Background: an optimization exercise with open tools, aiming at small area and a short achievable clock period. Do not read the settings as production practice. At most, simulation tests tie the RTL to the original design; equivalence was not proved. Not every run is shown, and edits may drop behaviour that the tests do not exercise. No functional check of the RTL was part of runs 2 to 9.

==> flow/design.v <==
module PulseSignal #(
    parameter int DELAY = 1,
    parameter bit RZ    = 1   
)
(
    input  logic clk,
    input  logic ena,
    input  logic rst_n,
    output logic dout
);
    localparam int CNTWIDTH = $clog2(DELAY + 2);
    logic [CNTWIDTH-1:0] count;
    always_ff @(posedge clk) begin
        if (!rst_n) begin
            count <= '0;
            dout  <= 1'b0;
        end
        else if (ena) begin
            if (count <= DELAY)
                count <= count + 1'b1;
            if (count == DELAY)
                dout <= 1'b1;          
            else if (RZ && (count > DELAY))
                dout <= 1'b0;          
        end
    end
endmodule
module CIC_Decimation #(
    parameter int WIDTH_IN  = 16,
    parameter int NUM_STAGE = 5,
    parameter int MAX_RATE  = 16,
    parameter int WIDTH_OUT = WIDTH_IN + NUM_STAGE * $clog2(MAX_RATE)
)
(
    input  clk, ena, rst_n,
    input  logic signed [WIDTH_IN-1:0]  din_odd, din_even,
    input  [7:0] rate,
    output logic signed [WIDTH_OUT-1:0] dout,
    output vld, rdy
);
    generate
        if (NUM_STAGE < 1) begin : gen_error_NUM_STAGE
            initial begin
                $error("NUM_STAGE must be > 0");
            end
        end
    endgenerate
    localparam int BITEXTENSION = WIDTH_IN + NUM_STAGE * $clog2(MAX_RATE);
    logic signed  [BITEXTENSION-1:0] acc_stage_integrator   [NUM_STAGE];
    logic signed  [BITEXTENSION-1:0] integrator_stage_i_odd [NUM_STAGE];
    logic signed  [BITEXTENSION-1:0] integrator_stage_i_eve [NUM_STAGE];
    logic signed  [BITEXTENSION-1:0] integrator_stage_o_odd [NUM_STAGE];
    logic signed  [BITEXTENSION-1:0] integrator_stage_o_eve [NUM_STAGE];
    logic signed  [BITEXTENSION-1:0] integrator_o_eve, integrator_o_odd;
    assign integrator_stage_i_odd[0] = {{(BITEXTENSION-WIDTH_IN){din_odd [WIDTH_IN-1]}}, din_odd };
    assign integrator_stage_i_eve[0] = {{(BITEXTENSION-WIDTH_IN){din_even[WIDTH_IN-1]}}, din_even};
    genvar i;
    generate
        for (i=1; i<NUM_STAGE; i++) begin : gen_wiring_integrator_stage_out_in
            assign integrator_stage_i_odd[i] = integrator_stage_o_odd[i-1];
            assign integrator_stage_i_eve[i] = integrator_stage_o_eve[i-1];
        end
    endgenerate
    generate
        for (i=0; i<NUM_STAGE; i++) begin : gen_integrator_stage
            assign integrator_stage_o_eve[i] = acc_stage_integrator[i]  +integrator_stage_i_eve[i];
            assign integrator_stage_o_odd[i] = integrator_stage_o_eve[i]+integrator_stage_i_odd[i];
            always_ff @(posedge clk) begin
                if (!rst_n) begin
                    acc_stage_integrator[i] <= '0;
                end
                else if (ena) begin
                    acc_stage_integrator[i] <= integrator_stage_o_odd[i];
                end
            end
        end
    endgenerate
    assign integrator_o_eve = integrator_stage_o_eve[NUM_STAGE-1];
    assign integrator_o_odd = integrator_stage_o_odd[NUM_STAGE-1];
    logic integrator_o_rdy;
    PulseSignal #(.DELAY(NUM_STAGE), .RZ(0))
        u_pulse_signal (.clk(clk), .ena(ena), .rst_n(rst_n), .dout(integrator_o_rdy));
    logic downsample_i_ena;
    assign downsample_i_ena = ena & integrator_o_rdy;
    logic [8:0] count_down;
    logic down_valid;
    logic signed [BITEXTENSION-1:0] down_o;
    logic [8:0] next_count_down;
    assign next_count_down = count_down + 2;
    always_ff @(posedge clk) begin
        if (!rst_n) begin
            count_down  <= 9'd0;
            down_valid  <= 1'b0;
            down_o      <= '0;
        end
        else if (downsample_i_ena) begin
            if (count_down == 0) begin
                down_o      <= integrator_stage_o_eve[NUM_STAGE-1];
                down_valid  <= 1;
            end
            else if (next_count_down > rate) begin
                down_valid <= 1;
                down_o     <= integrator_stage_o_odd[NUM_STAGE-1];
            end
            else
                down_valid <= 0;
            if (next_count_down >= rate)
                count_down <= next_count_down - rate;
            else
                count_down <= next_count_down;
        end
        else
            down_valid <= 0;
    end
    logic signed  [BITEXTENSION-1:0] acc_stage_comb[NUM_STAGE];
    logic signed  [BITEXTENSION-1:0] comb_stage_i  [NUM_STAGE];
    logic signed  [BITEXTENSION-1:0] comb_stage_o  [NUM_STAGE];
    logic signed  [BITEXTENSION-1:0] comb_o;
    logic                            comb_valid;
    logic                            comb_o_rdy;
    assign comb_stage_i[0] = down_o;
    generate
        for (i=1; i<NUM_STAGE; i++) begin : gen_wiring_comb_stage_out_in
            assign comb_stage_i[i] = comb_stage_o[i-1];
        end
        for (i=0; i<NUM_STAGE; i++) begin : gen_comb_stage
            assign comb_stage_o[i] = comb_stage_i[i] - acc_stage_comb[i];
            always_ff @(posedge clk) begin
                if (~rst_n) begin
                    acc_stage_comb[i] <= '0;
                end
                else if (down_valid) begin
                    acc_stage_comb[i] <= comb_stage_i[i];
                end
            end
        end
    endgenerate
    assign comb_o = comb_stage_o[NUM_STAGE-1];
    PulseSignal #(.DELAY(NUM_STAGE), .RZ(0))
        u_pulse_signal_comb (.clk(clk), .ena(down_valid), .rst_n(rst_n), .dout(comb_o_rdy));
    assign comb_valid = comb_o_rdy & down_valid;
    assign dout = comb_o;
    assign vld  = comb_valid;
    assign rdy  = comb_o_rdy;
endmodule
==> flow/run.sh <==
#!/bin/bash
# synth_recipe.tcl (not shown) runs the flow's synth.tcl, then flattens the netlist and writes it again
# the make line also repeats each setting of config.mk as NAME=value (left out here)
make -C /OpenROAD-flow-scripts/flow DESIGN_CONFIG=/design/flow/config.mk WORK_HOME=/design/flow/orfs CLKGATE_MAP_FILE= SYNTH_SCRIPT=/design/flow/synth_recipe.tcl finish
==> flow/config.mk <==
export PLATFORM = sky130hd
export DESIGN_NAME = CIC_Decimation
export DESIGN_NICKNAME = CIC_Decimation
export VERILOG_FILES = /design/flow/design.v
export SDC_FILE = /design/flow/constraint.sdc
export NUM_CORES = 4
export LEC_CHECK = 0
export CAP_MARGIN = 20
export CORE_MARGIN = 2
export CORE_UTILIZATION = 40
export SLEW_MARGIN = 20
==> flow/constraint.sdc <==
create_clock -name core_clock -period 14.0 [get_ports {clk}]
set_input_delay 2.8000 -clock core_clock [delete_from_list [all_inputs] [get_ports {clk}]]
set_output_delay 2.8000 -clock core_clock [all_outputs]
set_load 0.01 [all_outputs]
Run 1, supply network:
(1 px per um) Pins as bars on the die edge. Tap cells in grey.
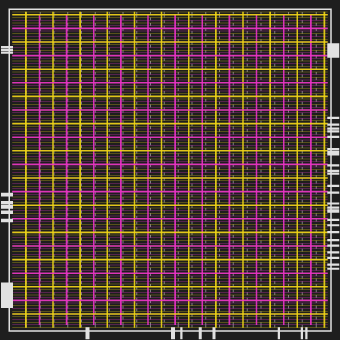
[yellow] VSS
[magenta] VDD
tap cells: 1,298
met4 straps: 23
met5 straps: 23
rows: 116
met1 rails: 117

Run 1, cell classes on the final placement:
(2 px per um) Fill, decap, tap and diode cells in grey.
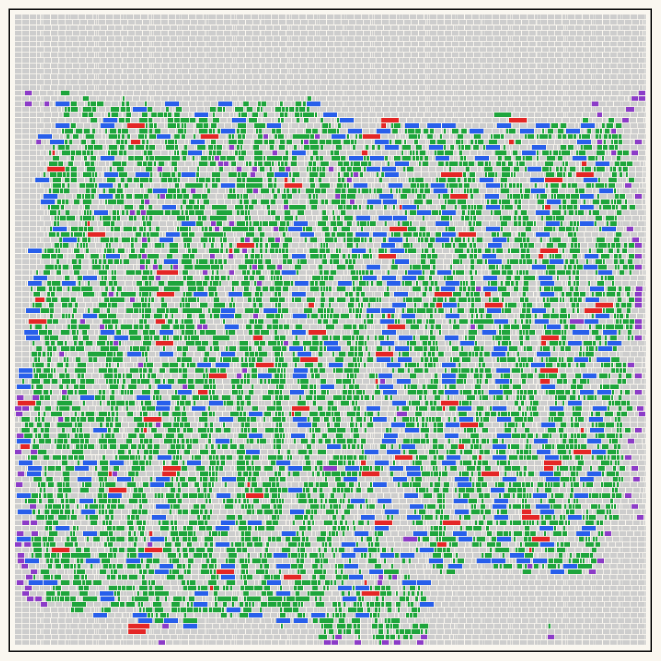
[green] all other logic | cells: 4,468 | share of their area: 73%
[purple] other buffers and delay cells | cells: 160 | share of their area: 3.4%
[blue] flip-flops | cells: 414 | share of their area: 19%
[red] clock drivers and dummy loads | cells: 98 | share of their area: 4.1%
Seq/total area: 0.186
utilization after layout: 0.449
Row Count: 116
post-layout instance area: 44,700 sq um

Run 1, routed clock nets over the placement:
(1 px per um)
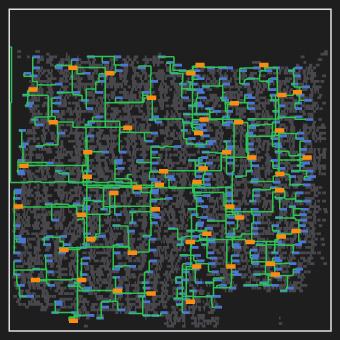
[green] clock wires | length: 7,330 um
[blue] flip-flops | count: 414
[orange] cells driving clock nets | count: 53
flops lie: all over the die
insertion delay to the later sink of the worst-skew pair: 640 ps
largest clock skew in the final design: 28.8 ps

==> summary.txt, run 1 <==
- The category of the worst setup path capture point is a flip-flop.
- The share of post-route cells with drive strength above 1 is 0.0586.
- The count of H-tree levels built during CTS is 2.
- The fraction of final cell area spent on clock buffers and inverters in this run is 0.0397.
- The instance area at placement is 42,600 sq um.
- The most common cell in the synthesized netlist is nor2_1.
- The horizontal die dimension is 320 um.
- Counting instances in the post-synthesis netlist gives the leading cell types as 687 x nor2_1, 549 x ha_1, 414 x dfxtp_1.
- The root buffer cell is clkbuf_16.
- The detailed-routed wire length on met2 is 40,400 um.
- The number of placed cells counting well taps is 6,329.
- For the worst setup path, the data arrival time is 13,790 ps.
- The number of clock buffers in the layout is 73.
- In the layout the tool counted multi-input logic cells amounting to 4,112.
- The largest fanout of any net on the critical path is 5.
- The detailed-route vias per instance is 5.26.
- Subtracting the final worst setup slack from the clock period gives 13,270 ps.
- After detailed routing, the average wire length per cell comes to 14.1 um.
- Counting flops and latches in the post-synthesis netlist gives 414.
- The overall routed net length is 91,000 um.
- Synthesis produced 5,002 cells.
- The total number of nets in the final design is 5,705.
- Counting flops with a built-in enable in the synthesized netlist gives 0.
- The count of plain and timing-repair buffers in the layout is 160.
- Sorting the synthesized cells by area gives the leading types as dfxtp_1 21%, ha_1 17%, mux2i_1 7.7%, xnor2_1 7.6%, nor2_1 6.4%.
- The number of clock buffers added by TritonCTS is 53.
- Leaving out the clock tree, the finished layout contains an inverter count of 356.
- The average cell area after synthesis is 8.00 sq um.
- Leaving out fill and tap cells, the most frequent cell in the layout is nor2_1.
- The largest area contributor in the netlist is dfxtp_1.
- The worst setup path is launched from an input pin.
- The die is 320 um tall.
- The startpoint of the worst-slack reg-to-reg timing path is acc_stage_integrator[0][0].
- The top layer used by detailed routing is met4.
- At the pin with the least slew margin, the transition time is 1180 ps.
- The worst-case setup slack after placement is -206 ps.
- Setup total negative slack on the finished layout was measured at 0 ps.
- After the flow finishes, the layout carries non-filler instances totaling 6,438.
- The synthesized netlist occupies a cell area of 40,000 sq um.
- The setup slack after layout is 728 ps.
- The post-detailed-route count of antenna-violating nets is 0.
- Hold is met by 471 ps.
- In this run the tightest slew margin relative to its limit is 0.210.
- In the final routing, the length of wire on met1 measures 46,600 um.
- The slowest stage of the critical path belongs to the cell clkdlybuf4s50_1.
- The share of the clock period used by the worst path after layout is 0.948.
- Detailed placement finished with a half-perimeter wire length of 69,500 um.
- After detailed routing, the number of remaining DRC violations is 0.
- In this run the deepest clock path goes through 3 buffers.
- The tool flagged a number of max-cap violations equal to 0.
- During placement, the flow inserted port buffers numbering 80.
- The diode insertion count for antenna repair is 0.
- The maximum cell stage delay along the critical path is 410 ps.
- The multi-input combinational area share is 0.676.
- After the first detailed-routing iteration, the DRC count stood at 1,375.
- The slack of the worst reg-to-reg path is 3020 ps.
- The first-pass GRT wire length is 155,000 um.
- Ranked by total area, the top cell class in this layout is multi-input gates.
- The total length of routed met3 wires is 2770 um.
- Clock-pin slew was measured on the worst setup and hold paths at 60 ps.
- Counting flops with an async set or reset pin after synthesis yields a share of 0.
- The run finished with no timing, DRC or antenna violations.
- The core footprint is 99,600 sq um.
- The classification of the worst setup path is input pin to flip-flop.
- The initial utilization of the core area, before any placement, comes to 0.402.
- The weighted congestion reported at the end of routability-driven placement is 0.891.
- Of the post-synthesis cell area, the dominant cell type holds 0.207.
- The sequential cell area is 8290 sq um.
- The number of antenna violations at the first check in global routing is 0.
- Counting every net in the synthesized netlist gives 5,610.
- The worst min-delay path class is flip-flop to flip-flop.
- The area growth from synthesis to final layout is 11.6%.
- For this run, the leading register cell type out of synthesis is dfxtp_1.
- The total track usage is 0.175.
- The total number of vias is 33.9k.
- The CTS tree is built.
- The length of the first detailed-routing pass in iterations is 5.
- The maximum number of pins on one net before global-route repair is 161.
- The synthesized netlist contains 105 unique library cells.
- The reg-to-reg critical path endpoint is down_o[35].
==> run 1: flip-flops by register name (all words and copies together) (netlist names) <==
register                   cells
u_pulse_signal.dout            1
acc_stage_comb               180
acc_stage_integrator         180
u_pulse_signal_comb.count      3
down_o                        36
down_valid                     1
u_pulse_signal.count           3
count_down                     9
u_pulse_signal_comb.dout       1
==> run 1: how the worst min path moves through the flow <==
stage,startpoint,to,slack (ps),cells after the start
after global routing,acc_stage_integrator[0][0],acc_stage_integrator[0][0],480,2
after floorplan,acc_stage_comb[4][29],acc_stage_comb[4][29],450,2
after CTS,acc_stage_integrator[0][0],acc_stage_integrator[0][0],470,2
after global placement,acc_stage_comb[3][2],acc_stage_comb[3][2],460,2
after detailed placement,acc_stage_comb[4][2],acc_stage_comb[4][2],460,2
final,acc_stage_comb[2][26],acc_stage_comb[2][26],470,2
==> run 1: routing by layer <==
layer | GRT usage | vias up
met5 | 0 | -
met4 | 0.0326 | 0
met3 | 0.0189 | 100
met2 | 0.297 | 424
met1 | 0.241 | 15382
li1 | - | 17957
==> run 1: worst max-delay path, delay by kind of cell <==
| kind | cells | cell delay, ps |
|---|---|---|
| simple gates | 12 | 2140 |
| fa+ha+maj | 7 | 2230 |
| mux | 1 | 150 |
| xor+xnor | 5 | 980 |
| buf+inv | 2 | 510 |
| compound gates | 28 | 5000 |
==> run 1: cell families (layout without fill, tap and decap cells) <==
kind of cell             Yosys count  count (layout)  synth area share
XOR/XNOR                         508             508             0.116
AO/OA/AOI/OAI                   1239            1239             0.206
adder cells (fa/ha/maj)          566             566             0.180
flip-flops                       414             414             0.207
AND/OR/NAND/NOR                 1489            1489             0.168
buffers and inverters            476             614            0.0449
multiplexers                     310             310            0.0776
==> run 1: what timing repair did <==
action	in CTS	in global routing
pin swaps	0	14
buffers inserted	0	11
setup endpoints to repair	2	20
resized for setup	2	56
Run 1, wiring by layer:
(2 px per um)
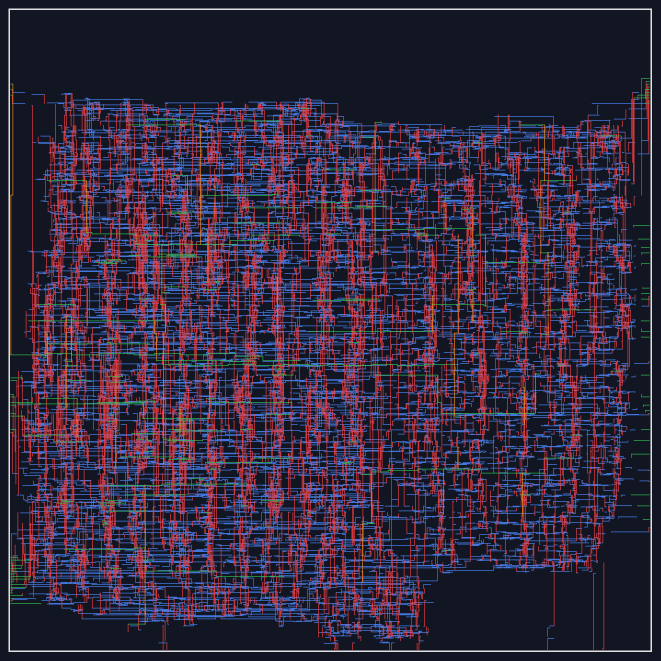

## Run 2: files that changed since run 1, shown whole
==> flow/design.v <==
module PulseSignal #(
    parameter int DELAY = 1,
    parameter bit RZ    = 1   
)
(
    input  logic clk,
    input  logic ena,
    input  logic rst_n,
    output logic dout
);
    localparam int CNTWIDTH = $clog2(DELAY + 2);
    logic [CNTWIDTH-1:0] count;
    always_ff @(posedge clk) begin
        if (!rst_n) begin
            count <= '0;
            dout  <= 1'b0;
        end
        else if (ena) begin
            if (count <= DELAY)
                count <= count + 1'b1;
            if (count == DELAY)
                dout <= 1'b1;          
            else if (RZ && (count > DELAY))
                dout <= 1'b0;          
        end
    end
endmodule
module CIC_Decimation #(
    parameter int WIDTH_IN  = 16,
    parameter int NUM_STAGE = 5,
    parameter int MAX_RATE  = 16,
    parameter int WIDTH_OUT = WIDTH_IN + NUM_STAGE * $clog2(MAX_RATE)
)
(
    input  clk, ena, rst_n,
    input  logic signed [WIDTH_IN-1:0]  din_odd, din_even,
    input  [7:0] rate,
    output logic signed [WIDTH_OUT-1:0] dout,
    output vld, rdy
);
    localparam int BW = WIDTH_OUT;              
    localparam int NST = NUM_STAGE;             
    localparam int SW = 6;                      
    localparam int NS = (BW + SW - 1) / SW;     
    localparam logic [NST-1:0] CPIPE = 5'b11010;
    localparam int NCG = $countones(CPIPE);     
    localparam int NV = NST + NS + 1;
    logic [NV-1:0] tok;
    always_ff @(posedge clk) begin
        if (!rst_n) tok <= '0;
        else        tok <= {tok[NV-2:0], ena};
    end
    logic [WIDTH_IN-1:0] xe_d [NS];    
    logic [WIDTH_IN-1:0] xo_d [NS];
    always_ff @(posedge clk) begin
        xe_d[0] <= din_even;
        xo_d[0] <= din_odd;
        for (int k = 1; k < NS; k++) begin
            xe_d[k] <= xe_d[k-1];
            xo_d[k] <= xo_d[k-1];
        end
    end
    logic [BW-1:0] xe_s, xo_s;
    always_comb begin
        for (int b = 0; b < BW; b++) begin
            xe_s[b] = xe_d[b / SW][(b < WIDTH_IN) ? b : WIDTH_IN-1];
            xo_s[b] = xo_d[b / SW][(b < WIDTH_IN) ? b : WIDTH_IN-1];
        end
    end
    logic [BW-1:0] acc [NST];    
    logic [BW-1:0] evn [NST];    
    logic [BW-1:0] i_a [NST], i_b [NST], i_e [NST], i_o [NST];
    logic [NS-1:0] ce_q [NST], co_q [NST];    
    logic [NS:0]   ce_c [NST], co_c [NST];    
    logic [NS-1:0] sel_e;
    logic [BW-1:0] dn;           
    genvar i, j, b;
    generate
        for (i = 0; i < NST; i++) begin : g_int
            if (i == 0) begin : g_in
                assign i_a[i] = xe_s;
                assign i_b[i] = xo_s;
            end else begin : g_mid
                assign i_a[i] = evn[i-1];
                assign i_b[i] = acc[i-1];
            end
            for (j = 0; j < NS; j++) begin : g_sl
                localparam int LO = j * SW;
                localparam int HI = ((j + 1) * SW < BW ? (j + 1) * SW : BW) - 1;
                logic [HI-LO+1:0] ce, co;
                assign ce[0] = (j == 0) ? 1'b0 : ce_q[i][j-1];
                assign co[0] = (j == 0) ? 1'b0 : co_q[i][j-1];
                for (b = LO; b <= HI; b++) begin : g_b
                    assign i_e[i][b]    = acc[i][b] ^ i_a[i][b] ^ ce[b-LO];
                    assign ce[b-LO+1]   = (acc[i][b] & i_a[i][b]) | (acc[i][b] & ce[b-LO]) | (i_a[i][b] & ce[b-LO]);
                    assign i_o[i][b]    = i_e[i][b] ^ i_b[i][b] ^ co[b-LO];
                    assign co[b-LO+1]   = (i_e[i][b] & i_b[i][b]) | (i_e[i][b] & co[b-LO]) | (i_b[i][b] & co[b-LO]);
                end
                if (j < NS - 1) begin : g_cq
                    always_ff @(posedge clk) begin
                        ce_q[i][j] <= ce[HI-LO+1];
                        co_q[i][j] <= co[HI-LO+1];
                    end
                end
                always_ff @(posedge clk) begin
                    if (!rst_n)
                        acc[i][HI:LO] <= '0;
                    else if (tok[i+j])
                        acc[i][HI:LO] <= i_o[i][HI:LO];
                end
                if (i < NST - 1) begin : g_ev
                    always_ff @(posedge clk) evn[i][HI:LO] <= i_e[i][HI:LO];
                end else begin : g_dn
                    always_ff @(posedge clk)
                        dn[HI:LO] <= sel_e[j] ? i_e[i][HI:LO] : i_o[i][HI:LO];
                end
            end
        end
    endgenerate
    logic [4:0] rate_q;
    always_ff @(posedge clk) rate_q <= rate[4:0];
    logic       ctl_tok;
    assign ctl_tok = tok[NST-1];
    logic [2:0] pcnt;            
    logic [2:0] dcnt;            
    logic [4:0] cd;              
    logic [5:0] cd2;
    logic       take_e, take_o, take;
    assign cd2    = {1'b0, cd} + 6'd2;
    assign take_e = ctl_tok && (pcnt == 3'd6) && (cd == 5'd0);
    assign take_o = ctl_tok && (pcnt == 3'd6) && (cd != 5'd0) && (cd2 > {1'b0, rate_q});
    assign take   = take_e | take_o;
    always_ff @(posedge clk) begin
        if (!rst_n) begin
            pcnt <= '0;
            dcnt <= '0;
            cd   <= '0;
        end else if (ctl_tok) begin
            if (pcnt != 3'd6) pcnt <= pcnt + 3'd1;
            if (take && dcnt != 3'd6) dcnt <= dcnt + 3'd1;
            if (pcnt == 3'd6)
                cd <= (cd2 >= {1'b0, rate_q}) ? 5'(cd2 - {1'b0, rate_q}) : cd2[4:0];
        end
    end
    logic [NS-1:0] sel_q;
    always_ff @(posedge clk) sel_q <= {sel_q[NS-2:0], take_e};
    assign sel_e = {sel_q[NS-2:0], take_e};
    localparam int ND = NS + NCG - 1;
    logic [ND-1:0] dtok, otok;
    always_ff @(posedge clk) begin
        if (!rst_n) begin
            dtok <= '0;
            otok <= '0;
        end else begin
            dtok <= {dtok[ND-2:0], take};
            otok <= {otok[ND-2:0], take && (dcnt == 3'd6)};
        end
    end
    logic [BW-1:0] c_x [NST], c_y [NST], c_d [NST];
    logic [BW-1:0] c_p [NST];           
    logic [NS-1:0] cc_q [NST];
    generate
        for (i = 0; i < NST; i++) begin : g_comb
            if (i == 0) begin : g_in
                assign c_x[i] = dn;
            end else if (CPIPE[i-1]) begin : g_reg
                assign c_x[i] = c_p[i-1];
            end else begin : g_wire
                assign c_x[i] = c_y[i-1];
            end
            localparam int CG = $countones(CPIPE & ((5'd1 << i) - 5'd1));
            for (j = 0; j < NS; j++) begin : g_sl
                localparam int LO = j * SW;
                localparam int HI = ((j + 1) * SW < BW ? (j + 1) * SW : BW) - 1;
                logic [HI-LO+1:0] cc;
                assign cc[0] = (j == 0) ? 1'b1 : cc_q[i][j-1];
                for (b = LO; b <= HI; b++) begin : g_b
                    assign c_y[i][b]  = c_x[i][b] ^ ~c_d[i][b] ^ cc[b-LO];
                    assign cc[b-LO+1] = (c_x[i][b] & ~c_d[i][b]) | (c_x[i][b] & cc[b-LO]) | (~c_d[i][b] & cc[b-LO]);
                end
                if (j < NS - 1) begin : g_cq
                    always_ff @(posedge clk) cc_q[i][j] <= cc[HI-LO+1];
                end
                always_ff @(posedge clk)
                    if (dtok[j + CG]) c_d[i][HI:LO] <= c_x[i][HI:LO];
                if (CPIPE[i] && i < NST - 1) begin : g_p
                    always_ff @(posedge clk) c_p[i][HI:LO] <= c_y[i][HI:LO];
                end
            end
        end
    endgenerate
    logic [BW-1:0] dq;
    generate
        for (j = 0; j < NS; j++) begin : g_dsk
            localparam int LO = j * SW;
            localparam int HI = ((j + 1) * SW < BW ? (j + 1) * SW : BW) - 1;
            localparam int DL = NS - 1 - j;
            if (DL == 0) begin : g_0
                assign dq[HI:LO] = c_y[NST-1][HI:LO];
            end else begin : g_n
                logic [HI-LO:0] sh [DL];
                always_ff @(posedge clk) begin
                    sh[0] <= c_y[NST-1][HI:LO];
                    for (int k = 1; k < DL; k++) sh[k] <= sh[k-1];
                end
                assign dq[HI:LO] = sh[DL-1];
            end
        end
    endgenerate
    logic vld_q, rdy_q;
    logic [BW-1:0] dout_q;
    always_ff @(posedge clk) begin
        dout_q <= dq;
        if (!rst_n) begin
            vld_q <= 1'b0;
            rdy_q <= 1'b0;
        end else begin
            vld_q <= otok[ND-1];
            rdy_q <= rdy_q | otok[ND-1];
        end
    end
    assign dout = dout_q;
    assign vld  = vld_q;
    assign rdy  = rdy_q;
endmodule
Run 2, wiring by layer:
(2 px per um)
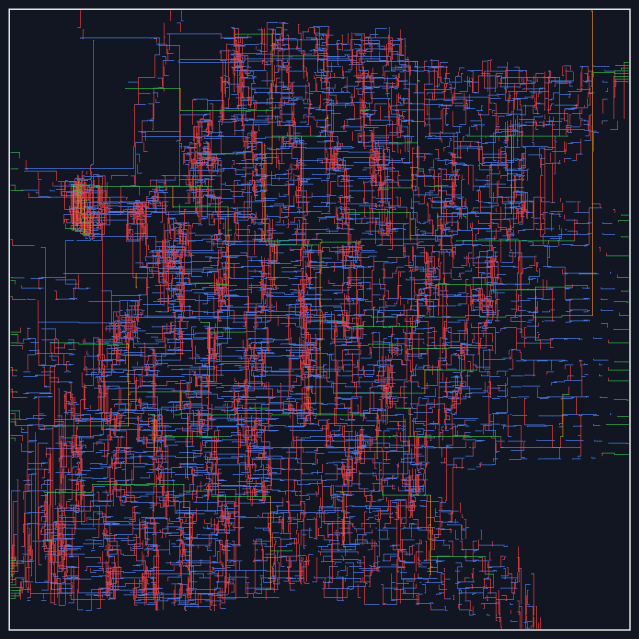
[red] met2 | wire length: 24.8 mm
[blue] met1 | wire length: 23.6 mm
[green] met3 | wire length: 2,150 um
[orange] met4 | wire length: 1,190 um

Run 2, cell classes on the final placement:
(2 px per um) Fill, decap, tap and diode cells in grey.
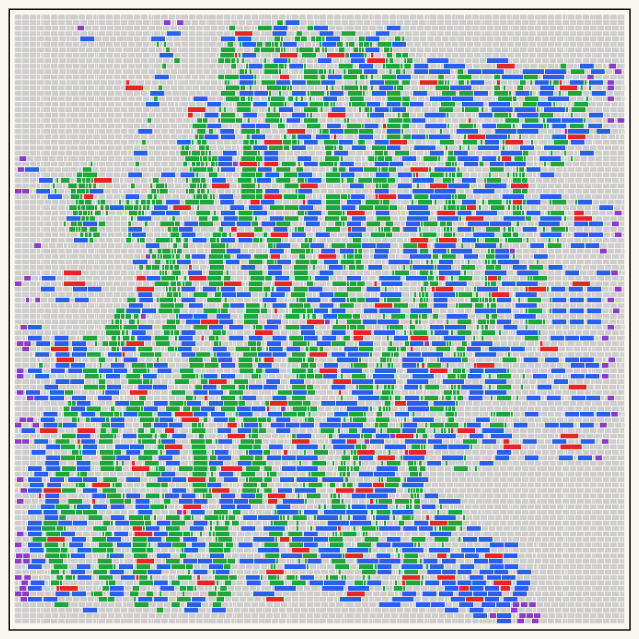
[green] all other logic | cells: 1,718 | share of their area: 41%
[purple] other buffers and delay cells | cells: 88 | share of their area: 2.1%
[blue] flip-flops | cells: 928 | share of their area: 49%
[red] clock drivers and dummy loads | cells: 176 | share of their area: 7.8%

==> summary.txt, run 2 <==
- Run status: finished clean (unchanged).
- The largest fanout of any net on the critical path is 119 (was 5).
- The post-detailed-route count of antenna-violating nets is 0 (unchanged).
- The maximum root-to-sink buffer count is 3 (unchanged).
- The most used standard cell by instance count after synthesis is dfxtp_1 (was nor2_1).
- The async set-reset flop share out of synthesis came to 0 (unchanged).
- The worst path buffer plus inverter count is 4 (was 2).
- The startpoint of the worst-slack reg-to-reg timing path is xe_d[5][15] (was acc_stage_integrator[0][0]).
- The most frequently used flop master after synthesis is dfxtp_1 (unchanged).
- The classification of the worst setup path is input pin to flip-flop (unchanged).
- The detailed-route vias per instance is 4.23 (was 5.26).
- The largest area contributor in the netlist is dfxtp_1 (unchanged).
- The net count after synthesis is 3,283 (was 5,610).
- The most common library cell in the layout ignoring fill and taps is dfxtp_1 (was nor2_1).
- The count of buffers from port buffering is 77 (was 80).
- The slack of the worst reg-to-reg path is 10,210 ps (was 3020 ps).
- Leading cell types by total area after synthesis: dfxtp_1 40%, fa_1 24%, edfxtp_1 14%, inv_1 4.1%, mux2i_1 3.7% (was dfxtp_1 21%, ha_1 17%, mux2i_1 7.7%, xnor2_1 7.6%, nor2_1 6.4%).
- The beginning of the worst hold path is g_dsk[3].g_n.sh[0][1] (was acc_stage_comb[2][26]).
- The combined area of all synthesized cells is 37,400 sq um (was 40,000 sq um).
- The number of standard cells after synthesis is 2,704 (was 5,002).
- The CTS tree is built (unchanged).
- The insertion delay of the later-clocked pin in the worst-skew pair was 630 ps (was 640 ps).
- The post-CTS clock slew at the launch and capture registers of the worst setup and hold paths is 60 ps (about the same).
- The number of antenna violations at the first check in global routing is 1 (was 0).
- The clock period minus worst slack is 4540 ps (was 13,270 ps).
- The number of distinct library cells after synthesis was 47 (was 105).
- The half-perimeter wire length of the detailed placement result is 37,100 um (was 69,500 um).
- The maximum number of pins on one net before global-route repair came to 120 (was 161).
- The overall routed net length is 51,800 um (was 91,000 um).
- The initial cell density of the core is 0.402 (about the same).
- The share of post-route cells with drive strength above 1 was 0.0739 (was 0.0586).
- The average cell area after synthesis is 13.8 sq um (was 8.00 sq um).
- The horizontal die dimension was 310 um (was 320 um).
- The category of the worst setup path capture point is a flip-flop (unchanged).
- The cell type group with the largest total delay on the critical path is buffers and inverters (was compound AO/OA/AOI/OAI gates).
- The number of core rows is 112 (was 116).
- The count of cells along the worst hold path came to 0 (was 2).
- The slowest library cell on the worst path was inv_6 (was clkdlybuf4s50_1).
- The sequential cell area is 20,400 sq um (was 8290 sq um).
- The setup slack after layout is 9460 ps (was 728 ps).
- The signal arrival time at the worst endpoint is 5030 ps (was 13,790 ps).
- The number of buffers inserted during clock tree synthesis is 97 (was 53).
- The count of unresolved DRC violations after routing is 0 (unchanged).
- Biggest regs: acc (180), c_d (180), evn (144) (was acc_stage_comb (180), acc_stage_integrator (180), down_o (36)).
- The post-cts repair resize count came to 0 (was 2).
- The number of buffers inserted by post-CTS setup repair is 0 (unchanged).
- The normalized max-slew margin is 0.349 (was 0.210).
- The area growth from synthesis to final layout was 14.5% (was 11.6%).
- The routed wire length per instance was 12.4 um (was 14.1 um).
- The floorplan die height came to 310 um (was 320 um).
- The DRC violation total after the first TritonRoute iteration is 616 (was 1,375).
- The weighted congestion reported at the end of routability-driven placement came to 0.745 (was 0.891).
- The diode insertion count for antenna repair is 0 (unchanged).
- The maximum cell stage delay along the critical path is 770 ps (was 410 ps).
- The final sum of negative setup slack is 0 ps (unchanged).
- The total track usage was 0.116 (was 0.175).
- The count of H-tree levels built during CTS is 3 (was 2).
- The slew at the pin closest to its max-slew limit was 976 ps (was 1180 ps).
- The total number of nets in the final design is 3,412 (was 5,705).
- The share of the clock period used by the worst path after layout is 0.325 (was 0.948).
- The length of the first detailed-routing pass in iterations is 7 (was 5).
Run 2, routed clock nets over the placement:
(1 px per um)
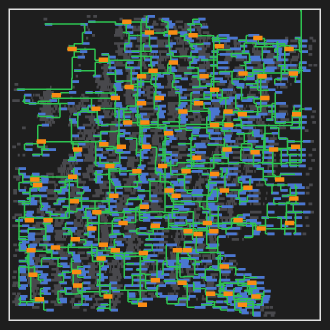
[blue] flip-flops | count: 928
[orange] cells driving clock nets | count: 97
[green] clock wires | length: 10,900 um
routed clock nets: 98
flops lie: all over the die

Run 2, supply network:
(1 px per um) Pins as bars on the die edge. Tap cells in grey.
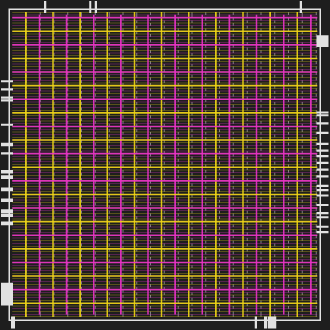
[magenta] VDD
[yellow] VSS
signal pins: 81
met1 rails: 113
met4 straps: 22
rows: 112

-- run 2: cell types whose count changed after synthesis, sizes merged, moves of 264 or more --
cell	change
ha	-454
nor2	-475
a21oi	-361
dfxtp	+334
fa	+425
xnor2	-273
nand2	-264
-- run 2: worst max path at each step --
stage | startpoint | slack, ps | endpoint | cells after the start
global placement | rst_n | 8900 | cd[4] | 5
floorplan | rst_n | 10390 | acc[0][35] | 4
global route | rst_n | 9300 | acc[0][3] | 5
finish | rst_n | 9460 | acc[0][3] | 5
CTS | rst_n | 9500 | acc[0][3] | 5
detailed placement | rst_n | 8800 | acc[0][3] | 5
-- run 2: layout make-up --
class,instances,share of cell area
inverters,409,0.0360
well taps,1254,0.0367
flip-flops and latches,928,0.477
repair buffers,88,0.0198
clock buffers,144,0.0685
multi-input cells,1309,0.356
clock inverters,32,0.00667
-- run 2: per-stage QoR --
step	cell area [sq um]	utilization	cells	hold WS, ps
after floorplan	37400	-	2704	310
after global placement	39600	0.426	3988	314
after detailed placement	39600	0.426	3988	312
after CTS	42800	0.460	4164	325
after global routing	42800	0.460	4164	327
final	42800	0.460	4164	323
-- run 2: logic make-up (layout without fill, tap and decap cells) --
| logic type | after synthesis | count (layout) | share of synthesized area |
|---|---|---|---|
| AOI/OAI and AO/OA | 161 | 161 | 0.0268 |
| xor gates and xnor gates | 107 | 107 | 0.0251 |
| adders and majority gates | 536 | 536 | 0.268 |
| buffers and inverters | 467 | 673 | 0.0470 |
| DFF | 928 | 928 | 0.546 |
| muxes | 174 | 174 | 0.0478 |
| and+or+nand+nor | 331 | 331 | 0.0395 |
-- run 2: per-layer routing --
| layer | GRT usage | up-vias | routed length [um] |
|---|---|---|---|
| li1 | - | 8798 | - |
| met2 | 0.197 | 241 | 24800 |
| met1 | 0.146 | 8468 | 23600 |
| met3 | 0.0264 | 103 | 2150 |
| met5 | 0 | - | 0 |
| met4 | 0.0377 | 0 | 1190 |
Run 2, critical path on the layout:
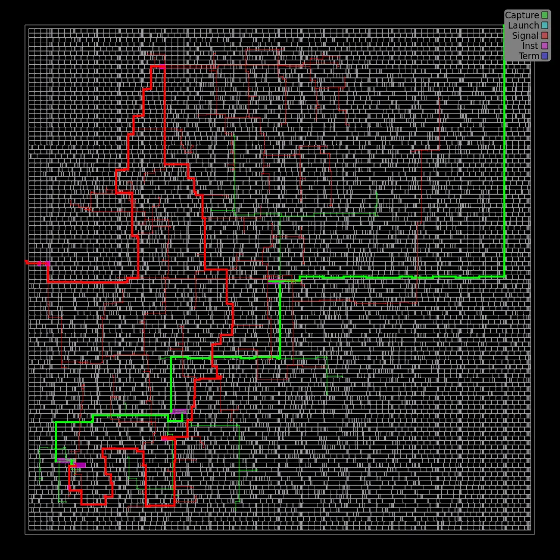

==> run 3: changes to the inputs <==
--- a/flow/design.v
+++ b/flow/design.v
@@ -48,2 +48,4 @@
     logic [NV-1:0] tok;
+    logic clr_q;
+    always_ff @(posedge clk) clr_q <= !rst_n;
     always_ff @(posedge clk) begin
@@ -93,6 +95,11 @@
                 for (b = LO; b <= HI; b++) begin : g_b
-                    assign i_e[i][b]    = acc[i][b] ^ i_a[i][b] ^ ce[b-LO];
-                    assign ce[b-LO+1]   = (acc[i][b] & i_a[i][b]) | (acc[i][b] & ce[b-LO]) | (i_a[i][b] & ce[b-LO]);
-                    assign i_o[i][b]    = i_e[i][b] ^ i_b[i][b] ^ co[b-LO];
-                    assign co[b-LO+1]   = (i_e[i][b] & i_b[i][b]) | (i_e[i][b] & co[b-LO]) | (i_b[i][b] & co[b-LO]);
+                    if (b == 0) begin : g_h
+                        assign i_e[i][b]    = acc[i][b] ^ i_a[i][b];
+                        assign ce[b-LO+1]   = acc[i][b] & i_a[i][b];
+                        assign i_o[i][b]    = i_e[i][b] ^ i_b[i][b];
+                        assign co[b-LO+1]   = i_e[i][b] & i_b[i][b];
+                    end else begin : g_f
+                        cic_fa u_fe (.a(acc[i][b]), .b(i_a[i][b]), .c(ce[b-LO]), .s(i_e[i][b]), .co(ce[b-LO+1]));
+                        cic_fa u_fo (.a(i_e[i][b]), .b(i_b[i][b]), .c(co[b-LO]), .s(i_o[i][b]), .co(co[b-LO+1]));
+                    end
                 end
@@ -105,3 +112,3 @@
                 always_ff @(posedge clk) begin
-                    if (!rst_n)
+                    if (clr_q)
                         acc[i][HI:LO] <= '0;
@@ -177,4 +184,8 @@
                 for (b = LO; b <= HI; b++) begin : g_b
-                    assign c_y[i][b]  = c_x[i][b] ^ ~c_d[i][b] ^ cc[b-LO];
-                    assign cc[b-LO+1] = (c_x[i][b] & ~c_d[i][b]) | (c_x[i][b] & cc[b-LO]) | (~c_d[i][b] & cc[b-LO]);
+                    if (b == 0) begin : g_h
+                        assign c_y[i][b]  = c_x[i][b] ^ c_d[i][b];
+                        assign cc[b-LO+1] = c_x[i][b] | ~c_d[i][b];
+                    end else begin : g_f
+                        cic_fa u_fc (.a(c_x[i][b]), .b(~c_d[i][b]), .c(cc[b-LO]), .s(c_y[i][b]), .co(cc[b-LO+1]));
+                    end
                 end
@@ -225 +236,8 @@
 endmodule
+module cic_fa (
+    input  logic a, b, c,
+    output logic s, co
+);
+    assign s  = a ^ b ^ c;
+    assign co = (a & b) | (a & c) | (b & c);
+endmodule
--- a/flow/config.mk
+++ b/flow/config.mk
@@ -11 +11,3 @@
 export SLEW_MARGIN = 20
+export SYNTH_HIERARCHICAL = 1
+export SYNTH_MINIMUM_KEEP_SIZE = 0
Run 3, critical path on the layout:
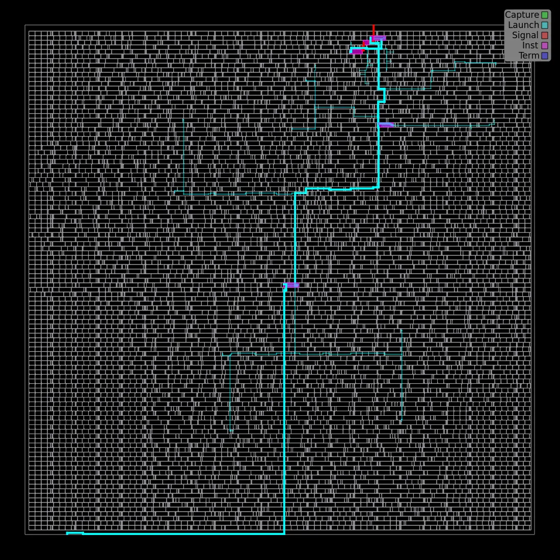
time the final worst path needs with I/O delays and setup: 4310 ps
final standard cell count with taps included and fillers excluded: 3,601

Run 3, supply network:
(1 px per um) Pins as bars on the die edge. Tap cells in grey.
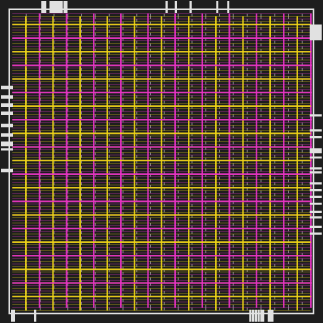
[yellow] VSS
[magenta] VDD
signal pins: 81
met5 straps: 21
met1 rails: 110
Die Wd: 303 um
Die Height: 303 um
CORE AREA: 88,500 sq um

Run 3, cell classes on the final placement:
(2 px per um) Fill, decap, tap and diode cells in grey.
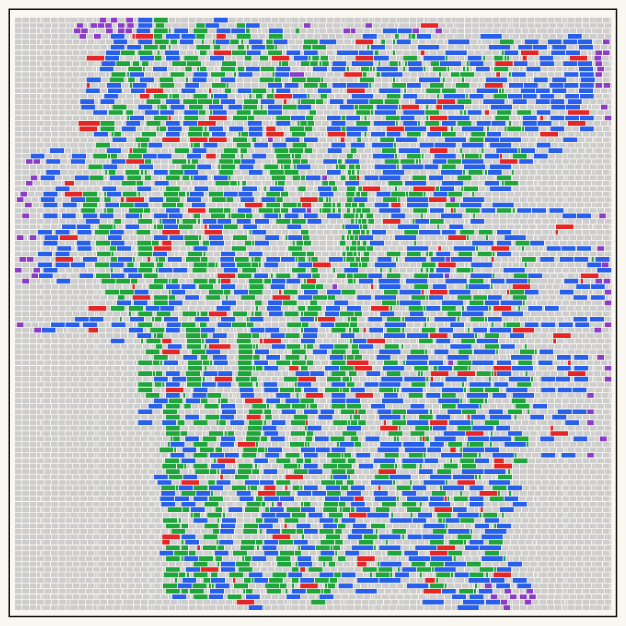
[blue] flip-flops | cells: 929 | share of their area: 51%
[purple] other buffers and delay cells | cells: 88 | share of their area: 2.2%
[green] all other logic | cells: 1,240 | share of their area: 38%
[red] clock drivers and dummy loads | cells: 179 | share of their area: 8.2%

Run 3, wiring by layer:
(2 px per um)
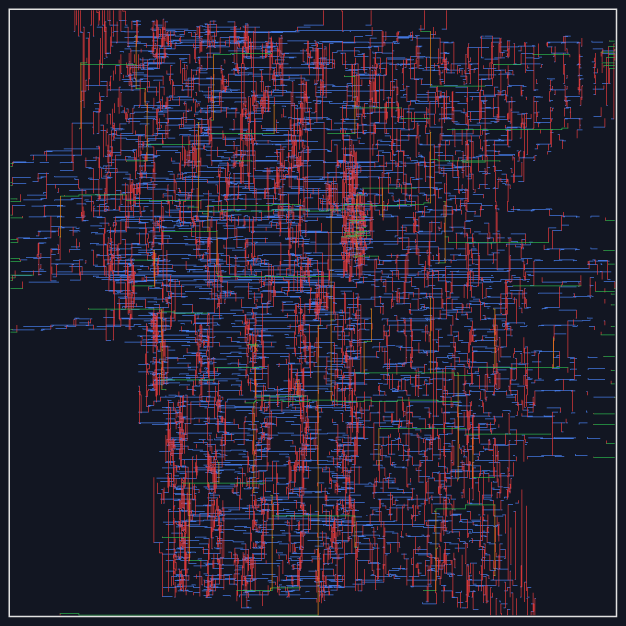
[orange] met4 | wire length: 1,170 um
[red] met2 | wire length: 22.4 mm
[green] met3 | wire length: 1,850 um
[blue] met1 | wire length: 21.6 mm

==> summary.txt, run 3 <==
- Run status: finished clean (unchanged).
- The count of unresolved DRC violations after routing came to 0 (unchanged).
- The maximum root-to-sink buffer count is 3 (unchanged).
- The worst-case setup slack after placement is 9360 ps (was 8800 ps).
- The insertion delay of the later-clocked pin in the worst-skew pair is 640 ps (was 630 ps).
- The worst min-delay path class is flip-flop to flip-flop (unchanged).
- The post-detailed-route count of antenna-violating nets came to 0 (unchanged).
- The most common library cell in the layout ignoring fill and taps is dfxtp_1 (unchanged).
- Setup repair after global routing missed its margin: false (unchanged).
- The number of flops mapped to enable cells by yosys was 180 (unchanged).
- The async set-reset flop share out of synthesis came to 0 (unchanged).
- The post-CTS clock slew at the launch and capture registers of the worst setup and hold paths is 60 ps (about the same).
- The signal arrival time at the worst endpoint is 1510 ps (was 5030 ps).
- The total number of vias was 15.3k (was 17.6k).
- The count of pins on the block boundary is 81 (unchanged).
- The number of antenna violations at the first check in global routing is 1 (unchanged).
- The sequential element share of the synthesized area is 0.571 (was 0.546).
- The slew at the pin closest to its max-slew limit came to 1020 ps (was 976 ps).
- The total count of hold-check failures in the final report is 0 (unchanged).
- The maximum cell stage delay along the critical path was 540 ps (was 770 ps).
- The root buffer cell was clkbuf_16 (unchanged).
- The worst path buffer plus inverter count was 1 (was 4).
- The cell type group with the largest total delay on the critical path is buffers and inverters (unchanged).
- The first-pass GRT wire length is 83,900 um (was 93,000 um).
- The length of the first detailed-routing pass in iterations was 20 (was 7).
- Most frequent cells in the layout: 744 x dfxtp_1, 526 x fa_1, 197 x inv_1 (was 745 x dfxtp_1, 441 x fa_1, 408 x inv_1).
- The number of global-route vias before repair is 17.3k (was 19.9k).
- The net count after synthesis is 2,817 (was 3,283).
- The CTS sink count is 929 (was 928).
- The total overflow reported by the global router was 0 (unchanged).
- Chain of cells forming the critical path: clkdlybuf4s50_1 (was buf_2 -> buf_4 -> inv_6 -> buf_4 -> nor2_1).
- The DRC violation total after the first TritonRoute iteration is 726 (was 616).
- The number of standard cells after synthesis is 2,223 (was 2,704).
- The number of synthesis warnings is 47 (was 21).
- The overall routed net length is 47,000 um (was 51,800 um).
- The slowest library cell on the worst path was clkdlybuf4s50_1 (was inv_6).
- The initial cell density of the core is 0.404 (was 0.402).
- The area share of the largest cell type after synthesis is 0.420 (was 0.401).
- The register bit count reported by yosys was 929 (was 928).
- The total track usage is 0.111 (was 0.116).
- The classification of the worst setup path was flip-flop to primary output (was input pin to flip-flop).
- The combined area of all synthesized cells came to 35,700 sq um (was 37,400 sq um).
- The most frequently used flop master after synthesis is dfxtp_1 (unchanged).
- The half-perimeter wire length of the detailed placement result is 33,300 um (was 37,100 um).
- The count of endpoints failing setup in the final report is 0 (unchanged).
- The number of buffers inserted by post-CTS setup repair is 0 (unchanged).
- The number of core rows is 109 (was 112).
- Most instantiated cells after synthesis: 749 x dfxtp_1, 526 x fa_1, 197 x inv_1 (was 748 x dfxtp_1, 441 x fa_1, 408 x inv_1).
- The average cell area after synthesis is 16.1 sq um (was 13.8 sq um).
- The routed wire length per instance was 13.0 um (was 12.4 um).
- The worst clock skew on the final layout is 25.2 ps (was 19.7 ps).
- The CTS tree is built (unchanged).
- Biggest regs: acc (180), c_d (180), evn (144) (unchanged).
- The highest attainable clock frequency is 232 MHz (was 220 MHz).
- The share of the clock period used by the worst path after layout came to 0.308 (was 0.325).
- The most used standard cell by instance count after synthesis is dfxtp_1 (unchanged).
- The number of maximum-capacitance constraint violations was 0 (unchanged).
- The detailed-route vias per instance came to 4.25 (was 4.23).
- The kind of start point of the critical path is a flip-flop (was input pin).
- The category of the worst setup path capture point is a primary output (was flip-flop).
- The maximum number of pins on one net before global-route repair was 93 (was 120).
- The count of pins over their slew limit is 0 (unchanged).
- The count of buffers from port buffering is 77 (unchanged).
- The setup slack after layout is 9690 ps (was 9460 ps).
- The largest area contributor in the netlist is dfxtp_1 (unchanged).
- The weighted congestion reported at the end of routability-driven placement is 0.718 (was 0.745).
- Leading cell types by total area after synthesis: dfxtp_1 42%, fa_1 29%, edfxtp_1 15%, mux2i_1 5.2%, inv_1 2.1% (was dfxtp_1 40%, fa_1 24%, edfxtp_1 14%, inv_1 4.1%, mux2i_1 3.7%).
- The floorplan die area is 91,700 sq um (was 95,800 sq um).
- The required time reported for the critical path endpoint is 11,200 ps (was 14,480 ps).
- The total number of nets in the final design is 2,950 (was 3,412).
- The count of H-tree levels built during CTS was 3 (unchanged).
- The number of buffers inserted during clock tree synthesis is 97 (unchanged).
- The cts-stage hold buffer count is 0 (unchanged).
- The area growth from synthesis to final layout was 15.0% (was 14.5%).
- The share of post-route cells with drive strength above 1 is 0.0854 (was 0.0739).
- The number of distinct library cells after synthesis is 47 (unchanged).
- The largest fanout of any net on the critical path is 2 (was 119).
- The normalized max-slew margin is 0.322 (was 0.349).
- The post-cts repair resize count was 0 (unchanged).
- The final sum of negative setup slack is 0 ps (unchanged).
- The diode insertion count for antenna repair is 0 (unchanged).
run 3: cell count changes after synthesis, moves of 40 or more:
| cell | before | now |
|---|---|---|
| inv_1 | 408 | 197 |
| fa_1 | 441 | 526 |
| xnor2_1 | 78 | 3 |
| ha_1 | 95 | 25 |
| mux2i_1 | 138 | 184 |
| a21oi_1 | 45 | 5 |
run 3: worst paths after layout:
check                        start               endpoint  slack [ps]  cells past startpoint
min          g_dsk[1].g_n.sh[1][4]  g_dsk[1].g_n.sh[2][4]         310                      0
min reg2reg  g_dsk[1].g_n.sh[1][4]  g_dsk[1].g_n.sh[2][4]         310                      0
max reg2reg            xe_d[4][15]             acc[0][29]        9980                      9
max                          rdy_q                    rdy        9690                      1
run 3: cells by family (layout without fill, tap and decap cells):
kind of cell,count (synthesis),count (layout),share of synthesized area
flip-flops,929,929,0.571
adder cells (fa/ha/maj),551,551,0.303
buffers and inverters,252,465,0.0271
AND/OR/NAND/NOR,241,241,0.0296
multiplexers,220,220,0.0629
AO/OA/AOI/OAI,24,24,0.00459
XOR/XNOR,6,6,0.00147
run 3: Yosys stat by module (local to each module, per instance):
module | cell area [sq um] | cells inside
cic_fa | 20.0 | 1
CIC_Decimation | 25200 | 1698
run 3: layer usage:
| metal | global-route usage | vias to the layer above | part of all wire |
|---|---|---|---|
| li1 | - | 7353 | - |
| met1 | 0.150 | 7642 | 0.46 |
| met2 | 0.175 | 201 | 0.48 |
| met3 | 0.0242 | 92 | 0.039 |
| met4 | 0.0411 | 0 | 0.025 |
| met5 | 0 | - | 0 |
run 3: final cells by class:
cell class | count | area [sq um]
inverters | 198 | 743
fillers | 7486 | 47400
multi-input cells | 1042 | 14400
clock inverters | 36 | 370
repair buffers | 88 | 866
well taps | 1165 | 1460
flip-flops and latches | 929 | 20400
clock buffers | 143 | 2900
run 3: per-stage QoR:
stage                util  instance area, sq um  std cells  hold slack, ps
floorplan               -                 35700       2223             310
global placement    0.427                 37800       3421             311
detailed placement  0.427                 37800       3421             312
CTS                 0.464                 41100       3600             299
global route        0.464                 41100       3601             315
finish              0.464                 41100       3601             309
Run 3, routed clock nets over the placement:
(1 px per um)
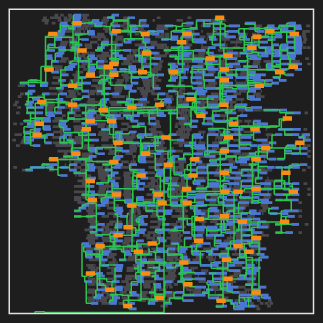

==> run 4: changes to the inputs <==
--- a/flow/config.mk
+++ b/flow/config.mk
@@ -9,3 +9,4 @@
 export CORE_MARGIN = 2
-export CORE_UTILIZATION = 40
+export CORE_UTILIZATION = 70
+export CTS_BUF_LIST = sky130_fd_sc_hd__clkbuf_4 sky130_fd_sc_hd__clkbuf_8
 export SLEW_MARGIN = 20
Run 4, routed clock nets over the placement:
(1.5 px per um)
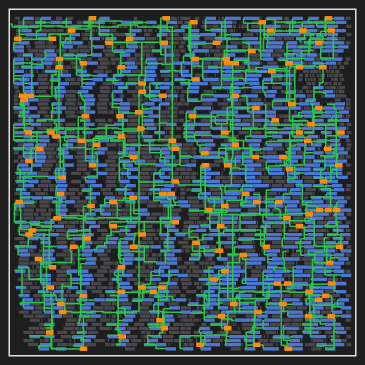
[blue] flip-flops | count: 929
[orange] cells driving clock nets | count: 143
[green] clock wires | length: 9,870 um
flops lie: all over the die

Run 4, supply network:
(1.5 px per um) Pins as bars on the die edge. Tap cells in grey.
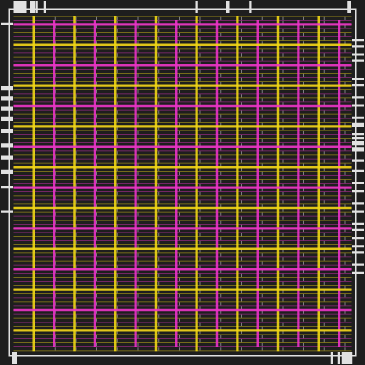
[magenta] VDD
[yellow] VSS
met4 straps: 16
tap cells: 672
met1 rails: 83
signal pins: 81

Run 4, cell classes on the final placement:
(2 px per um) Fill, decap, tap and diode cells in grey.
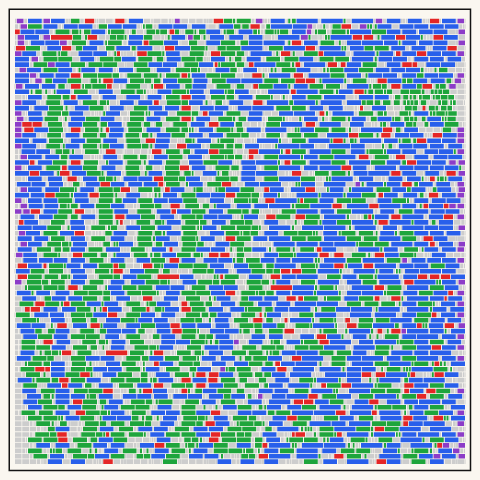
[blue] flip-flops | cells: 929 | share of their area: 52%
[red] clock drivers and dummy loads | cells: 262 | share of their area: 8.0%
[purple] other buffers and delay cells | cells: 87 | share of their area: 2.1%
[green] all other logic | cells: 1,240 | share of their area: 38%

Run 4, critical path on the layout:
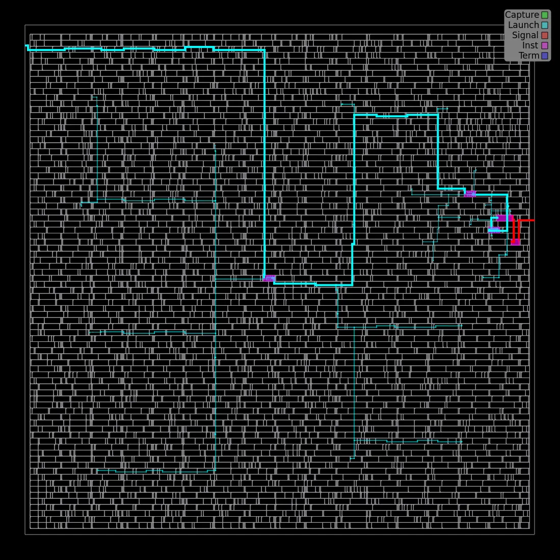
time the final worst path needs with I/O delays and setup: 4440 ps
utilization after layout: 0.803
final standard cell count with taps included and fillers excluded: 3,190
Worst Slack Setup Final: 9560 ps
aggregate negative setup slack: 0 ps

==> summary.txt, run 4 <==
- The routed wire length per instance is 14.4 um (was 13.0 um).
- The signal arrival time at the worst endpoint is 1640 ps (was 1510 ps).
- The normalized max-slew margin was 0.253 (was 0.322).
- The core footprint came to 50,300 sq um (was 88,500 sq um).
- The root buffer cell is clkbuf_8 (was clkbuf_16).
- The worst clock skew on the final layout is 28.5 ps (was 25.2 ps).
- The net count after synthesis is 2,817 (unchanged).
- The post-CTS clock slew at the launch and capture registers of the worst setup and hold paths is 60 ps (about the same).
- The slack of the worst reg-to-reg path is 9990 ps (was 9980 ps).
- The simple-gate share of the synthesized area is 0.0296 (unchanged).
- The average cell area after synthesis is 16.1 sq um (unchanged).
- The first-pass GRT wire length came to 84,000 um (was 83,900 um).
- The worst hold path endpoint is g_dsk[3].g_n.sh[1][3] (was g_dsk[1].g_n.sh[2][4]).
- The area fraction in compound gates after synthesis was 0.00459 (unchanged).
- The count of buffers from port buffering was 77 (unchanged).
- The worst path buffer plus inverter count is 1 (unchanged).
- Biggest regs: acc (180), c_d (180), evn (144) (unchanged).
- The smallest hold slack came to 320 ps (was 309 ps).
- The async set-reset flop share out of synthesis came to 0 (unchanged).
- The cell type group with the largest total delay on the critical path is buffers and inverters (unchanged).
- The CTS tree is built (unchanged).
- The number of distinct library cells after synthesis is 47 (unchanged).
- The category of the worst setup path capture point was a primary output (unchanged).
- The startpoint of the worst-slack reg-to-reg timing path is xe_d[4][15] (unchanged).
- The slowest library cell on the worst path is clkdlybuf4s50_1 (unchanged).
- The number of inserted filler cells in the final layout came to 2,762 (was 7,486).
- The most common library cell in the layout ignoring fill and taps is dfxtp_1 (unchanged).
- The post-detailed-route count of antenna-violating nets came to 0 (unchanged).
- The count of cells along the worst hold path is 0 (unchanged).
- The area growth from synthesis to final layout is 13.0% (was 15.0%).
- The sequential element share of the synthesized area is 0.571 (unchanged).
- Setup repair after global routing missed its margin: false (unchanged).
- The cts-stage hold buffer count was 0 (unchanged).
- Leading cell types by total area after synthesis: dfxtp_1 42%, fa_1 29%, edfxtp_1 15%, mux2i_1 5.2%, inv_1 2.1% (unchanged).
- The parity-gate share of the synthesized area counting xor and xnor cells is 0.00147 (unchanged).
- The length of the first detailed-routing pass in iterations is 4 (was 20).
- The adder-cell share of the synthesized area came to 0.303 (unchanged).
- The slew at the pin closest to its max-slew limit is 1120 ps (was 1020 ps).
- Chain of cells forming the critical path: clkdlybuf4s50_1 (unchanged).
- The share of post-route cells with drive strength above 1 came to 0.126 (was 0.0854).
- The insertion delay of the later-clocked pin in the worst-skew pair is 770 ps (was 640 ps).
- The total number of vias came to 15.6k (was 15.3k).
- The total count of hold-check failures in the final report is 0 (unchanged).
- The depth of the most critical reg-to-reg path is 9 (unchanged).
- The CTS sink count is 929 (unchanged).
- The floorplan die height is 230 um (was 303 um).
- The largest family of logic cells by synthesized area was adder cells (unchanged).
- The register bit count reported by yosys came to 929 (unchanged).
- The area share of the largest cell type after synthesis is 0.420 (unchanged).
- The number of flops mapped to enable cells by yosys was 180 (unchanged).
- The DRC violation total after the first TritonRoute iteration was 628 (was 726).
- The overall routed net length is 46,000 um (was 47,000 um).
- The number of buffers inserted by post-CTS setup repair is 0 (unchanged).
- The total track usage was 0.197 (was 0.111).
- The detailed-route vias per instance is 4.87 (was 4.25).
- The maximum root-to-sink buffer count came to 3 (unchanged).
- The weighted congestion reported at the end of routability-driven placement is 0.757 (was 0.718).
- The largest fanout of any net on the critical path is 2 (unchanged).
- Most frequent cells in the layout: 745 x dfxtp_1, 526 x fa_1, 197 x inv_1 (was 744 x dfxtp_1, 526 x fa_1, 197 x inv_1).
- The count of endpoints failing setup in the final report is 0 (unchanged).
- The classification of the worst setup path is flip-flop to primary output (unchanged).
- The number of antenna violations at the first check in global routing came to 0 (was 1).
- The initial cell density of the core is 0.711 (was 0.404).
- The number of standard cells after synthesis was 2,223 (unchanged).
- The horizontal die dimension is 230 um (was 303 um).
- The highest attainable clock frequency is 225 MHz (was 232 MHz).
- The count of pins over their slew limit is 0 (unchanged).
- The number of global-route vias before repair is 17.7k (was 17.3k).
- The combined area of all synthesized cells is 35,700 sq um (unchanged).
- The total overflow reported by the global router came to 0 (unchanged).
- The share of the clock period used by the worst path after layout was 0.317 (was 0.308).
- The beginning of the worst hold path is g_dsk[3].g_n.sh[0][3] (was g_dsk[1].g_n.sh[1][4]).
- The required time reported for the critical path endpoint is 11,200 ps (about the same).
- Run status: finished clean (unchanged).
- The number of synthesis warnings was 47 (unchanged).
- The count of unresolved DRC violations after routing is 0 (unchanged).
- The final non-filler cell area is 40,400 sq um (was 41,100 sq um).
- The count of pins on the block boundary is 81 (unchanged).
- The number of maximum-capacitance constraint violations was 0 (unchanged).
- The maximum cell stage delay along the critical path was 540 ps (about the same).
- The count of H-tree levels built during CTS is 4 (was 3).
- The maximum number of pins on one net before global-route repair is 96 (was 93).
- The diode insertion count for antenna repair is 0 (unchanged).
- The post-synthesis mux area share was 0.0629 (unchanged).
- The kind of start point of the critical path is a flip-flop (unchanged).
- The reg-to-reg critical path endpoint was acc[0][29] (unchanged).
- The largest area contributor in the netlist is dfxtp_1 (unchanged).
- The number of buffers inserted during clock tree synthesis was 143 (was 97).
- The floorplan die area is 52,900 sq um (was 91,700 sq um).
- The number of placed cells counting well taps came to 2,928 (was 3,421).
- Most instantiated cells after synthesis: 749 x dfxtp_1, 526 x fa_1, 197 x inv_1 (unchanged).
- The post-cts repair resize count is 0 (unchanged).
- The most frequently used flop master after synthesis is dfxtp_1 (unchanged).
- The worst min-delay path class is flip-flop to flip-flop (unchanged).
- The number of core rows was 82 (was 109).
- The total number of nets in the final design is 2,995 (was 2,950).
- The most used standard cell by instance count after synthesis was dfxtp_1 (unchanged).
- The instance area at placement came to 37,200 sq um (was 37,800 sq um).
- The half-perimeter wire length of the detailed placement result is 33,000 um (was 33,300 um).
==> run 4: routing by layer <==
metal,GRT usage,vias up,wire length [um]
met5,0,-,0
met4,0.0817,0,1060
met3,0.0441,93,1570
li1,-,7465,-
met2,0.304,207,22100
met1,0.278,7786,21300
==> run 4: metrics by stage <==
step | setup slack, ps
2_1_floorplan | 10280
3_3_place_gp | 9560
3_5_place_dp | 9510
4_1_cts | 9460
5_1_grt | 9470
6_report | 9560
==> run 4: cells by family after synthesis <==
logic type / count (synthesis)
buffers and inverters: 252
AND/OR/NAND/NOR: 241
AO/OA/AOI/OAI: 24
XOR/XNOR: 6
flip-flops: 929
multiplexers: 220
adder cells (fa/ha/maj): 551
==> run 4: cell type report <==
cell class              instances  area (sq um)  share of cell area
clock buffers                 228          2850              0.0706
repair buffers                 87           846              0.0210
multi-input cells            1042         14400               0.356
clock inverters                34           308             0.00763
well taps                     672           841              0.0208
flip-flops and latches        929         20400               0.506
inverters                     198           743              0.0184
==> run 4: worst max-delay path by stage <==
stage                            from    endpoint  slack, ps  depth (start not counted)
final                           rdy_q         rdy       9560                          1
after global routing            rdy_q         rdy       9470                          1
after CTS                       rdy_q         rdy       9460                          1
after detailed placement        rst_n       cd[0]       9510                          4
after global placement          rst_n     dcnt[1]       9560                          4
after floorplan           xe_d[3][15]  acc[0][23]      10280                          9
==> run 4: per-module statistics from Yosys (local to each module, per instance) <==
module,cells,copies in the design,area (sq um)
cic_fa,1,525,20.0
CIC_Decimation,1698,1,25200
Run 4, wiring by layer:
(3 px per um)
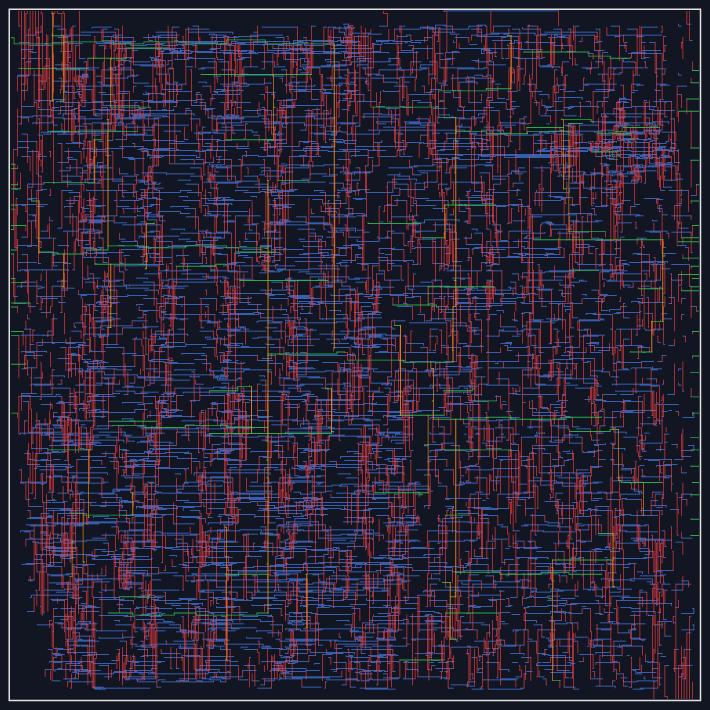

==> run 5: changes to the inputs <==
--- a/flow/config.mk
+++ b/flow/config.mk
@@ -10,3 +10,4 @@
 export CORE_UTILIZATION = 70
-export CTS_BUF_LIST = sky130_fd_sc_hd__clkbuf_4 sky130_fd_sc_hd__clkbuf_8
+export CTS_CLUSTER_DIAMETER = 60
+export CTS_CLUSTER_SIZE = 30
 export SLEW_MARGIN = 20
Run 5, wiring by layer:
(3 px per um)
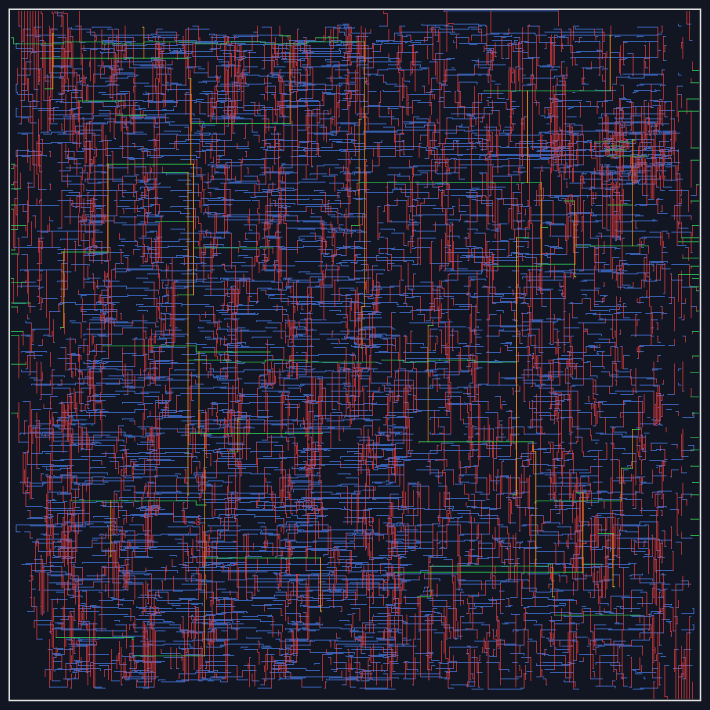
[green] met3 | wire length: 1,270 um
[blue] met1 | wire length: 21.1 mm
[red] met2 | wire length: 21.6 mm
[orange] met4 | wire length: 972 um
average wire per standard cell: 14.9 um
Tot GR Track Use: 0.189

Run 5, cell classes on the final placement:
(2 px per um) Fill, decap, tap and diode cells in grey.
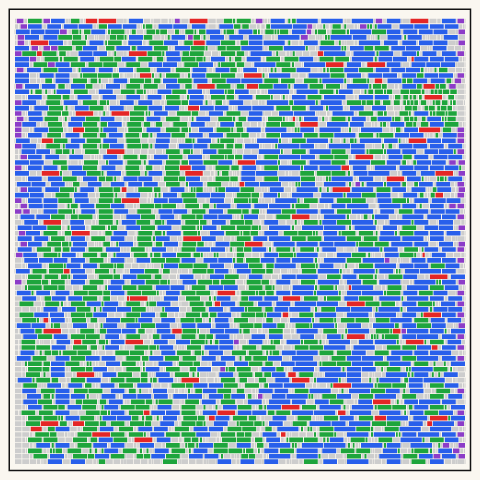
[green] all other logic | cells: 1,240 | share of their area: 40%
[blue] flip-flops | cells: 929 | share of their area: 54%
[red] clock drivers and dummy loads | cells: 88 | share of their area: 4.4%
[purple] other buffers and delay cells | cells: 87 | share of their area: 2.2%
CORE AREA: 50,300 sq um
post-layout instance area: 38,900 sq um
Row Count: 82

==> summary.txt, run 5 <==
- The CTS tree is built (unchanged).
- The total count of hold-check failures in the final report was 0 (unchanged).
- The most frequently used flop master after synthesis is dfxtp_1 (unchanged).
- The classification of the worst setup path is flip-flop to primary output (unchanged).
- The cell type group with the largest total delay on the critical path is buffers and inverters (unchanged).
- The detailed-route vias per instance came to 4.95 (was 4.87).
- The sequential cell area came to 20,400 sq um (unchanged).
- The root buffer cell is clkbuf_16 (was clkbuf_8).
- Most instantiated cells after synthesis: 749 x dfxtp_1, 526 x fa_1, 197 x inv_1 (unchanged).
- The number of flops mapped to enable cells by yosys is 180 (unchanged).
- The area growth from synthesis to final layout is 8.79% (was 13.0%).
- The combined area of all synthesized cells is 35,700 sq um (unchanged).
- Most frequent cells in the layout: 745 x dfxtp_1, 526 x fa_1, 197 x inv_1 (unchanged).
- The slew at the pin closest to its max-slew limit is 1100 ps (was 1120 ps).
- The DRC violation total after the first TritonRoute iteration is 697 (was 628).
- The startpoint of the worst setup timing path is rdy_q (unchanged).
- The post-CTS clock slew at the launch and capture registers of the worst setup and hold paths came to 100 ps (was 60 ps).
- The floorplan die area was 52,900 sq um (unchanged).
- The count of pins over their slew limit is 0 (unchanged).
- The total overflow reported by the global router is 0 (unchanged).
- The area occupied by multi-input gates is 14,400 sq um (unchanged).
- The kind of start point of the critical path is a flip-flop (unchanged).
- The post-detailed-route count of antenna-violating nets is 0 (unchanged).
- The first-pass GRT wire length is 81,800 um (was 84,000 um).
- The number of buffers inserted during clock tree synthesis came to 48 (was 143).
- The maximum cell stage delay along the critical path is 540 ps (about the same).
- The normalized max-slew margin came to 0.268 (was 0.253).
- The beginning of the worst hold path is g_dsk[1].g_n.sh[3][5] (was g_dsk[3].g_n.sh[0][3]).
- The largest area contributor in the netlist is dfxtp_1 (unchanged).
- The initial cell density of the core came to 0.711 (unchanged).
- The category of the worst setup path capture point is a primary output (unchanged).
- The number of buffers inserted by post-CTS setup repair is 0 (unchanged).
- The startpoint of the worst-slack reg-to-reg timing path is xe_d[4][15] (unchanged).
- The most common library cell in the layout ignoring fill and taps is dfxtp_1 (unchanged).
- The number of synthesis warnings was 47 (unchanged).
- The final sum of negative setup slack came to 0 ps (unchanged).
- The count of endpoints failing setup in the final report is 0 (unchanged).
- The highest attainable clock frequency is 234 MHz (was 225 MHz).
- The total number of nets in the final design came to 2,900 (was 2,995).
- Leading cell types by total area after synthesis: dfxtp_1 42%, fa_1 29%, edfxtp_1 15%, mux2i_1 5.2%, inv_1 2.1% (unchanged).
- The net count after synthesis is 2,817 (unchanged).
- The insertion delay of the later-clocked pin in the worst-skew pair is 610 ps (was 770 ps).
- The signal arrival time at the worst endpoint was 1480 ps (was 1640 ps).
- The worst min-delay path class is flip-flop to flip-flop (unchanged).
- The sequential element share of the synthesized area came to 0.571 (unchanged).
- The CTS sink count is 929 (unchanged).
- The slowest library cell on the worst path is clkdlybuf4s50_1 (unchanged).
- The count of H-tree levels built during CTS is 2 (was 4).
- The required time reported for the critical path endpoint was 11,200 ps (about the same).
- The async set-reset flop share out of synthesis is 0 (unchanged).
- The floorplan die height is 230 um (unchanged).
- The most used standard cell by instance count after synthesis is dfxtp_1 (unchanged).
- The maximum number of pins on one net before global-route repair came to 96 (unchanged).
- The number of global-route vias before repair is 16.7k (was 17.7k).
- The count of pins on the block boundary is 81 (unchanged).
- The register bit count reported by yosys is 929 (unchanged).
- Run status: finished clean (unchanged).
- The overall routed net length is 45,000 um (was 46,000 um).
- The worst clock skew on the final layout is 16.4 ps (was 28.5 ps).
- The worst path buffer plus inverter count came to 1 (unchanged).
- The share of post-route cells with drive strength above 1 is 0.0597 (was 0.126).
- The number of inserted filler cells in the final layout is 2,942 (was 2,762).
- The maximum root-to-sink buffer count is 3 (unchanged).
- The area share of the largest cell type after synthesis came to 0.420 (unchanged).
- The count of unresolved DRC violations after routing is 0 (unchanged).
- The cts-stage hold buffer count came to 0 (unchanged).
- The length of the first detailed-routing pass in iterations is 4 (unchanged).
- The diode insertion count for antenna repair came to 0 (unchanged).
- The number of antenna violations at the first check in global routing is 0 (unchanged).
- The count of buffers from port buffering came to 77 (unchanged).
- Chain of cells forming the critical path: clkdlybuf4s50_1 (unchanged).
- The average cell area after synthesis is 16.1 sq um (unchanged).
- The number of distinct library cells after synthesis came to 47 (unchanged).
- The largest fanout of any net on the critical path is 2 (unchanged).
- The weighted congestion reported at the end of routability-driven placement is 0.757 (unchanged).
- Biggest regs: acc (180), c_d (180), evn (144) (unchanged).
- Setup repair after global routing missed its margin: false (unchanged).
- The total number of vias came to 14.9k (was 15.6k).
- The share of the clock period used by the worst path after layout is 0.306 (was 0.317).
- The post-cts repair resize count is 0 (unchanged).
- The half-perimeter wire length of the detailed placement result was 33,000 um (unchanged).
- The number of standard cells after synthesis came to 2,223 (unchanged).
- The number of maximum-capacitance constraint violations is 0 (unchanged).
- The horizontal die dimension came to 230 um (unchanged).
Run 5, routed clock nets over the placement:
(1.5 px per um)
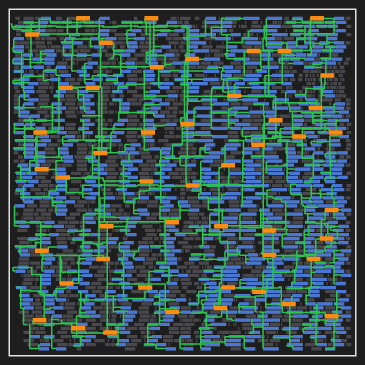
[blue] flip-flops | count: 929
[orange] cells driving clock nets | count: 48
[green] clock wires | length: 8,310 um
flops lie: all over the die

Run 5, critical path on the layout:
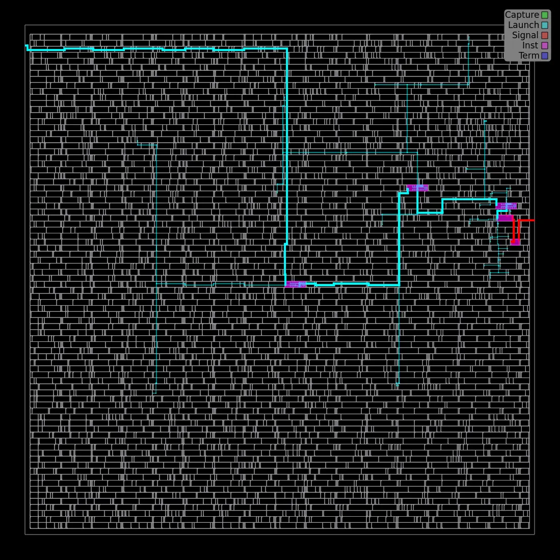
final standard cell count with taps included and fillers excluded: 3,016
utilization after layout: 0.773
time the final worst path needs with I/O delays and setup: 4280 ps

-- run 5: stage by stage --
stage,cell area [sq um],worst slack [ps],cells,hold WS [ps]
after floorplan,35700,10280,2223,310
after global placement,37200,9560,2928,310
after detailed placement,37200,9510,2928,312
after CTS,38900,9650,3016,333
after global routing,38900,9640,3016,333
final,38900,9720,3016,330
-- run 5: cell families after synthesis --
group / after synthesis / synth area share
AOI/OAI and AO/OA: 24 / 0.00459
adders and majority gates: 551 / 0.303
buffers and inverters: 252 / 0.0271
and+or+nand+nor: 241 / 0.0296
xor gates and xnor gates: 6 / 0.00147
muxes: 220 / 0.0629
DFF: 929 / 0.571
-- run 5: path summary, 6_finish.rpt --
| path | end | slack [ps] | cells after the start |
|---|---|---|---|
| hold reg to reg | dout_q[11] | 330 | 0 |
| hold / removal | dout_q[11] | 330 | 0 |
| setup / recovery | rdy | 9720 | 1 |
| setup reg to reg | acc[0][29] | 9960 | 9 |
-- run 5: Yosys stat by module, one instance, submodules excluded --
module          flip-flops and latches  cells inside  copies in the design  cell area [sq um]
cic_fa                               0             1                   525               20.0
CIC_Decimation                     929          1698                     1              25200
-- run 5: per-layer routing --
metal | track usage | up-vias | share of wire
li1 | - | 7207 | -
met1 | 0.281 | 7529 | 0.47
met2 | 0.301 | 136 | 0.48
met3 | 0.0279 | 69 | 0.028
met4 | 0.0504 | 0 | 0.022
met5 | 0 | - | 0
-- run 5: layout make-up --
class,count,area share
Clock inverter,34,0.0107
Tap cell,672,0.0216
Inverter,198,0.0191
Multi-Input combinational cell,1042,0.370
Clock buffer,54,0.0323
Sequential cell,929,0.525
Timing Repair Buffer,87,0.0218
==> run 6: changes to the inputs <==
--- a/flow/config.mk
+++ b/flow/config.mk
@@ -10,4 +10,4 @@
 export CORE_UTILIZATION = 70
-export CTS_CLUSTER_DIAMETER = 60
-export CTS_CLUSTER_SIZE = 30
+export CTS_CLUSTER_DIAMETER = 80
+export CTS_CLUSTER_SIZE = 40
 export SLEW_MARGIN = 20
Run 6, wiring by layer:
(3 px per um)
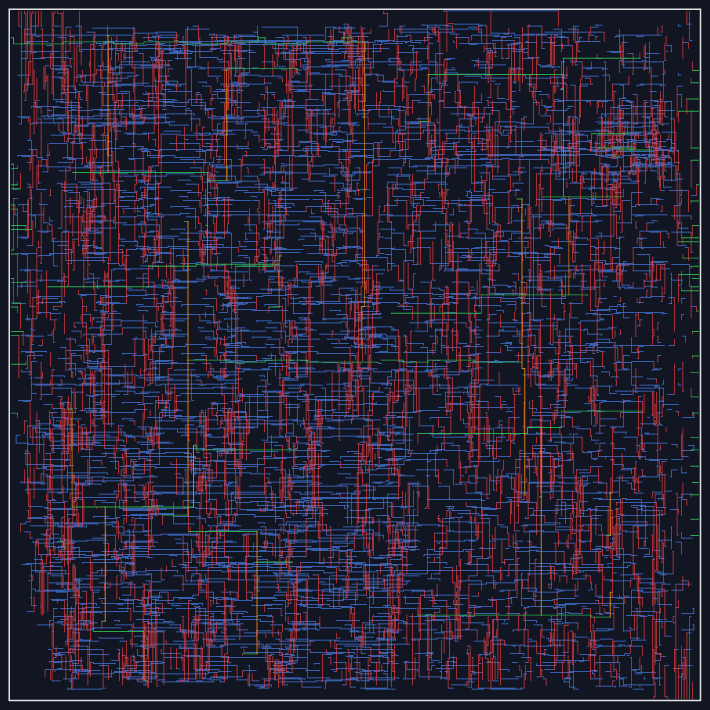
[orange] met4 | wire length: 758 um
[green] met3 | wire length: 1,060 um
[red] met2 | wire length: 21.1 mm
[blue] met1 | wire length: 20.9 mm

Run 6, critical path on the layout:
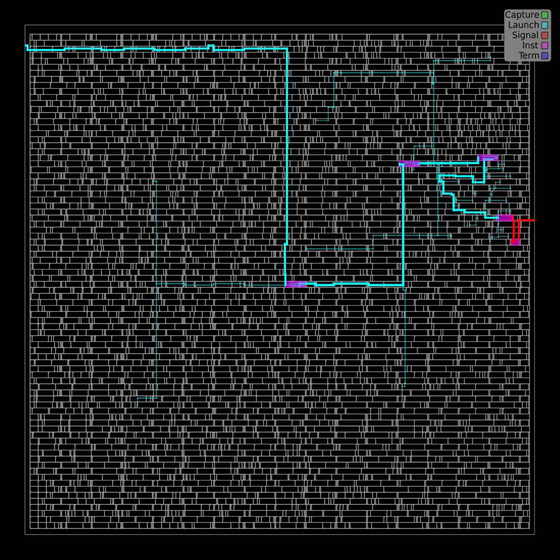
final standard cell count with taps included and fillers excluded: 2,993
Worst Slack Setup Final: 9710 ps

==> summary.txt, run 6 <==
- Run status: finished clean (unchanged).
- The post-detailed-route count of antenna-violating nets is 0 (unchanged).
- The floorplan die area is 52,900 sq um (unchanged).
- The required time reported for the critical path endpoint came to 11,200 ps (about the same).
- The count of unresolved DRC violations after routing came to 0 (unchanged).
- The number of global-route vias before repair is 16.5k (was 16.7k).
- The root buffer cell is clkbuf_16 (unchanged).
- The number of core rows came to 82 (unchanged).
- The normalized max-slew margin is 0.245 (was 0.268).
- Most frequent cells in the layout: 745 x dfxtp_1, 526 x fa_1, 197 x inv_1 (unchanged).
- The core footprint was 50,300 sq um (unchanged).
- The kind of start point of the critical path is a flip-flop (unchanged).
- Setup repair after global routing missed its margin: false (unchanged).
- The count of pins over their slew limit came to 0 (unchanged).
- The share of post-route cells with drive strength above 1 is 0.0517 (was 0.0597).
- The most used standard cell by instance count after synthesis was dfxtp_1 (unchanged).
- The DRC violation total after the first TritonRoute iteration is 747 (was 697).
- The weighted congestion reported at the end of routability-driven placement is 0.757 (unchanged).
- The area growth from synthesis to final layout is 7.70% (was 8.79%).
- The total overflow reported by the global router is 0 (unchanged).
- The signal arrival time at the worst endpoint was 1490 ps (was 1480 ps).
- The routed wire length per instance came to 14.6 um (was 14.9 um).
- Biggest regs: acc (180), c_d (180), evn (144) (unchanged).
- The first-pass GRT wire length is 80,400 um (was 81,800 um).
- The number of synthesis warnings is 47 (unchanged).
- The maximum number of pins on one net before global-route repair is 96 (unchanged).
- The clock period minus worst slack is 4290 ps (was 4280 ps).
- The number of distinct library cells after synthesis is 47 (unchanged).
- The net count after synthesis came to 2,817 (unchanged).
- The count of endpoints failing setup in the final report came to 0 (unchanged).
- The count of buffers from port buffering is 77 (unchanged).
- Chain of cells forming the critical path: clkdlybuf4s50_1 (unchanged).
- The slowest library cell on the worst path is clkdlybuf4s50_1 (unchanged).
- The combined area of all synthesized cells was 35,700 sq um (unchanged).
- The category of the worst setup path capture point is a primary output (unchanged).
- The post-cts repair resize count came to 0 (unchanged).
- The worst min-delay path class is flip-flop to flip-flop (unchanged).
- The register bit count reported by yosys came to 929 (unchanged).
- The CTS sink count is 929 (unchanged).
- The floorplan die height is 230 um (unchanged).
- The initial cell density of the core came to 0.711 (unchanged).
- The sequential element share of the synthesized area is 0.571 (unchanged).
- The length of the first detailed-routing pass in iterations is 4 (unchanged).
- The count of pins on the block boundary came to 81 (unchanged).
- The largest fanout of any net on the critical path is 2 (unchanged).
- The worst path buffer plus inverter count came to 1 (unchanged).
- The final sum of negative setup slack is 0 ps (unchanged).
- The share of the clock period used by the worst path after layout is 0.307 (was 0.306).
- The detailed-route vias per instance came to 4.94 (was 4.95).
- The number of maximum-capacitance constraint violations is 0 (unchanged).
- The total number of vias is 14.8k (was 14.9k).
- The cts-stage hold buffer count is 0 (unchanged).
- The CTS tree is built (unchanged).
- The maximum root-to-sink buffer count is 3 (unchanged).
- The most common library cell in the layout ignoring fill and taps is dfxtp_1 (unchanged).
- The total track usage is 0.185 (was 0.189).
Run 6, routed clock nets over the placement:
(1.5 px per um)
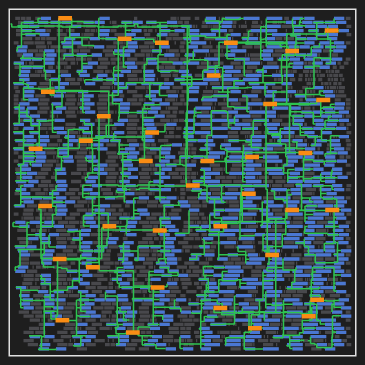
[orange] cells driving clock nets | count: 36
[blue] flip-flops | count: 929
[green] clock wires | length: 7,950 um
routed clock nets: 37
flops lie: all over the die
insertion delay to the later sink of the worst-skew pair: 590 ps
largest clock skew in the final design: 17.6 ps

Run 6, cell classes on the final placement:
(2 px per um) Fill, decap, tap and diode cells in grey.
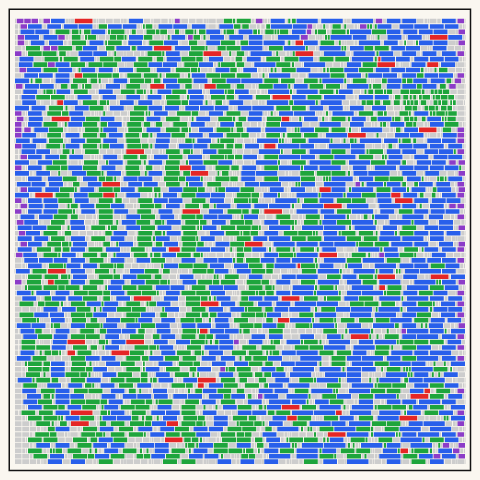
[blue] flip-flops | cells: 929 | share of their area: 54%
[purple] other buffers and delay cells | cells: 87 | share of their area: 2.2%
[green] all other logic | cells: 1,240 | share of their area: 40%
[red] clock drivers and dummy loads | cells: 64 | share of their area: 3.4%
post-layout instance area: 38,500 sq um
Seq/total area: 0.530
utilization after layout: 0.765

-- run 6: worst paths after layout --
check | from | end | slack (ps) | depth (start not counted)
min reg2reg | g_dsk[2].g_n.sh[0][3] | g_dsk[2].g_n.sh[1][3] | 330 | 0
max | rdy_q | rdy | 9710 | 1
min | g_dsk[2].g_n.sh[0][3] | g_dsk[2].g_n.sh[1][3] | 330 | 0
max reg2reg | xe_d[4][15] | acc[0][29] | 9990 | 9
-- run 6: logic make-up (layout without fill, tap and decap cells) --
family | count (synthesis) | in the layout | synth area share
buffers and inverters | 252 | 349 | 0.0271
flip-flops | 929 | 929 | 0.571
adder cells (fa/ha/maj) | 551 | 551 | 0.303
XOR/XNOR | 6 | 6 | 0.00147
AND/OR/NAND/NOR | 241 | 241 | 0.0296
AO/OA/AOI/OAI | 24 | 24 | 0.00459
other | 0 | 1 | 0
multiplexers | 220 | 220 | 0.0629
-- run 6: metal layers --
layer / track usage / part of all wire / up-vias
met1: 0.280 / 0.48 / 7465
met3: 0.0242 / 0.024 / 45
met4: 0.0442 / 0.017 / 0
met2: 0.295 / 0.48 / 112
li1: - / - / 7177
met5: 0 / 0 / -
-- run 6: area by class of cell --
type	count	area (sq um)
tap	672	841
timing repair buffer	87	846
sequential	929	20400
clock inverter	24	322
inverter	198	743
fill	2981	11800
antenna	1	2.50
clock buffer	40	957
multi-input combinational	1042	14400
-- run 6: stage by stage --
step / worst slack (ps) / hold WS (ps) / instances / cell area (sq um)
after floorplan: 10280 / 310 / 2223 / 35700
after global placement: 9560 / 310 / 2928 / 37200
after detailed placement: 9510 / 312 / 2928 / 37200
after CTS: 9650 / 338 / 2992 / 38500
after global routing: 9640 / 337 / 2992 / 38500
final: 9710 / 330 / 2993 / 38500
-- run 6: per-module statistics from Yosys (local to each module, per instance) --
module | copies in the design | flip-flops and latches | area [sq um]
cic_fa | 525 | 0 | 20.0
CIC_Decimation | 1 | 929 | 25200
==> run 7: changes to the inputs <==
--- a/flow/config.mk
+++ b/flow/config.mk
@@ -10,4 +10,5 @@
 export CORE_UTILIZATION = 70
-export CTS_CLUSTER_DIAMETER = 80
-export CTS_CLUSTER_SIZE = 40
+export CTS_BUF_LIST = sky130_fd_sc_hd__clkbuf_8 sky130_fd_sc_hd__clkbuf_16
+export CTS_CLUSTER_DIAMETER = 50
+export CTS_CLUSTER_SIZE = 20
 export SLEW_MARGIN = 20
Run 7, cell classes on the final placement:
(2 px per um) Fill, decap, tap and diode cells in grey.
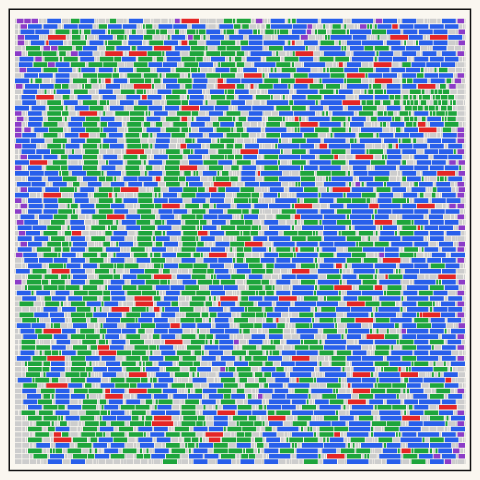
[green] all other logic | cells: 1,240 | share of their area: 39%
[red] clock drivers and dummy loads | cells: 121 | share of their area: 5.9%
[purple] other buffers and delay cells | cells: 87 | share of their area: 2.2%
[blue] flip-flops | cells: 929 | share of their area: 53%
utilization after layout: 0.785
post-layout instance area: 39,500 sq um
Seq/total area: 0.517

Run 7, critical path on the layout:
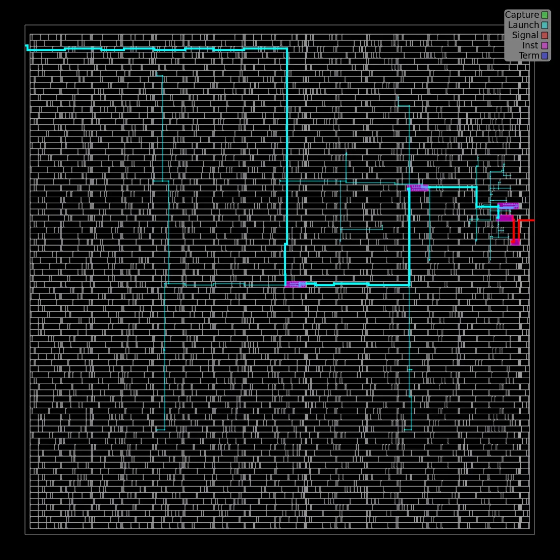
time the final worst path needs with I/O delays and setup: 4270 ps
final standard cell count with taps included and fillers excluded: 3,049
Worst Slack Setup Final: 9730 ps

==> summary.txt, run 7 <==
- The number of placed cells counting well taps came to 2,928 (unchanged).
- The half-perimeter wire length of the detailed placement result was 33,000 um (unchanged).
- The number of maximum-capacitance constraint violations is 0 (unchanged).
- The post-cts repair resize count is 0 (unchanged).
- The floorplan die height is 230 um (unchanged).
- The count of H-tree levels built during CTS is 3 (was 2).
- The count of endpoints failing setup in the final report is 0 (unchanged).
- The highest attainable clock frequency was 234 MHz (was 233 MHz).
- The instance area at placement is 37,200 sq um (unchanged).
- The horizontal die dimension is 230 um (unchanged).
- The cts-stage hold buffer count is 0 (unchanged).
- The largest area contributor in the netlist is dfxtp_1 (unchanged).
- The final sum of negative setup slack is 0 ps (unchanged).
- The largest fanout of any net on the critical path is 2 (unchanged).
- Most frequent cells in the layout: 745 x dfxtp_1, 526 x fa_1, 209 x inv_1 (was 745 x dfxtp_1, 526 x fa_1, 197 x inv_1).
- The top layer used by detailed routing is met4 (unchanged).
- The count of pins over their slew limit is 0 (unchanged).
- The depth of the most critical reg-to-reg path is 9 (unchanged).
- The worst path buffer plus inverter count is 1 (unchanged).
- The count of buffers from port buffering is 77 (unchanged).
- The diode insertion count for antenna repair came to 0 (was 1).
- The most common library cell in the layout ignoring fill and taps was dfxtp_1 (unchanged).
- The DRC violation total after the first TritonRoute iteration is 683 (was 747).
- The count of pins on the block boundary is 81 (unchanged).
- The worst hold path endpoint is g_dsk[2].g_n.sh[1][3] (unchanged).
- The number of flops mapped to enable cells by yosys was 180 (unchanged).
- The number of global-route vias before repair is 17.1k (was 16.5k).
- The root buffer cell is clkbuf_16 (unchanged).
- The kind of start point of the critical path is a flip-flop (unchanged).
- The required time reported for the critical path endpoint is 11,200 ps (about the same).
- The number of antenna violations at the first check in global routing is 0 (unchanged).
- The startpoint of the worst-slack reg-to-reg timing path is xe_d[4][15] (unchanged).
- The register bit count reported by yosys came to 929 (unchanged).
- The maximum root-to-sink buffer count is 3 (unchanged).
- The area share of the largest cell type after synthesis came to 0.420 (unchanged).
- The CTS sink count is 929 (unchanged).
- The count of cells along the worst hold path was 0 (unchanged).
- The share of the clock period used by the worst path after layout was 0.305 (was 0.307).
- The slack of the worst reg-to-reg path is 9980 ps (was 9990 ps).
- The category of the worst setup path capture point is a primary output (unchanged).
- The post-detailed-route count of antenna-violating nets came to 0 (unchanged).
- The normalized max-slew margin came to 0.254 (was 0.245).
- The number of synthesis warnings is 47 (unchanged).
- Chain of cells forming the critical path: clkdlybuf4s50_1 (unchanged).
- The beginning of the worst hold path is g_dsk[2].g_n.sh[0][3] (unchanged).
- The number of distinct library cells after synthesis was 47 (unchanged).
- Setup repair after global routing missed its margin: false (unchanged).
- Run status: finished clean (unchanged).
- The share of post-route cells with drive strength above 1 is 0.0698 (was 0.0517).
- The reg-to-reg critical path endpoint is acc[0][29] (unchanged).
- The number of inserted filler cells in the final layout is 2,851 (was 2,981).
- The number of standard cells after synthesis was 2,223 (unchanged).
- The insertion delay of the later-clocked pin in the worst-skew pair is 590 ps (about the same).
- The classification of the worst setup path is flip-flop to primary output (unchanged).
- The post-route met1 wirelength came to 21,400 um (was 20,900 um).
- The weighted congestion reported at the end of routability-driven placement is 0.757 (unchanged).
- The number of buffers inserted by post-CTS setup repair is 0 (unchanged).
- The async set-reset flop share out of synthesis is 0 (unchanged).
- The signal arrival time at the worst endpoint was 1470 ps (was 1490 ps).
- The maximum cell stage delay along the critical path is 540 ps (about the same).
- The initial cell density of the core is 0.711 (unchanged).
- The most used standard cell by instance count after synthesis was dfxtp_1 (unchanged).
- Leading cell types by total area after synthesis: dfxtp_1 42%, fa_1 29%, edfxtp_1 15%, mux2i_1 5.2%, inv_1 2.1% (unchanged).
- The length of the first detailed-routing pass in iterations is 4 (unchanged).
- The average cell area after synthesis is 16.1 sq um (unchanged).
- The slew at the pin closest to its max-slew limit was 1120 ps (was 1130 ps).
- The core footprint is 50,300 sq um (unchanged).
- The count of unresolved DRC violations after routing is 0 (unchanged).
- The number of core rows is 82 (unchanged).
- The detailed-route vias per instance came to 4.97 (was 4.94).
- The floorplan die area is 52,900 sq um (unchanged).
- The total count of hold-check failures in the final report was 0 (unchanged).
- The slowest library cell on the worst path is clkdlybuf4s50_1 (unchanged).
- The net count after synthesis came to 2,817 (unchanged).
- The most frequently used flop master after synthesis is dfxtp_1 (unchanged).
- The area growth from synthesis to final layout came to 10.5% (was 7.70%).
- The combined area of all synthesized cells is 35,700 sq um (unchanged).
- The total number of nets in the final design was 2,919 (was 2,888).
- The cell type group with the largest total delay on the critical path is buffers and inverters (unchanged).
- The worst min-delay path class is flip-flop to flip-flop (unchanged).
- The area occupied by multi-input gates came to 14,400 sq um (unchanged).
- The CTS tree is built (unchanged).
- The sequential cell area is 20,400 sq um (unchanged).
- The sequential element share of the synthesized area is 0.571 (unchanged).
- Biggest regs: acc (180), c_d (180), evn (144) (unchanged).
- The first-pass GRT wire length was 83,700 um (was 80,400 um).
- The number of buffers inserted during clock tree synthesis is 67 (was 36).
- The detailed-routed wire length on met2 is 22,500 um (was 21,100 um).
Run 7, routed clock nets over the placement:
(1.5 px per um)
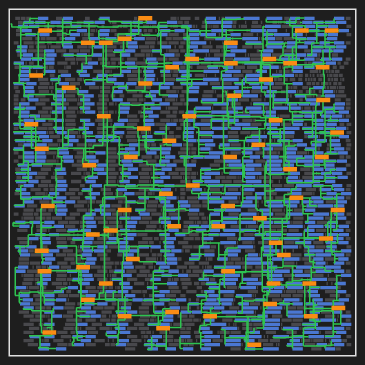
[orange] cells driving clock nets | count: 67
[green] clock wires | length: 8,680 um
[blue] flip-flops | count: 929
flops lie: all over the die
largest clock skew in the final design: 18.1 ps

Run 7, wiring by layer:
(3 px per um)
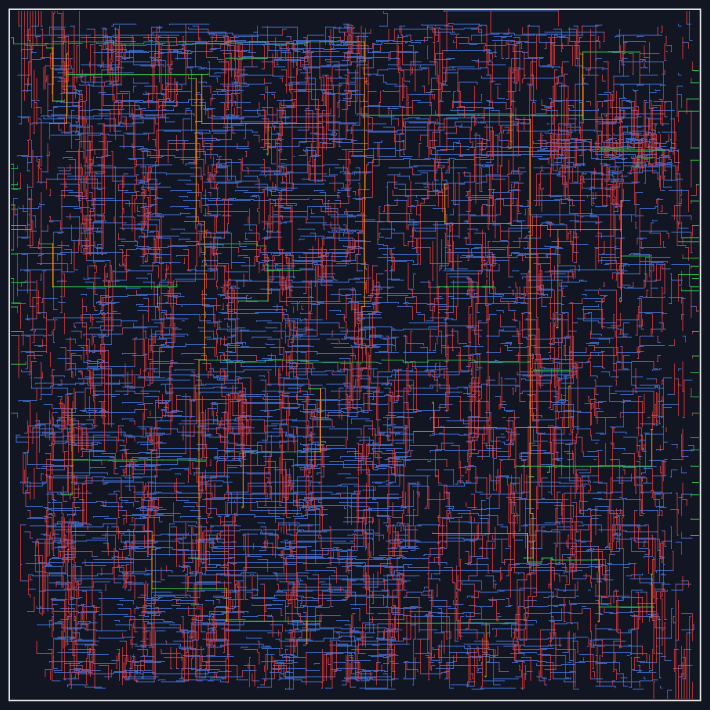
[green] met3 | wire length: 1,280 um
[blue] met1 | wire length: 21.4 mm
[red] met2 | wire length: 22.5 mm
[orange] met4 | wire length: 819 um
count of vias placed by the detailed router: 15.1k
Post-Route WL: 45,900 um
average wire per standard cell: 15.1 um
Tot GR Track Use: 0.195

[run 7: cell count changes in the layout (fill, tap and decap cells not counted), sizes merged]
cell | previous run | this run
clkinvlp | 0 | 3
bufinv | 1 | 2
clkinv | 5 | 9
inv | 216 | 225
clkbuf | 40 | 80
diode | 1 | 0
[run 7: cells by family after synthesis]
group,count (synthesis),synth area share
AO/OA/AOI/OAI,24,0.00459
XOR/XNOR,6,0.00147
adder cells (fa/ha/maj),551,0.303
buffers and inverters,252,0.0271
flip-flops,929,0.571
multiplexers,220,0.0629
AND/OR/NAND/NOR,241,0.0296
[run 7: worst max-delay path by stage]
| stage | startpoint | to | slack [ps] | cells past startpoint |
|---|---|---|---|---|
| finish | rdy_q | rdy | 9730 | 1 |
| global route | rdy_q | rdy | 9660 | 1 |
| CTS | rdy_q | rdy | 9670 | 1 |
| detailed placement | rst_n | cd[0] | 9510 | 4 |
| global placement | rst_n | dcnt[1] | 9560 | 4 |
| floorplan | xe_d[3][15] | acc[0][23] | 10280 | 9 |
[run 7: layer usage]
layer  up-vias  GRT usage
met5         -          0
met4         0     0.0571
met3        70     0.0305
met2       147      0.313
met1      7658      0.283
li1       7264          -
[run 7: Yosys stat by module, one instance, submodules excluded]
module | cells inside | times used
CIC_Decimation | 1698 | 1
cic_fa | 1 | 525
[run 7: through the flow]
stage               setup WS, ps  hold slack (ps)
finish                      9730              316
CTS                         9670              317
global placement            9560              310
global route                9660              324
floorplan                  10280              310
detailed placement          9510              312
[run 7: cell type report]
type	instances	area share
clock inverters	41	0.00878
well taps	672	0.0213
clock buffers	80	0.0490
flip-flops and latches	929	0.517
repair buffers	87	0.0214
inverters	198	0.0188
multi-input cells	1042	0.364
==> run 8: changes to the inputs <==
==> flow/flow/run.sh (new file) <==
#!/bin/bash
# The standard layout (standard.sh), with the input and output port
# buffers made of sky130_fd_sc_hd__buf_2 instead of the cell buffer_ports
# picks by default. make's output goes to standard.log; ORFS keeps each
# tool's own log under orfs/logs/.
set -euo pipefail
export BUFFER_PORTS_ARGS="-buffer_cell sky130_fd_sc_hd__buf_2"
bash standard.sh > standard.log 2>&1
==> flow/standard.sh (new file) <==
#!/bin/bash
# synth_recipe.tcl (not shown) runs the flow's synth.tcl, then flattens the netlist and writes it again
# the make line also repeats each setting of config.mk as NAME=value (left out here)
make -C /OpenROAD-flow-scripts/flow DESIGN_CONFIG=/design/flow/config.mk WORK_HOME=/design/flow/orfs CLKGATE_MAP_FILE= SYNTH_SCRIPT=/design/flow/synth_recipe.tcl "${@:-finish}"
--- a/flow/config.mk
+++ b/flow/config.mk
@@ -10,5 +10,4 @@
 export CORE_UTILIZATION = 70
-export CTS_BUF_LIST = sky130_fd_sc_hd__clkbuf_8 sky130_fd_sc_hd__clkbuf_16
-export CTS_CLUSTER_DIAMETER = 50
-export CTS_CLUSTER_SIZE = 20
+export CTS_CLUSTER_DIAMETER = 60
+export CTS_CLUSTER_SIZE = 30
 export SLEW_MARGIN = 20
removed: flow/run.sh
Run 8, cell classes on the final placement:
(2 px per um) Fill, decap, tap and diode cells in grey.
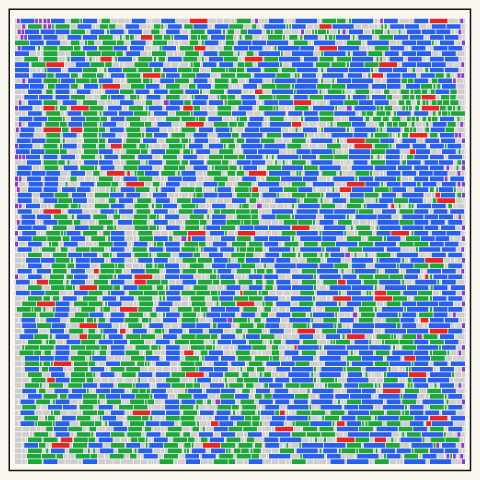
[blue] flip-flops | cells: 929 | share of their area: 54%
[green] all other logic | cells: 1,240 | share of their area: 40%
[red] clock drivers and dummy loads | cells: 87 | share of their area: 4.4%
[purple] other buffers and delay cells | cells: 86 | share of their area: 1.2%

Run 8, routed clock nets over the placement:
(1.5 px per um)
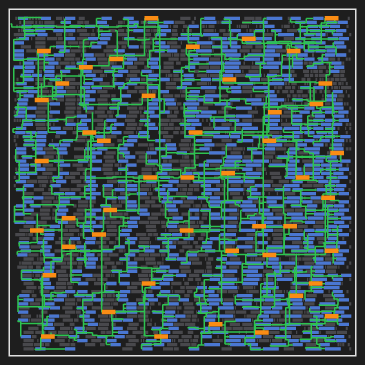
[green] clock wires | length: 8,390 um
[orange] cells driving clock nets | count: 47
[blue] flip-flops | count: 929
flops lie: all over the die
routed clock nets: 48

==> summary.txt, run 8 <==
- The slowest library cell on the worst path is dfxtp_1 (was clkdlybuf4s50_1).
- The maximum number of pins on one net before global-route repair is 94 (was 96).
- The insertion delay of the later-clocked pin in the worst-skew pair was 620 ps (was 590 ps).
- The number of global-route vias before repair is 16.8k (was 17.1k).
- The category of the worst setup path capture point is a flip-flop (was primary output).
- The post-detailed-route count of antenna-violating nets is 0 (unchanged).
- The total count of hold-check failures in the final report is 0 (unchanged).
- The weighted congestion reported at the end of routability-driven placement came to 0.758 (was 0.757).
- The number of standard cells after synthesis came to 2,223 (unchanged).
- The most frequently used flop master after synthesis is dfxtp_1 (unchanged).
- The CTS sink count is 929 (unchanged).
- The overall routed net length is 45,100 um (was 45,900 um).
- The half-perimeter wire length of the detailed placement result is 32,900 um (was 33,000 um).
- The share of post-route cells with drive strength above 1 came to 0.0935 (was 0.0698).
- The detailed-route vias per instance is 4.95 (was 4.97).
- The count of H-tree levels built during CTS is 2 (was 3).
- The share of the clock period used by the worst path after layout is 0.287 (was 0.305).
- The average cell area after synthesis is 16.1 sq um (unchanged).
- Leading cell types by total area after synthesis: dfxtp_1 42%, fa_1 29%, edfxtp_1 15%, mux2i_1 5.2%, inv_1 2.1% (unchanged).
- The most common library cell in the layout ignoring fill and taps is dfxtp_1 (unchanged).
- The area growth from synthesis to final layout came to 7.69% (was 10.5%).
- Chain of cells forming the critical path: fa_1 -> fa_1 -> fa_1 -> fa_1 -> fa_1 -> fa_1 -> fa_1 -> mux2i_1 -> nor2_1 (was clkdlybuf4s50_1).
- The cts-stage hold buffer count is 0 (unchanged).
- The DRC violation total after the first TritonRoute iteration came to 642 (was 683).
- The number of buffers inserted during clock tree synthesis is 47 (was 67).
- The count of unresolved DRC violations after routing is 0 (unchanged).
- The first-pass GRT wire length was 81,300 um (was 83,700 um).
- The horizontal die dimension is 230 um (unchanged).
- Most frequent cells in the layout: 744 x dfxtp_1, 526 x fa_1, 197 x inv_1 (was 745 x dfxtp_1, 526 x fa_1, 209 x inv_1).
- The floorplan die area came to 52,900 sq um (unchanged).
- The number of maximum-capacitance constraint violations is 0 (unchanged).
- The largest fanout of any net on the critical path is 7 (was 2).
- Most instantiated cells after synthesis: 749 x dfxtp_1, 526 x fa_1, 197 x inv_1 (unchanged).
- The number of synthesis warnings is 47 (unchanged).
- The core footprint is 50,300 sq um (unchanged).
- The worst clock skew on the final layout was 27.2 ps (was 18.1 ps).
- The maximum cell stage delay along the critical path is 590 ps (was 540 ps).
- The total overflow reported by the global router is 0 (unchanged).
- The slew at the pin closest to its max-slew limit was 1030 ps (was 1120 ps).
- The number of placed cells counting well taps is 2,927 (was 2,928).
- The dominant cell type by count on the critical path is fa_1.
- The diode insertion count for antenna repair is 0 (unchanged).
- Run status: finished clean (unchanged).
- The number of antenna violations at the first check in global routing is 0 (unchanged).
- The normalized max-slew margin is 0.313 (was 0.254).
- The number of buffers inserted by post-CTS setup repair was 0 (unchanged).
- The most used standard cell by instance count after synthesis is dfxtp_1 (unchanged).
- The async set-reset flop share out of synthesis is 0 (unchanged).
- The signal arrival time at the worst endpoint was 4460 ps (was 1470 ps).
- The count of buffers from port buffering was 77 (unchanged).
- The CTS tree is built (unchanged).
- The number of flops mapped to enable cells by yosys is 180 (unchanged).
- The register bit count reported by yosys was 929 (unchanged).
- Setup repair after global routing missed its margin: false (unchanged).
- The kind of start point of the critical path is a flip-flop (unchanged).
- The number of core rows is 82 (unchanged).
- The maximum root-to-sink buffer count was 3 (unchanged).
- The combined area of all synthesized cells is 35,700 sq um (unchanged).
- The root buffer cell is clkbuf_16 (unchanged).
- The initial cell density of the core came to 0.711 (unchanged).
- The classification of the worst setup path is flip-flop to flip-flop (was flip-flop to primary output).
- The largest area contributor in the netlist was dfxtp_1 (unchanged).
- The count of pins on the block boundary is 81 (unchanged).
- Biggest regs: acc (180), c_d (180), evn (144) (unchanged).
- The post-cts repair resize count is 0 (unchanged).
- The number of distinct library cells after synthesis is 47 (unchanged).
- The sequential element share of the synthesized area is 0.571 (unchanged).
- The highest attainable clock frequency came to 249 MHz (was 234 MHz).
- The floorplan die height is 230 um (unchanged).
- The total number of nets in the final design is 2,898 (was 2,919).
- The count of pins over their slew limit came to 0 (unchanged).
- The total track usage was 0.188 (was 0.195).
- The worst min-delay path class is flip-flop to flip-flop (unchanged).
- The count of endpoints failing setup in the final report is 0 (unchanged).
- The area share of the largest cell type after synthesis is 0.420 (unchanged).
- The length of the first detailed-routing pass in iterations came to 4 (unchanged).
- The final sum of negative setup slack is 0 ps (unchanged).
- The net count after synthesis is 2,817 (unchanged).
- The required time reported for the critical path endpoint is 14,450 ps (was 11,200 ps).
- The post-CTS clock slew at the launch and capture registers of the worst setup and hold paths is 100 ps (was 80 ps).
Run 8, critical path on the layout:
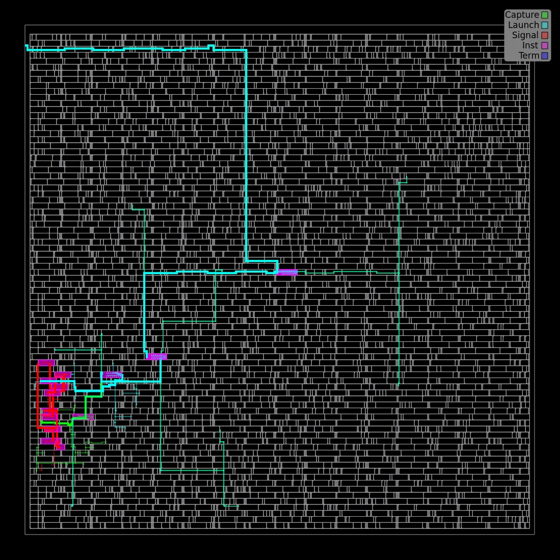
utilization after layout: 0.765
final standard cell count with taps included and fillers excluded: 3,014
Worst Slack Setup Final: 9990 ps
time the final worst path needs with I/O delays and setup: 4010 ps

Run 8, wiring by layer:
(3 px per um)
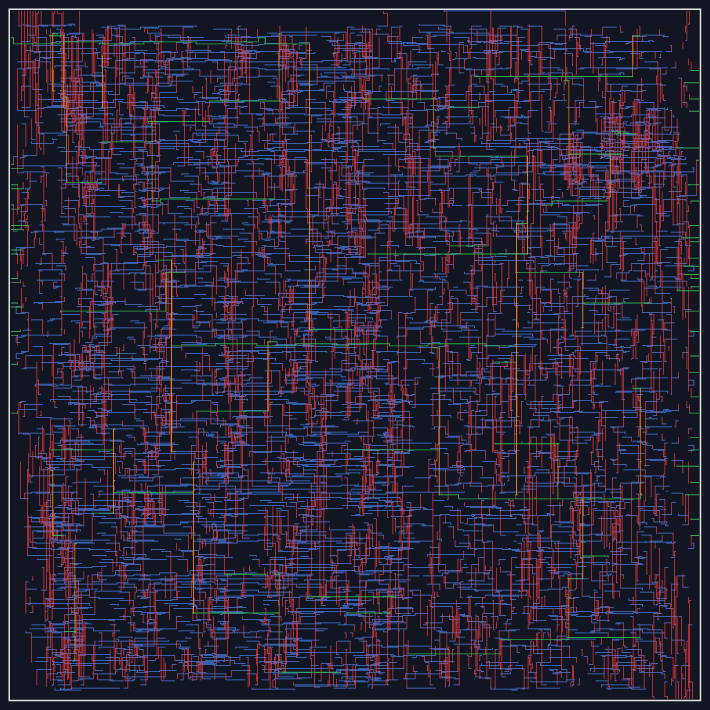
[red] met2 | wire length: 21.5 mm
[orange] met4 | wire length: 859 um
[blue] met1 | wire length: 21.4 mm
[green] met3 | wire length: 1,280 um
average wire per standard cell: 14.9 um
count of vias placed by the detailed router: 14.9k

-- run 8: cell counts after synthesis --
Identical to the previous run, type by type.
-- run 8: final cells by class --
class	count	area, sq um
clock buffer	52	1250
clock inverter	35	424
fill	3013	11800
inverter	198	743
multi-input combinational	1042	14400
sequential	929	20400
tap	672	841
timing repair buffer	86	453
-- run 8: worst max-delay path, delay by kind of cell, from the launching register on --
kind | cells | cell delay, ps
fa+ha+maj | 7 | 3060
flops | 1 | 590
mux | 1 | 140
simple gates | 1 | 60
-- run 8: cell families (layout without fill, tap and decap cells) --
logic type / count (synthesis) / after routing / share of synthesized area
AOI/OAI and AO/OA: 24 / 24 / 0.00459
xor gates and xnor gates: 6 / 6 / 0.00147
adders and majority gates: 551 / 551 / 0.303
buffers and inverters: 252 / 371 / 0.0271
DFF: 929 / 929 / 0.571
muxes: 220 / 220 / 0.0629
and+or+nand+nor: 241 / 241 / 0.0296
-- run 8: final timing paths --
| path | startpoint | endpoint | slack, ps | depth (start not counted) |
|---|---|---|---|---|
| max | xe_d[4][15] | acc[0][29] | 9990 | 9 |
| max reg2reg | xe_d[4][15] | acc[0][29] | 9990 | 9 |
| min reg2reg | g_dsk[0].g_n.sh[0][3] | g_dsk[0].g_n.sh[1][3] | 330 | 0 |
| min | g_dsk[0].g_n.sh[0][3] | g_dsk[0].g_n.sh[1][3] | 330 | 0 |
-- run 8: Yosys stat by module, one instance, submodules excluded --
module | copies in the design | flip-flops and latches | cell area (sq um) | cells
CIC_Decimation | 1 | 929 | 25200 | 1698
cic_fa | 525 | 0 | 20.0 | 1
-- run 8: metal layers --
| metal | GRT usage | up-vias | routed length [um] |
|---|---|---|---|
| li1 | - | 7202 | - |
| met4 | 0.0466 | 0 | 858 |
| met3 | 0.0268 | 66 | 1280 |
| met1 | 0.277 | 7521 | 21400 |
| met5 | 0 | - | 0 |
| met2 | 0.303 | 139 | 21500 |
-- run 8: through the flow --
stage | util | setup WS, ps | hold slack, ps | instance area, sq um
floorplan | - | 10280 | 310 | 35700
detailed placement | 0.732 | 9410 | 312 | 36800
global route | 0.765 | 9760 | 335 | 38500
global placement | 0.732 | 9430 | 309 | 36800
CTS | 0.765 | 9930 | 327 | 38500
finish | 0.765 | 9990 | 326 | 38500
==> run 9: changes to the inputs <==
--- a/flow/design.v
+++ b/flow/design.v
@@ -48,7 +48,11 @@
     logic [NV-1:0] tok;
-    logic clr_q;
-    always_ff @(posedge clk) clr_q <= !rst_n;
-    always_ff @(posedge clk) begin
-        if (!rst_n) tok <= '0;
-        else        tok <= {tok[NV-2:0], ena};
+    logic rst_q, clr_q;
+    always_ff @(posedge clk) begin
+        rst_q <= rst_n;
+        clr_q <= !rst_n;
+    end
+    always_ff @(posedge clk) begin
+        tok[0] <= ena & rst_n;
+        if (!rst_q) tok[NV-1:1] <= '0;
+        else        tok[NV-1:1] <= tok[NV-2:0];
     end
@@ -140,3 +144,3 @@
     always_ff @(posedge clk) begin
-        if (!rst_n) begin
+        if (!rst_q) begin
             pcnt <= '0;
@@ -157,3 +161,3 @@
     always_ff @(posedge clk) begin
-        if (!rst_n) begin
+        if (!rst_q) begin
             dtok <= '0;
@@ -228,4 +232,4 @@
         end else begin
-            vld_q <= otok[ND-1];
-            rdy_q <= rdy_q | otok[ND-1];
+            vld_q <= otok[ND-1] & rst_q;
+            rdy_q <= rdy_q | (otok[ND-1] & rst_q);
         end
Run 9, critical path on the layout:
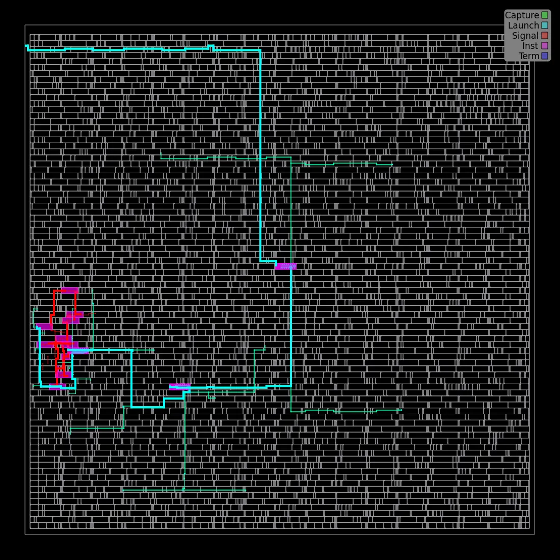
final standard cell count with taps included and fillers excluded: 3,019
utilization after layout: 0.769
Worst Slack Setup Final: 10,010 ps

Run 9, routed clock nets over the placement:
(1.5 px per um)
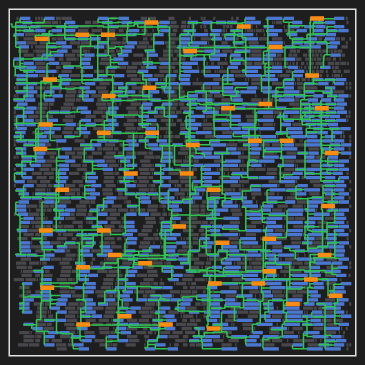
[green] clock wires | length: 8,220 um
[blue] flip-flops | count: 930
[orange] cells driving clock nets | count: 48
routed clock nets: 49
flops lie: all over the die

==> summary.txt, run 9 <==
- The async set-reset flop share out of synthesis was 0 (unchanged).
- The clock period minus worst slack was 3990 ps (was 4010 ps).
- The CTS sink count is 930 (was 929).
- The core footprint is 50,300 sq um (unchanged).
- The clock network area share is 0.0464 (was 0.0434).
- The post-synthesis mux area share is 0.0628 (was 0.0629).
- The weighted congestion reported at the end of routability-driven placement came to 0.750 (was 0.758).
- The floorplan die area was 52,900 sq um (about the same).
- The dominant cell type by count on the critical path is fa_1 (unchanged).
- The post-detailed-route count of antenna-violating nets is 0 (unchanged).
- The register bit count reported by yosys was 930 (was 929).
- The area-dominant cell class after layout is registers (unchanged).
- The number of antenna violations at the first check in global routing is 0 (unchanged).
- The DRC violation total after the first TritonRoute iteration is 580 (was 642).
- The inverter count of the layout excluding clock inverters is 199 (was 198).
- The most common library cell in the layout ignoring fill and taps is dfxtp_1 (unchanged).
- The total track usage was 0.187 (was 0.188).
- The first-pass GRT wire length was 80,700 um (was 81,300 um).
- The overall routed net length came to 45,000 um (was 45,100 um).
- The number of buffers inserted by post-CTS setup repair came to 0 (unchanged).
- The maximum number of pins on one net before global-route repair is 104 (was 94).
- The adder-cell share of the synthesized area came to 0.303 (about the same).
- The required time reported for the critical path endpoint is 14,460 ps (was 14,450 ps).
- The highest attainable clock frequency is 251 MHz (was 249 MHz).
- The most used standard cell by instance count after synthesis is dfxtp_1 (unchanged).
- The maximum root-to-sink buffer count is 3 (unchanged).
- The area growth from synthesis to final layout is 8.10% (was 7.69%).
- The count of pins on the block boundary was 81 (unchanged).
- The number of distinct library cells after synthesis came to 46 (was 47).
- The net count after synthesis is 2,819 (was 2,817).
- The number of inserted filler cells in the final layout is 2,972 (was 3,013).
- The share of the clock period used by the worst path after layout is 0.285 (was 0.287).
- The area share of buffers outside the clock network is 0.0124 (was 0.0118).
- The average cell area after synthesis came to 16.1 sq um (about the same).
- The count of pins over their slew limit is 0 (unchanged).
- Biggest regs: acc (180), c_d (180), evn (144) (unchanged).
- The count of endpoints failing setup in the final report is 0 (unchanged).
- The half-perimeter wire length of the detailed placement result came to 33,400 um (was 32,900 um).
- The largest area contributor in the netlist is dfxtp_1 (unchanged).
- The root buffer cell was clkbuf_16 (unchanged).
- The multi-input combinational area share is 0.372 (was 0.373).
- The routed wire length per instance came to 14.9 um (about the same).
- The simple-gate share of the synthesized area is 0.0294 (was 0.0296).
- The initial cell density of the core is 0.711 (about the same).
- The normalized max-slew margin is 0.259 (was 0.313).
- The count of plain and timing-repair buffers in the layout is 88 (was 86).
- The smallest hold slack was 325 ps (was 326 ps).
- The multi-input combinational cell count was 1,042 (unchanged).
- The floorplan die height is 230 um (about the same).
- The number of core rows is 82 (unchanged).
- The maximum cell stage delay along the critical path came to 590 ps (about the same).
- The insertion delay of the later-clocked pin in the worst-skew pair is 610 ps (was 620 ps).
- The sequential cell area came to 20,400 sq um (about the same).
- The worst-case setup slack after placement is 10,010 ps (was 9410 ps).
- The number of standard cells after synthesis is 2,225 (was 2,223).
- The CTS tree was built (unchanged).
- The largest family of logic cells by synthesized area is adder cells (unchanged).
- The number of clock buffers in the layout is 56 (was 52).
- The total count of hold-check failures in the final report is 0 (unchanged).
- Most frequent cells in the layout: 746 x dfxtp_1, 526 x fa_1, 199 x inv_1 (was 744 x dfxtp_1, 526 x fa_1, 197 x inv_1).
- The slew at the pin closest to its max-slew limit is 1110 ps (was 1030 ps).
- The cts-stage hold buffer count is 0 (unchanged).
- The slowest library cell on the worst path is dfxtp_1 (unchanged).
- The share of post-route cells with drive strength above 1 is 0.0937 (was 0.0935).
- The number of flops mapped to enable cells by yosys is 180 (unchanged).
- The inserted tap cell count is 672 (unchanged).
- The signal arrival time at the worst endpoint is 4450 ps (was 4460 ps).
- The parity-gate share of the synthesized area counting xor and xnor cells is 0.00147 (about the same).
- The combined area of all synthesized cells was 35,800 sq um (was 35,700 sq um).
- The horizontal die dimension is 230 um (about the same).
- The count of sequential standard cells was 930 (was 929).
- The classification of the worst setup path is flip-flop to flip-flop (unchanged).
- Chain of cells forming the critical path: fa_1 -> fa_1 -> fa_1 -> fa_1 -> fa_1 -> fa_1 -> fa_1 -> mux2i_1 -> nor2_1 (unchanged).
- Most instantiated cells after synthesis: 750 x dfxtp_1, 526 x fa_1, 199 x inv_1 (was 749 x dfxtp_1, 526 x fa_1, 197 x inv_1).
- The number of buffers inserted during clock tree synthesis came to 48 (was 47).
- The area share of the largest cell type after synthesis is 0.420 (about the same).
- The post-cts repair resize count came to 0 (unchanged).
- The worst clock skew on the final layout is 20.9 ps (was 27.2 ps).
- The final sum of negative setup slack was 0 ps (unchanged).
- The count of unresolved DRC violations after routing is 0 (unchanged).
- The sequential element share of the synthesized area came to 0.571 (about the same).
- The largest fanout of any net on the critical path was 7 (unchanged).
- The detailed-route vias per instance is 4.96 (was 4.95).
- The count of buffers from port buffering was 77 (unchanged).
- The slack of the worst reg-to-reg path is 10,010 ps (was 9990 ps).
- Setup repair after global routing missed its margin: false (unchanged).
- The share of cell area taken by flip-flops and latches is 0.528 (was 0.530).
- The length of the first detailed-routing pass in iterations is 4 (unchanged).
- The number of maximum-capacitance constraint violations was 0 (unchanged).
- The number of global-route vias before repair is 16.7k (was 16.8k).
- The category of the worst setup path capture point is a flip-flop (unchanged).
- The count of H-tree levels built during CTS is 2 (unchanged).
- The post-CTS clock slew at the launch and capture registers of the worst setup and hold paths is 100 ps (about the same).
- The worst min-delay path class is flip-flop to flip-flop (unchanged).
- The startpoint of the worst-slack reg-to-reg timing path is xe_d[3][15] (was xe_d[4][15]).
- The total number of nets in the final design was 2,903 (was 2,898).
- The diode insertion count for antenna repair was 0 (unchanged).
- The most frequently used flop master after synthesis was dfxtp_1 (unchanged).
- The depth of the most critical reg-to-reg path was 9 (unchanged).
- The kind of start point of the critical path was a flip-flop (unchanged).
- The last element of the critical path is acc[0][23] (was acc[0][29]).
- Leading cell types by total area after synthesis: dfxtp_1 42%, fa_1 29%, edfxtp_1 15%, mux2i_1 5.2%, inv_1 2.1% (unchanged).
- The number of synthesis warnings is 47 (unchanged).
- The area fraction in compound gates after synthesis came to 0.00472 (was 0.00459).
- The total number of vias is 15.0k (was 14.9k).
- The area occupied by multi-input gates came to 14,400 sq um (about the same).
- The total overflow reported by the global router is 0 (unchanged).
- The reg-to-reg critical path endpoint is acc[0][23] (was acc[0][29]).
- Run status: finished clean (unchanged).
- The startpoint of the worst setup timing path is xe_d[3][15] (was xe_d[4][15]).
Run 9, wiring by layer:
(3 px per um)
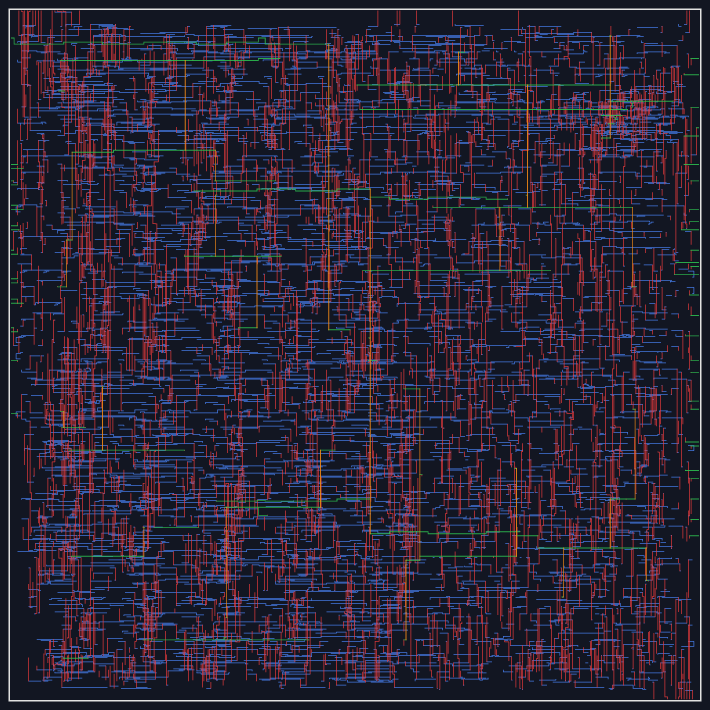
[orange] met4 | wire length: 751 um
[blue] met1 | wire length: 21.1 mm
[red] met2 | wire length: 21.8 mm
[green] met3 | wire length: 1,300 um

Run 9, supply network:
(1.5 px per um) Pins as bars on the die edge. Tap cells in grey.
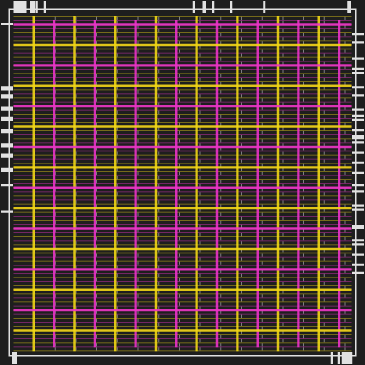
[magenta] VDD
[yellow] VSS
tap cells: 672
met4 straps: 16
met5 straps: 16
rows: 82
signal pins: 81

==> run 9: changes by cell type after synthesis <==
cell,delta
inv_1,+2
nor2_1,-1
a21oi_1,+1
buf_1,+3
and2_1,-1
dfxtp_1,+1
and3_1,+1
clkinv_1,-1
clkbuf_1,-3
==> run 9: routing by layer <==
| layer | GRT usage | up-vias | share of wire |
|---|---|---|---|
| met5 | 0 | - | 0 |
| li1 | - | 7201 | - |
| met4 | 0.0381 | 0 | 0.017 |
| met2 | 0.304 | 130 | 0.48 |
| met3 | 0.0295 | 58 | 0.029 |
| met1 | 0.274 | 7591 | 0.47 |
==> run 9: how the worst min path moves through the flow <==
stage | to | start | cells past startpoint
6_report | g_dsk[0].g_n.sh[1][3] | g_dsk[0].g_n.sh[0][3] | 0
5_1_grt | g_dsk[2].g_n.sh[2][4] | g_dsk[2].g_n.sh[1][4] | 0
4_1_cts | g_dsk[2].g_n.sh[2][4] | g_dsk[2].g_n.sh[1][4] | 0
3_5_place_dp | g_dsk[1].g_n.sh[2][0] | g_dsk[1].g_n.sh[1][0] | 0
3_3_place_gp | dout_q[1] | g_dsk[0].g_n.sh[4][1] | 0
2_1_floorplan | dout_q[0] | g_dsk[0].g_n.sh[4][0] | 0
==> run 9: per-module statistics from Yosys (local to each module, per instance) <==
module,flops+latches,cells inside
CIC_Decimation,930,1700
cic_fa,0,1
==> run 9: logic make-up (layout without fill, tap and decap cells) <==
| logic type | Yosys count | count (layout) |
|---|---|---|
| compound gates | 25 | 25 |
| xor+xnor | 6 | 6 |
| fa+ha+maj | 551 | 551 |
| buf+inv | 253 | 375 |
| flops | 930 | 930 |
| mux | 220 | 220 |
| simple gates | 240 | 240 |
==> run 9: through the flow <==
step           cell area (sq um)  instances  utilization
2_1_floorplan              35800       2225            -
4_1_cts                    38600       3018        0.768
6_report                   38700       3019        0.769
3_3_place_gp               36800       2930        0.733
5_1_grt                    38700       3019        0.769
3_5_place_dp               36800       2930        0.733
==> run 9: worst max-delay path, delay by kind of cell (launching register included) <==
family	cells	cell delay, ps
adders and majority gates	7	3050
DFF	1	590
muxes	1	160
and+or+nand+nor	1	60

## port drivers added, routing unchanged
Ports are ideal in the flow. The routed layouts listed here were re-timed in OpenROAD.
Step 1, drivers: a clkbuf_16 drives clk and a buf_2 each remaining input, both assumed.
Step 2, shift: input delay + t, output delay - t, t = (earliest + latest rising clock arrival at the registers) / 2. This alone moves slack from input paths to output paths.
a / b / c = no drivers / after step 1 / after step 2; a / b = the first two.
| run | t, ns | setup WS [ns] | latest minus earliest clock arrival (ns) | cell pins on the clock port's net |
|---|---|---|---|---|
| run 1 | 0.689 | 0.728 / 0.767 / 0.078 | 0.030 / 0.030 | 1 |
| run 2 | 0.690 | 9.456 / 9.501 / 8.811 | 0.026 / 0.026 | 1 |
| run 3 | 0.692 | 9.694 / 9.634 / 9.455 | 0.027 / 0.028 | 1 |
| run 4 | 0.814 | 9.565 / 9.510 / 9.512 | 0.034 / 0.034 | 1 |
| run 5 | 0.661 | 9.717 / 9.655 / 9.522 | 0.021 / 0.022 | 1 |
| run 6 | 0.647 | 9.707 / 9.643 / 9.546 | 0.022 / 0.021 | 1 |
| run 7 | 0.649 | 9.728 / 9.665 / 9.512 | 0.022 / 0.022 | 1 |
| run 8 | 0.664 | 9.986 / 9.986 / 9.414 | 0.032 / 0.032 | 1 |
| run 9 | 0.659 | 10.010 / 10.010 / 10.010 | 0.029 / 0.029 | 1 |
After both steps setup and hold are still met in every run listed. The setup slack of run 1, which loses most, moves by +0.039 ns with the drivers and by -0.650 ns with both steps.
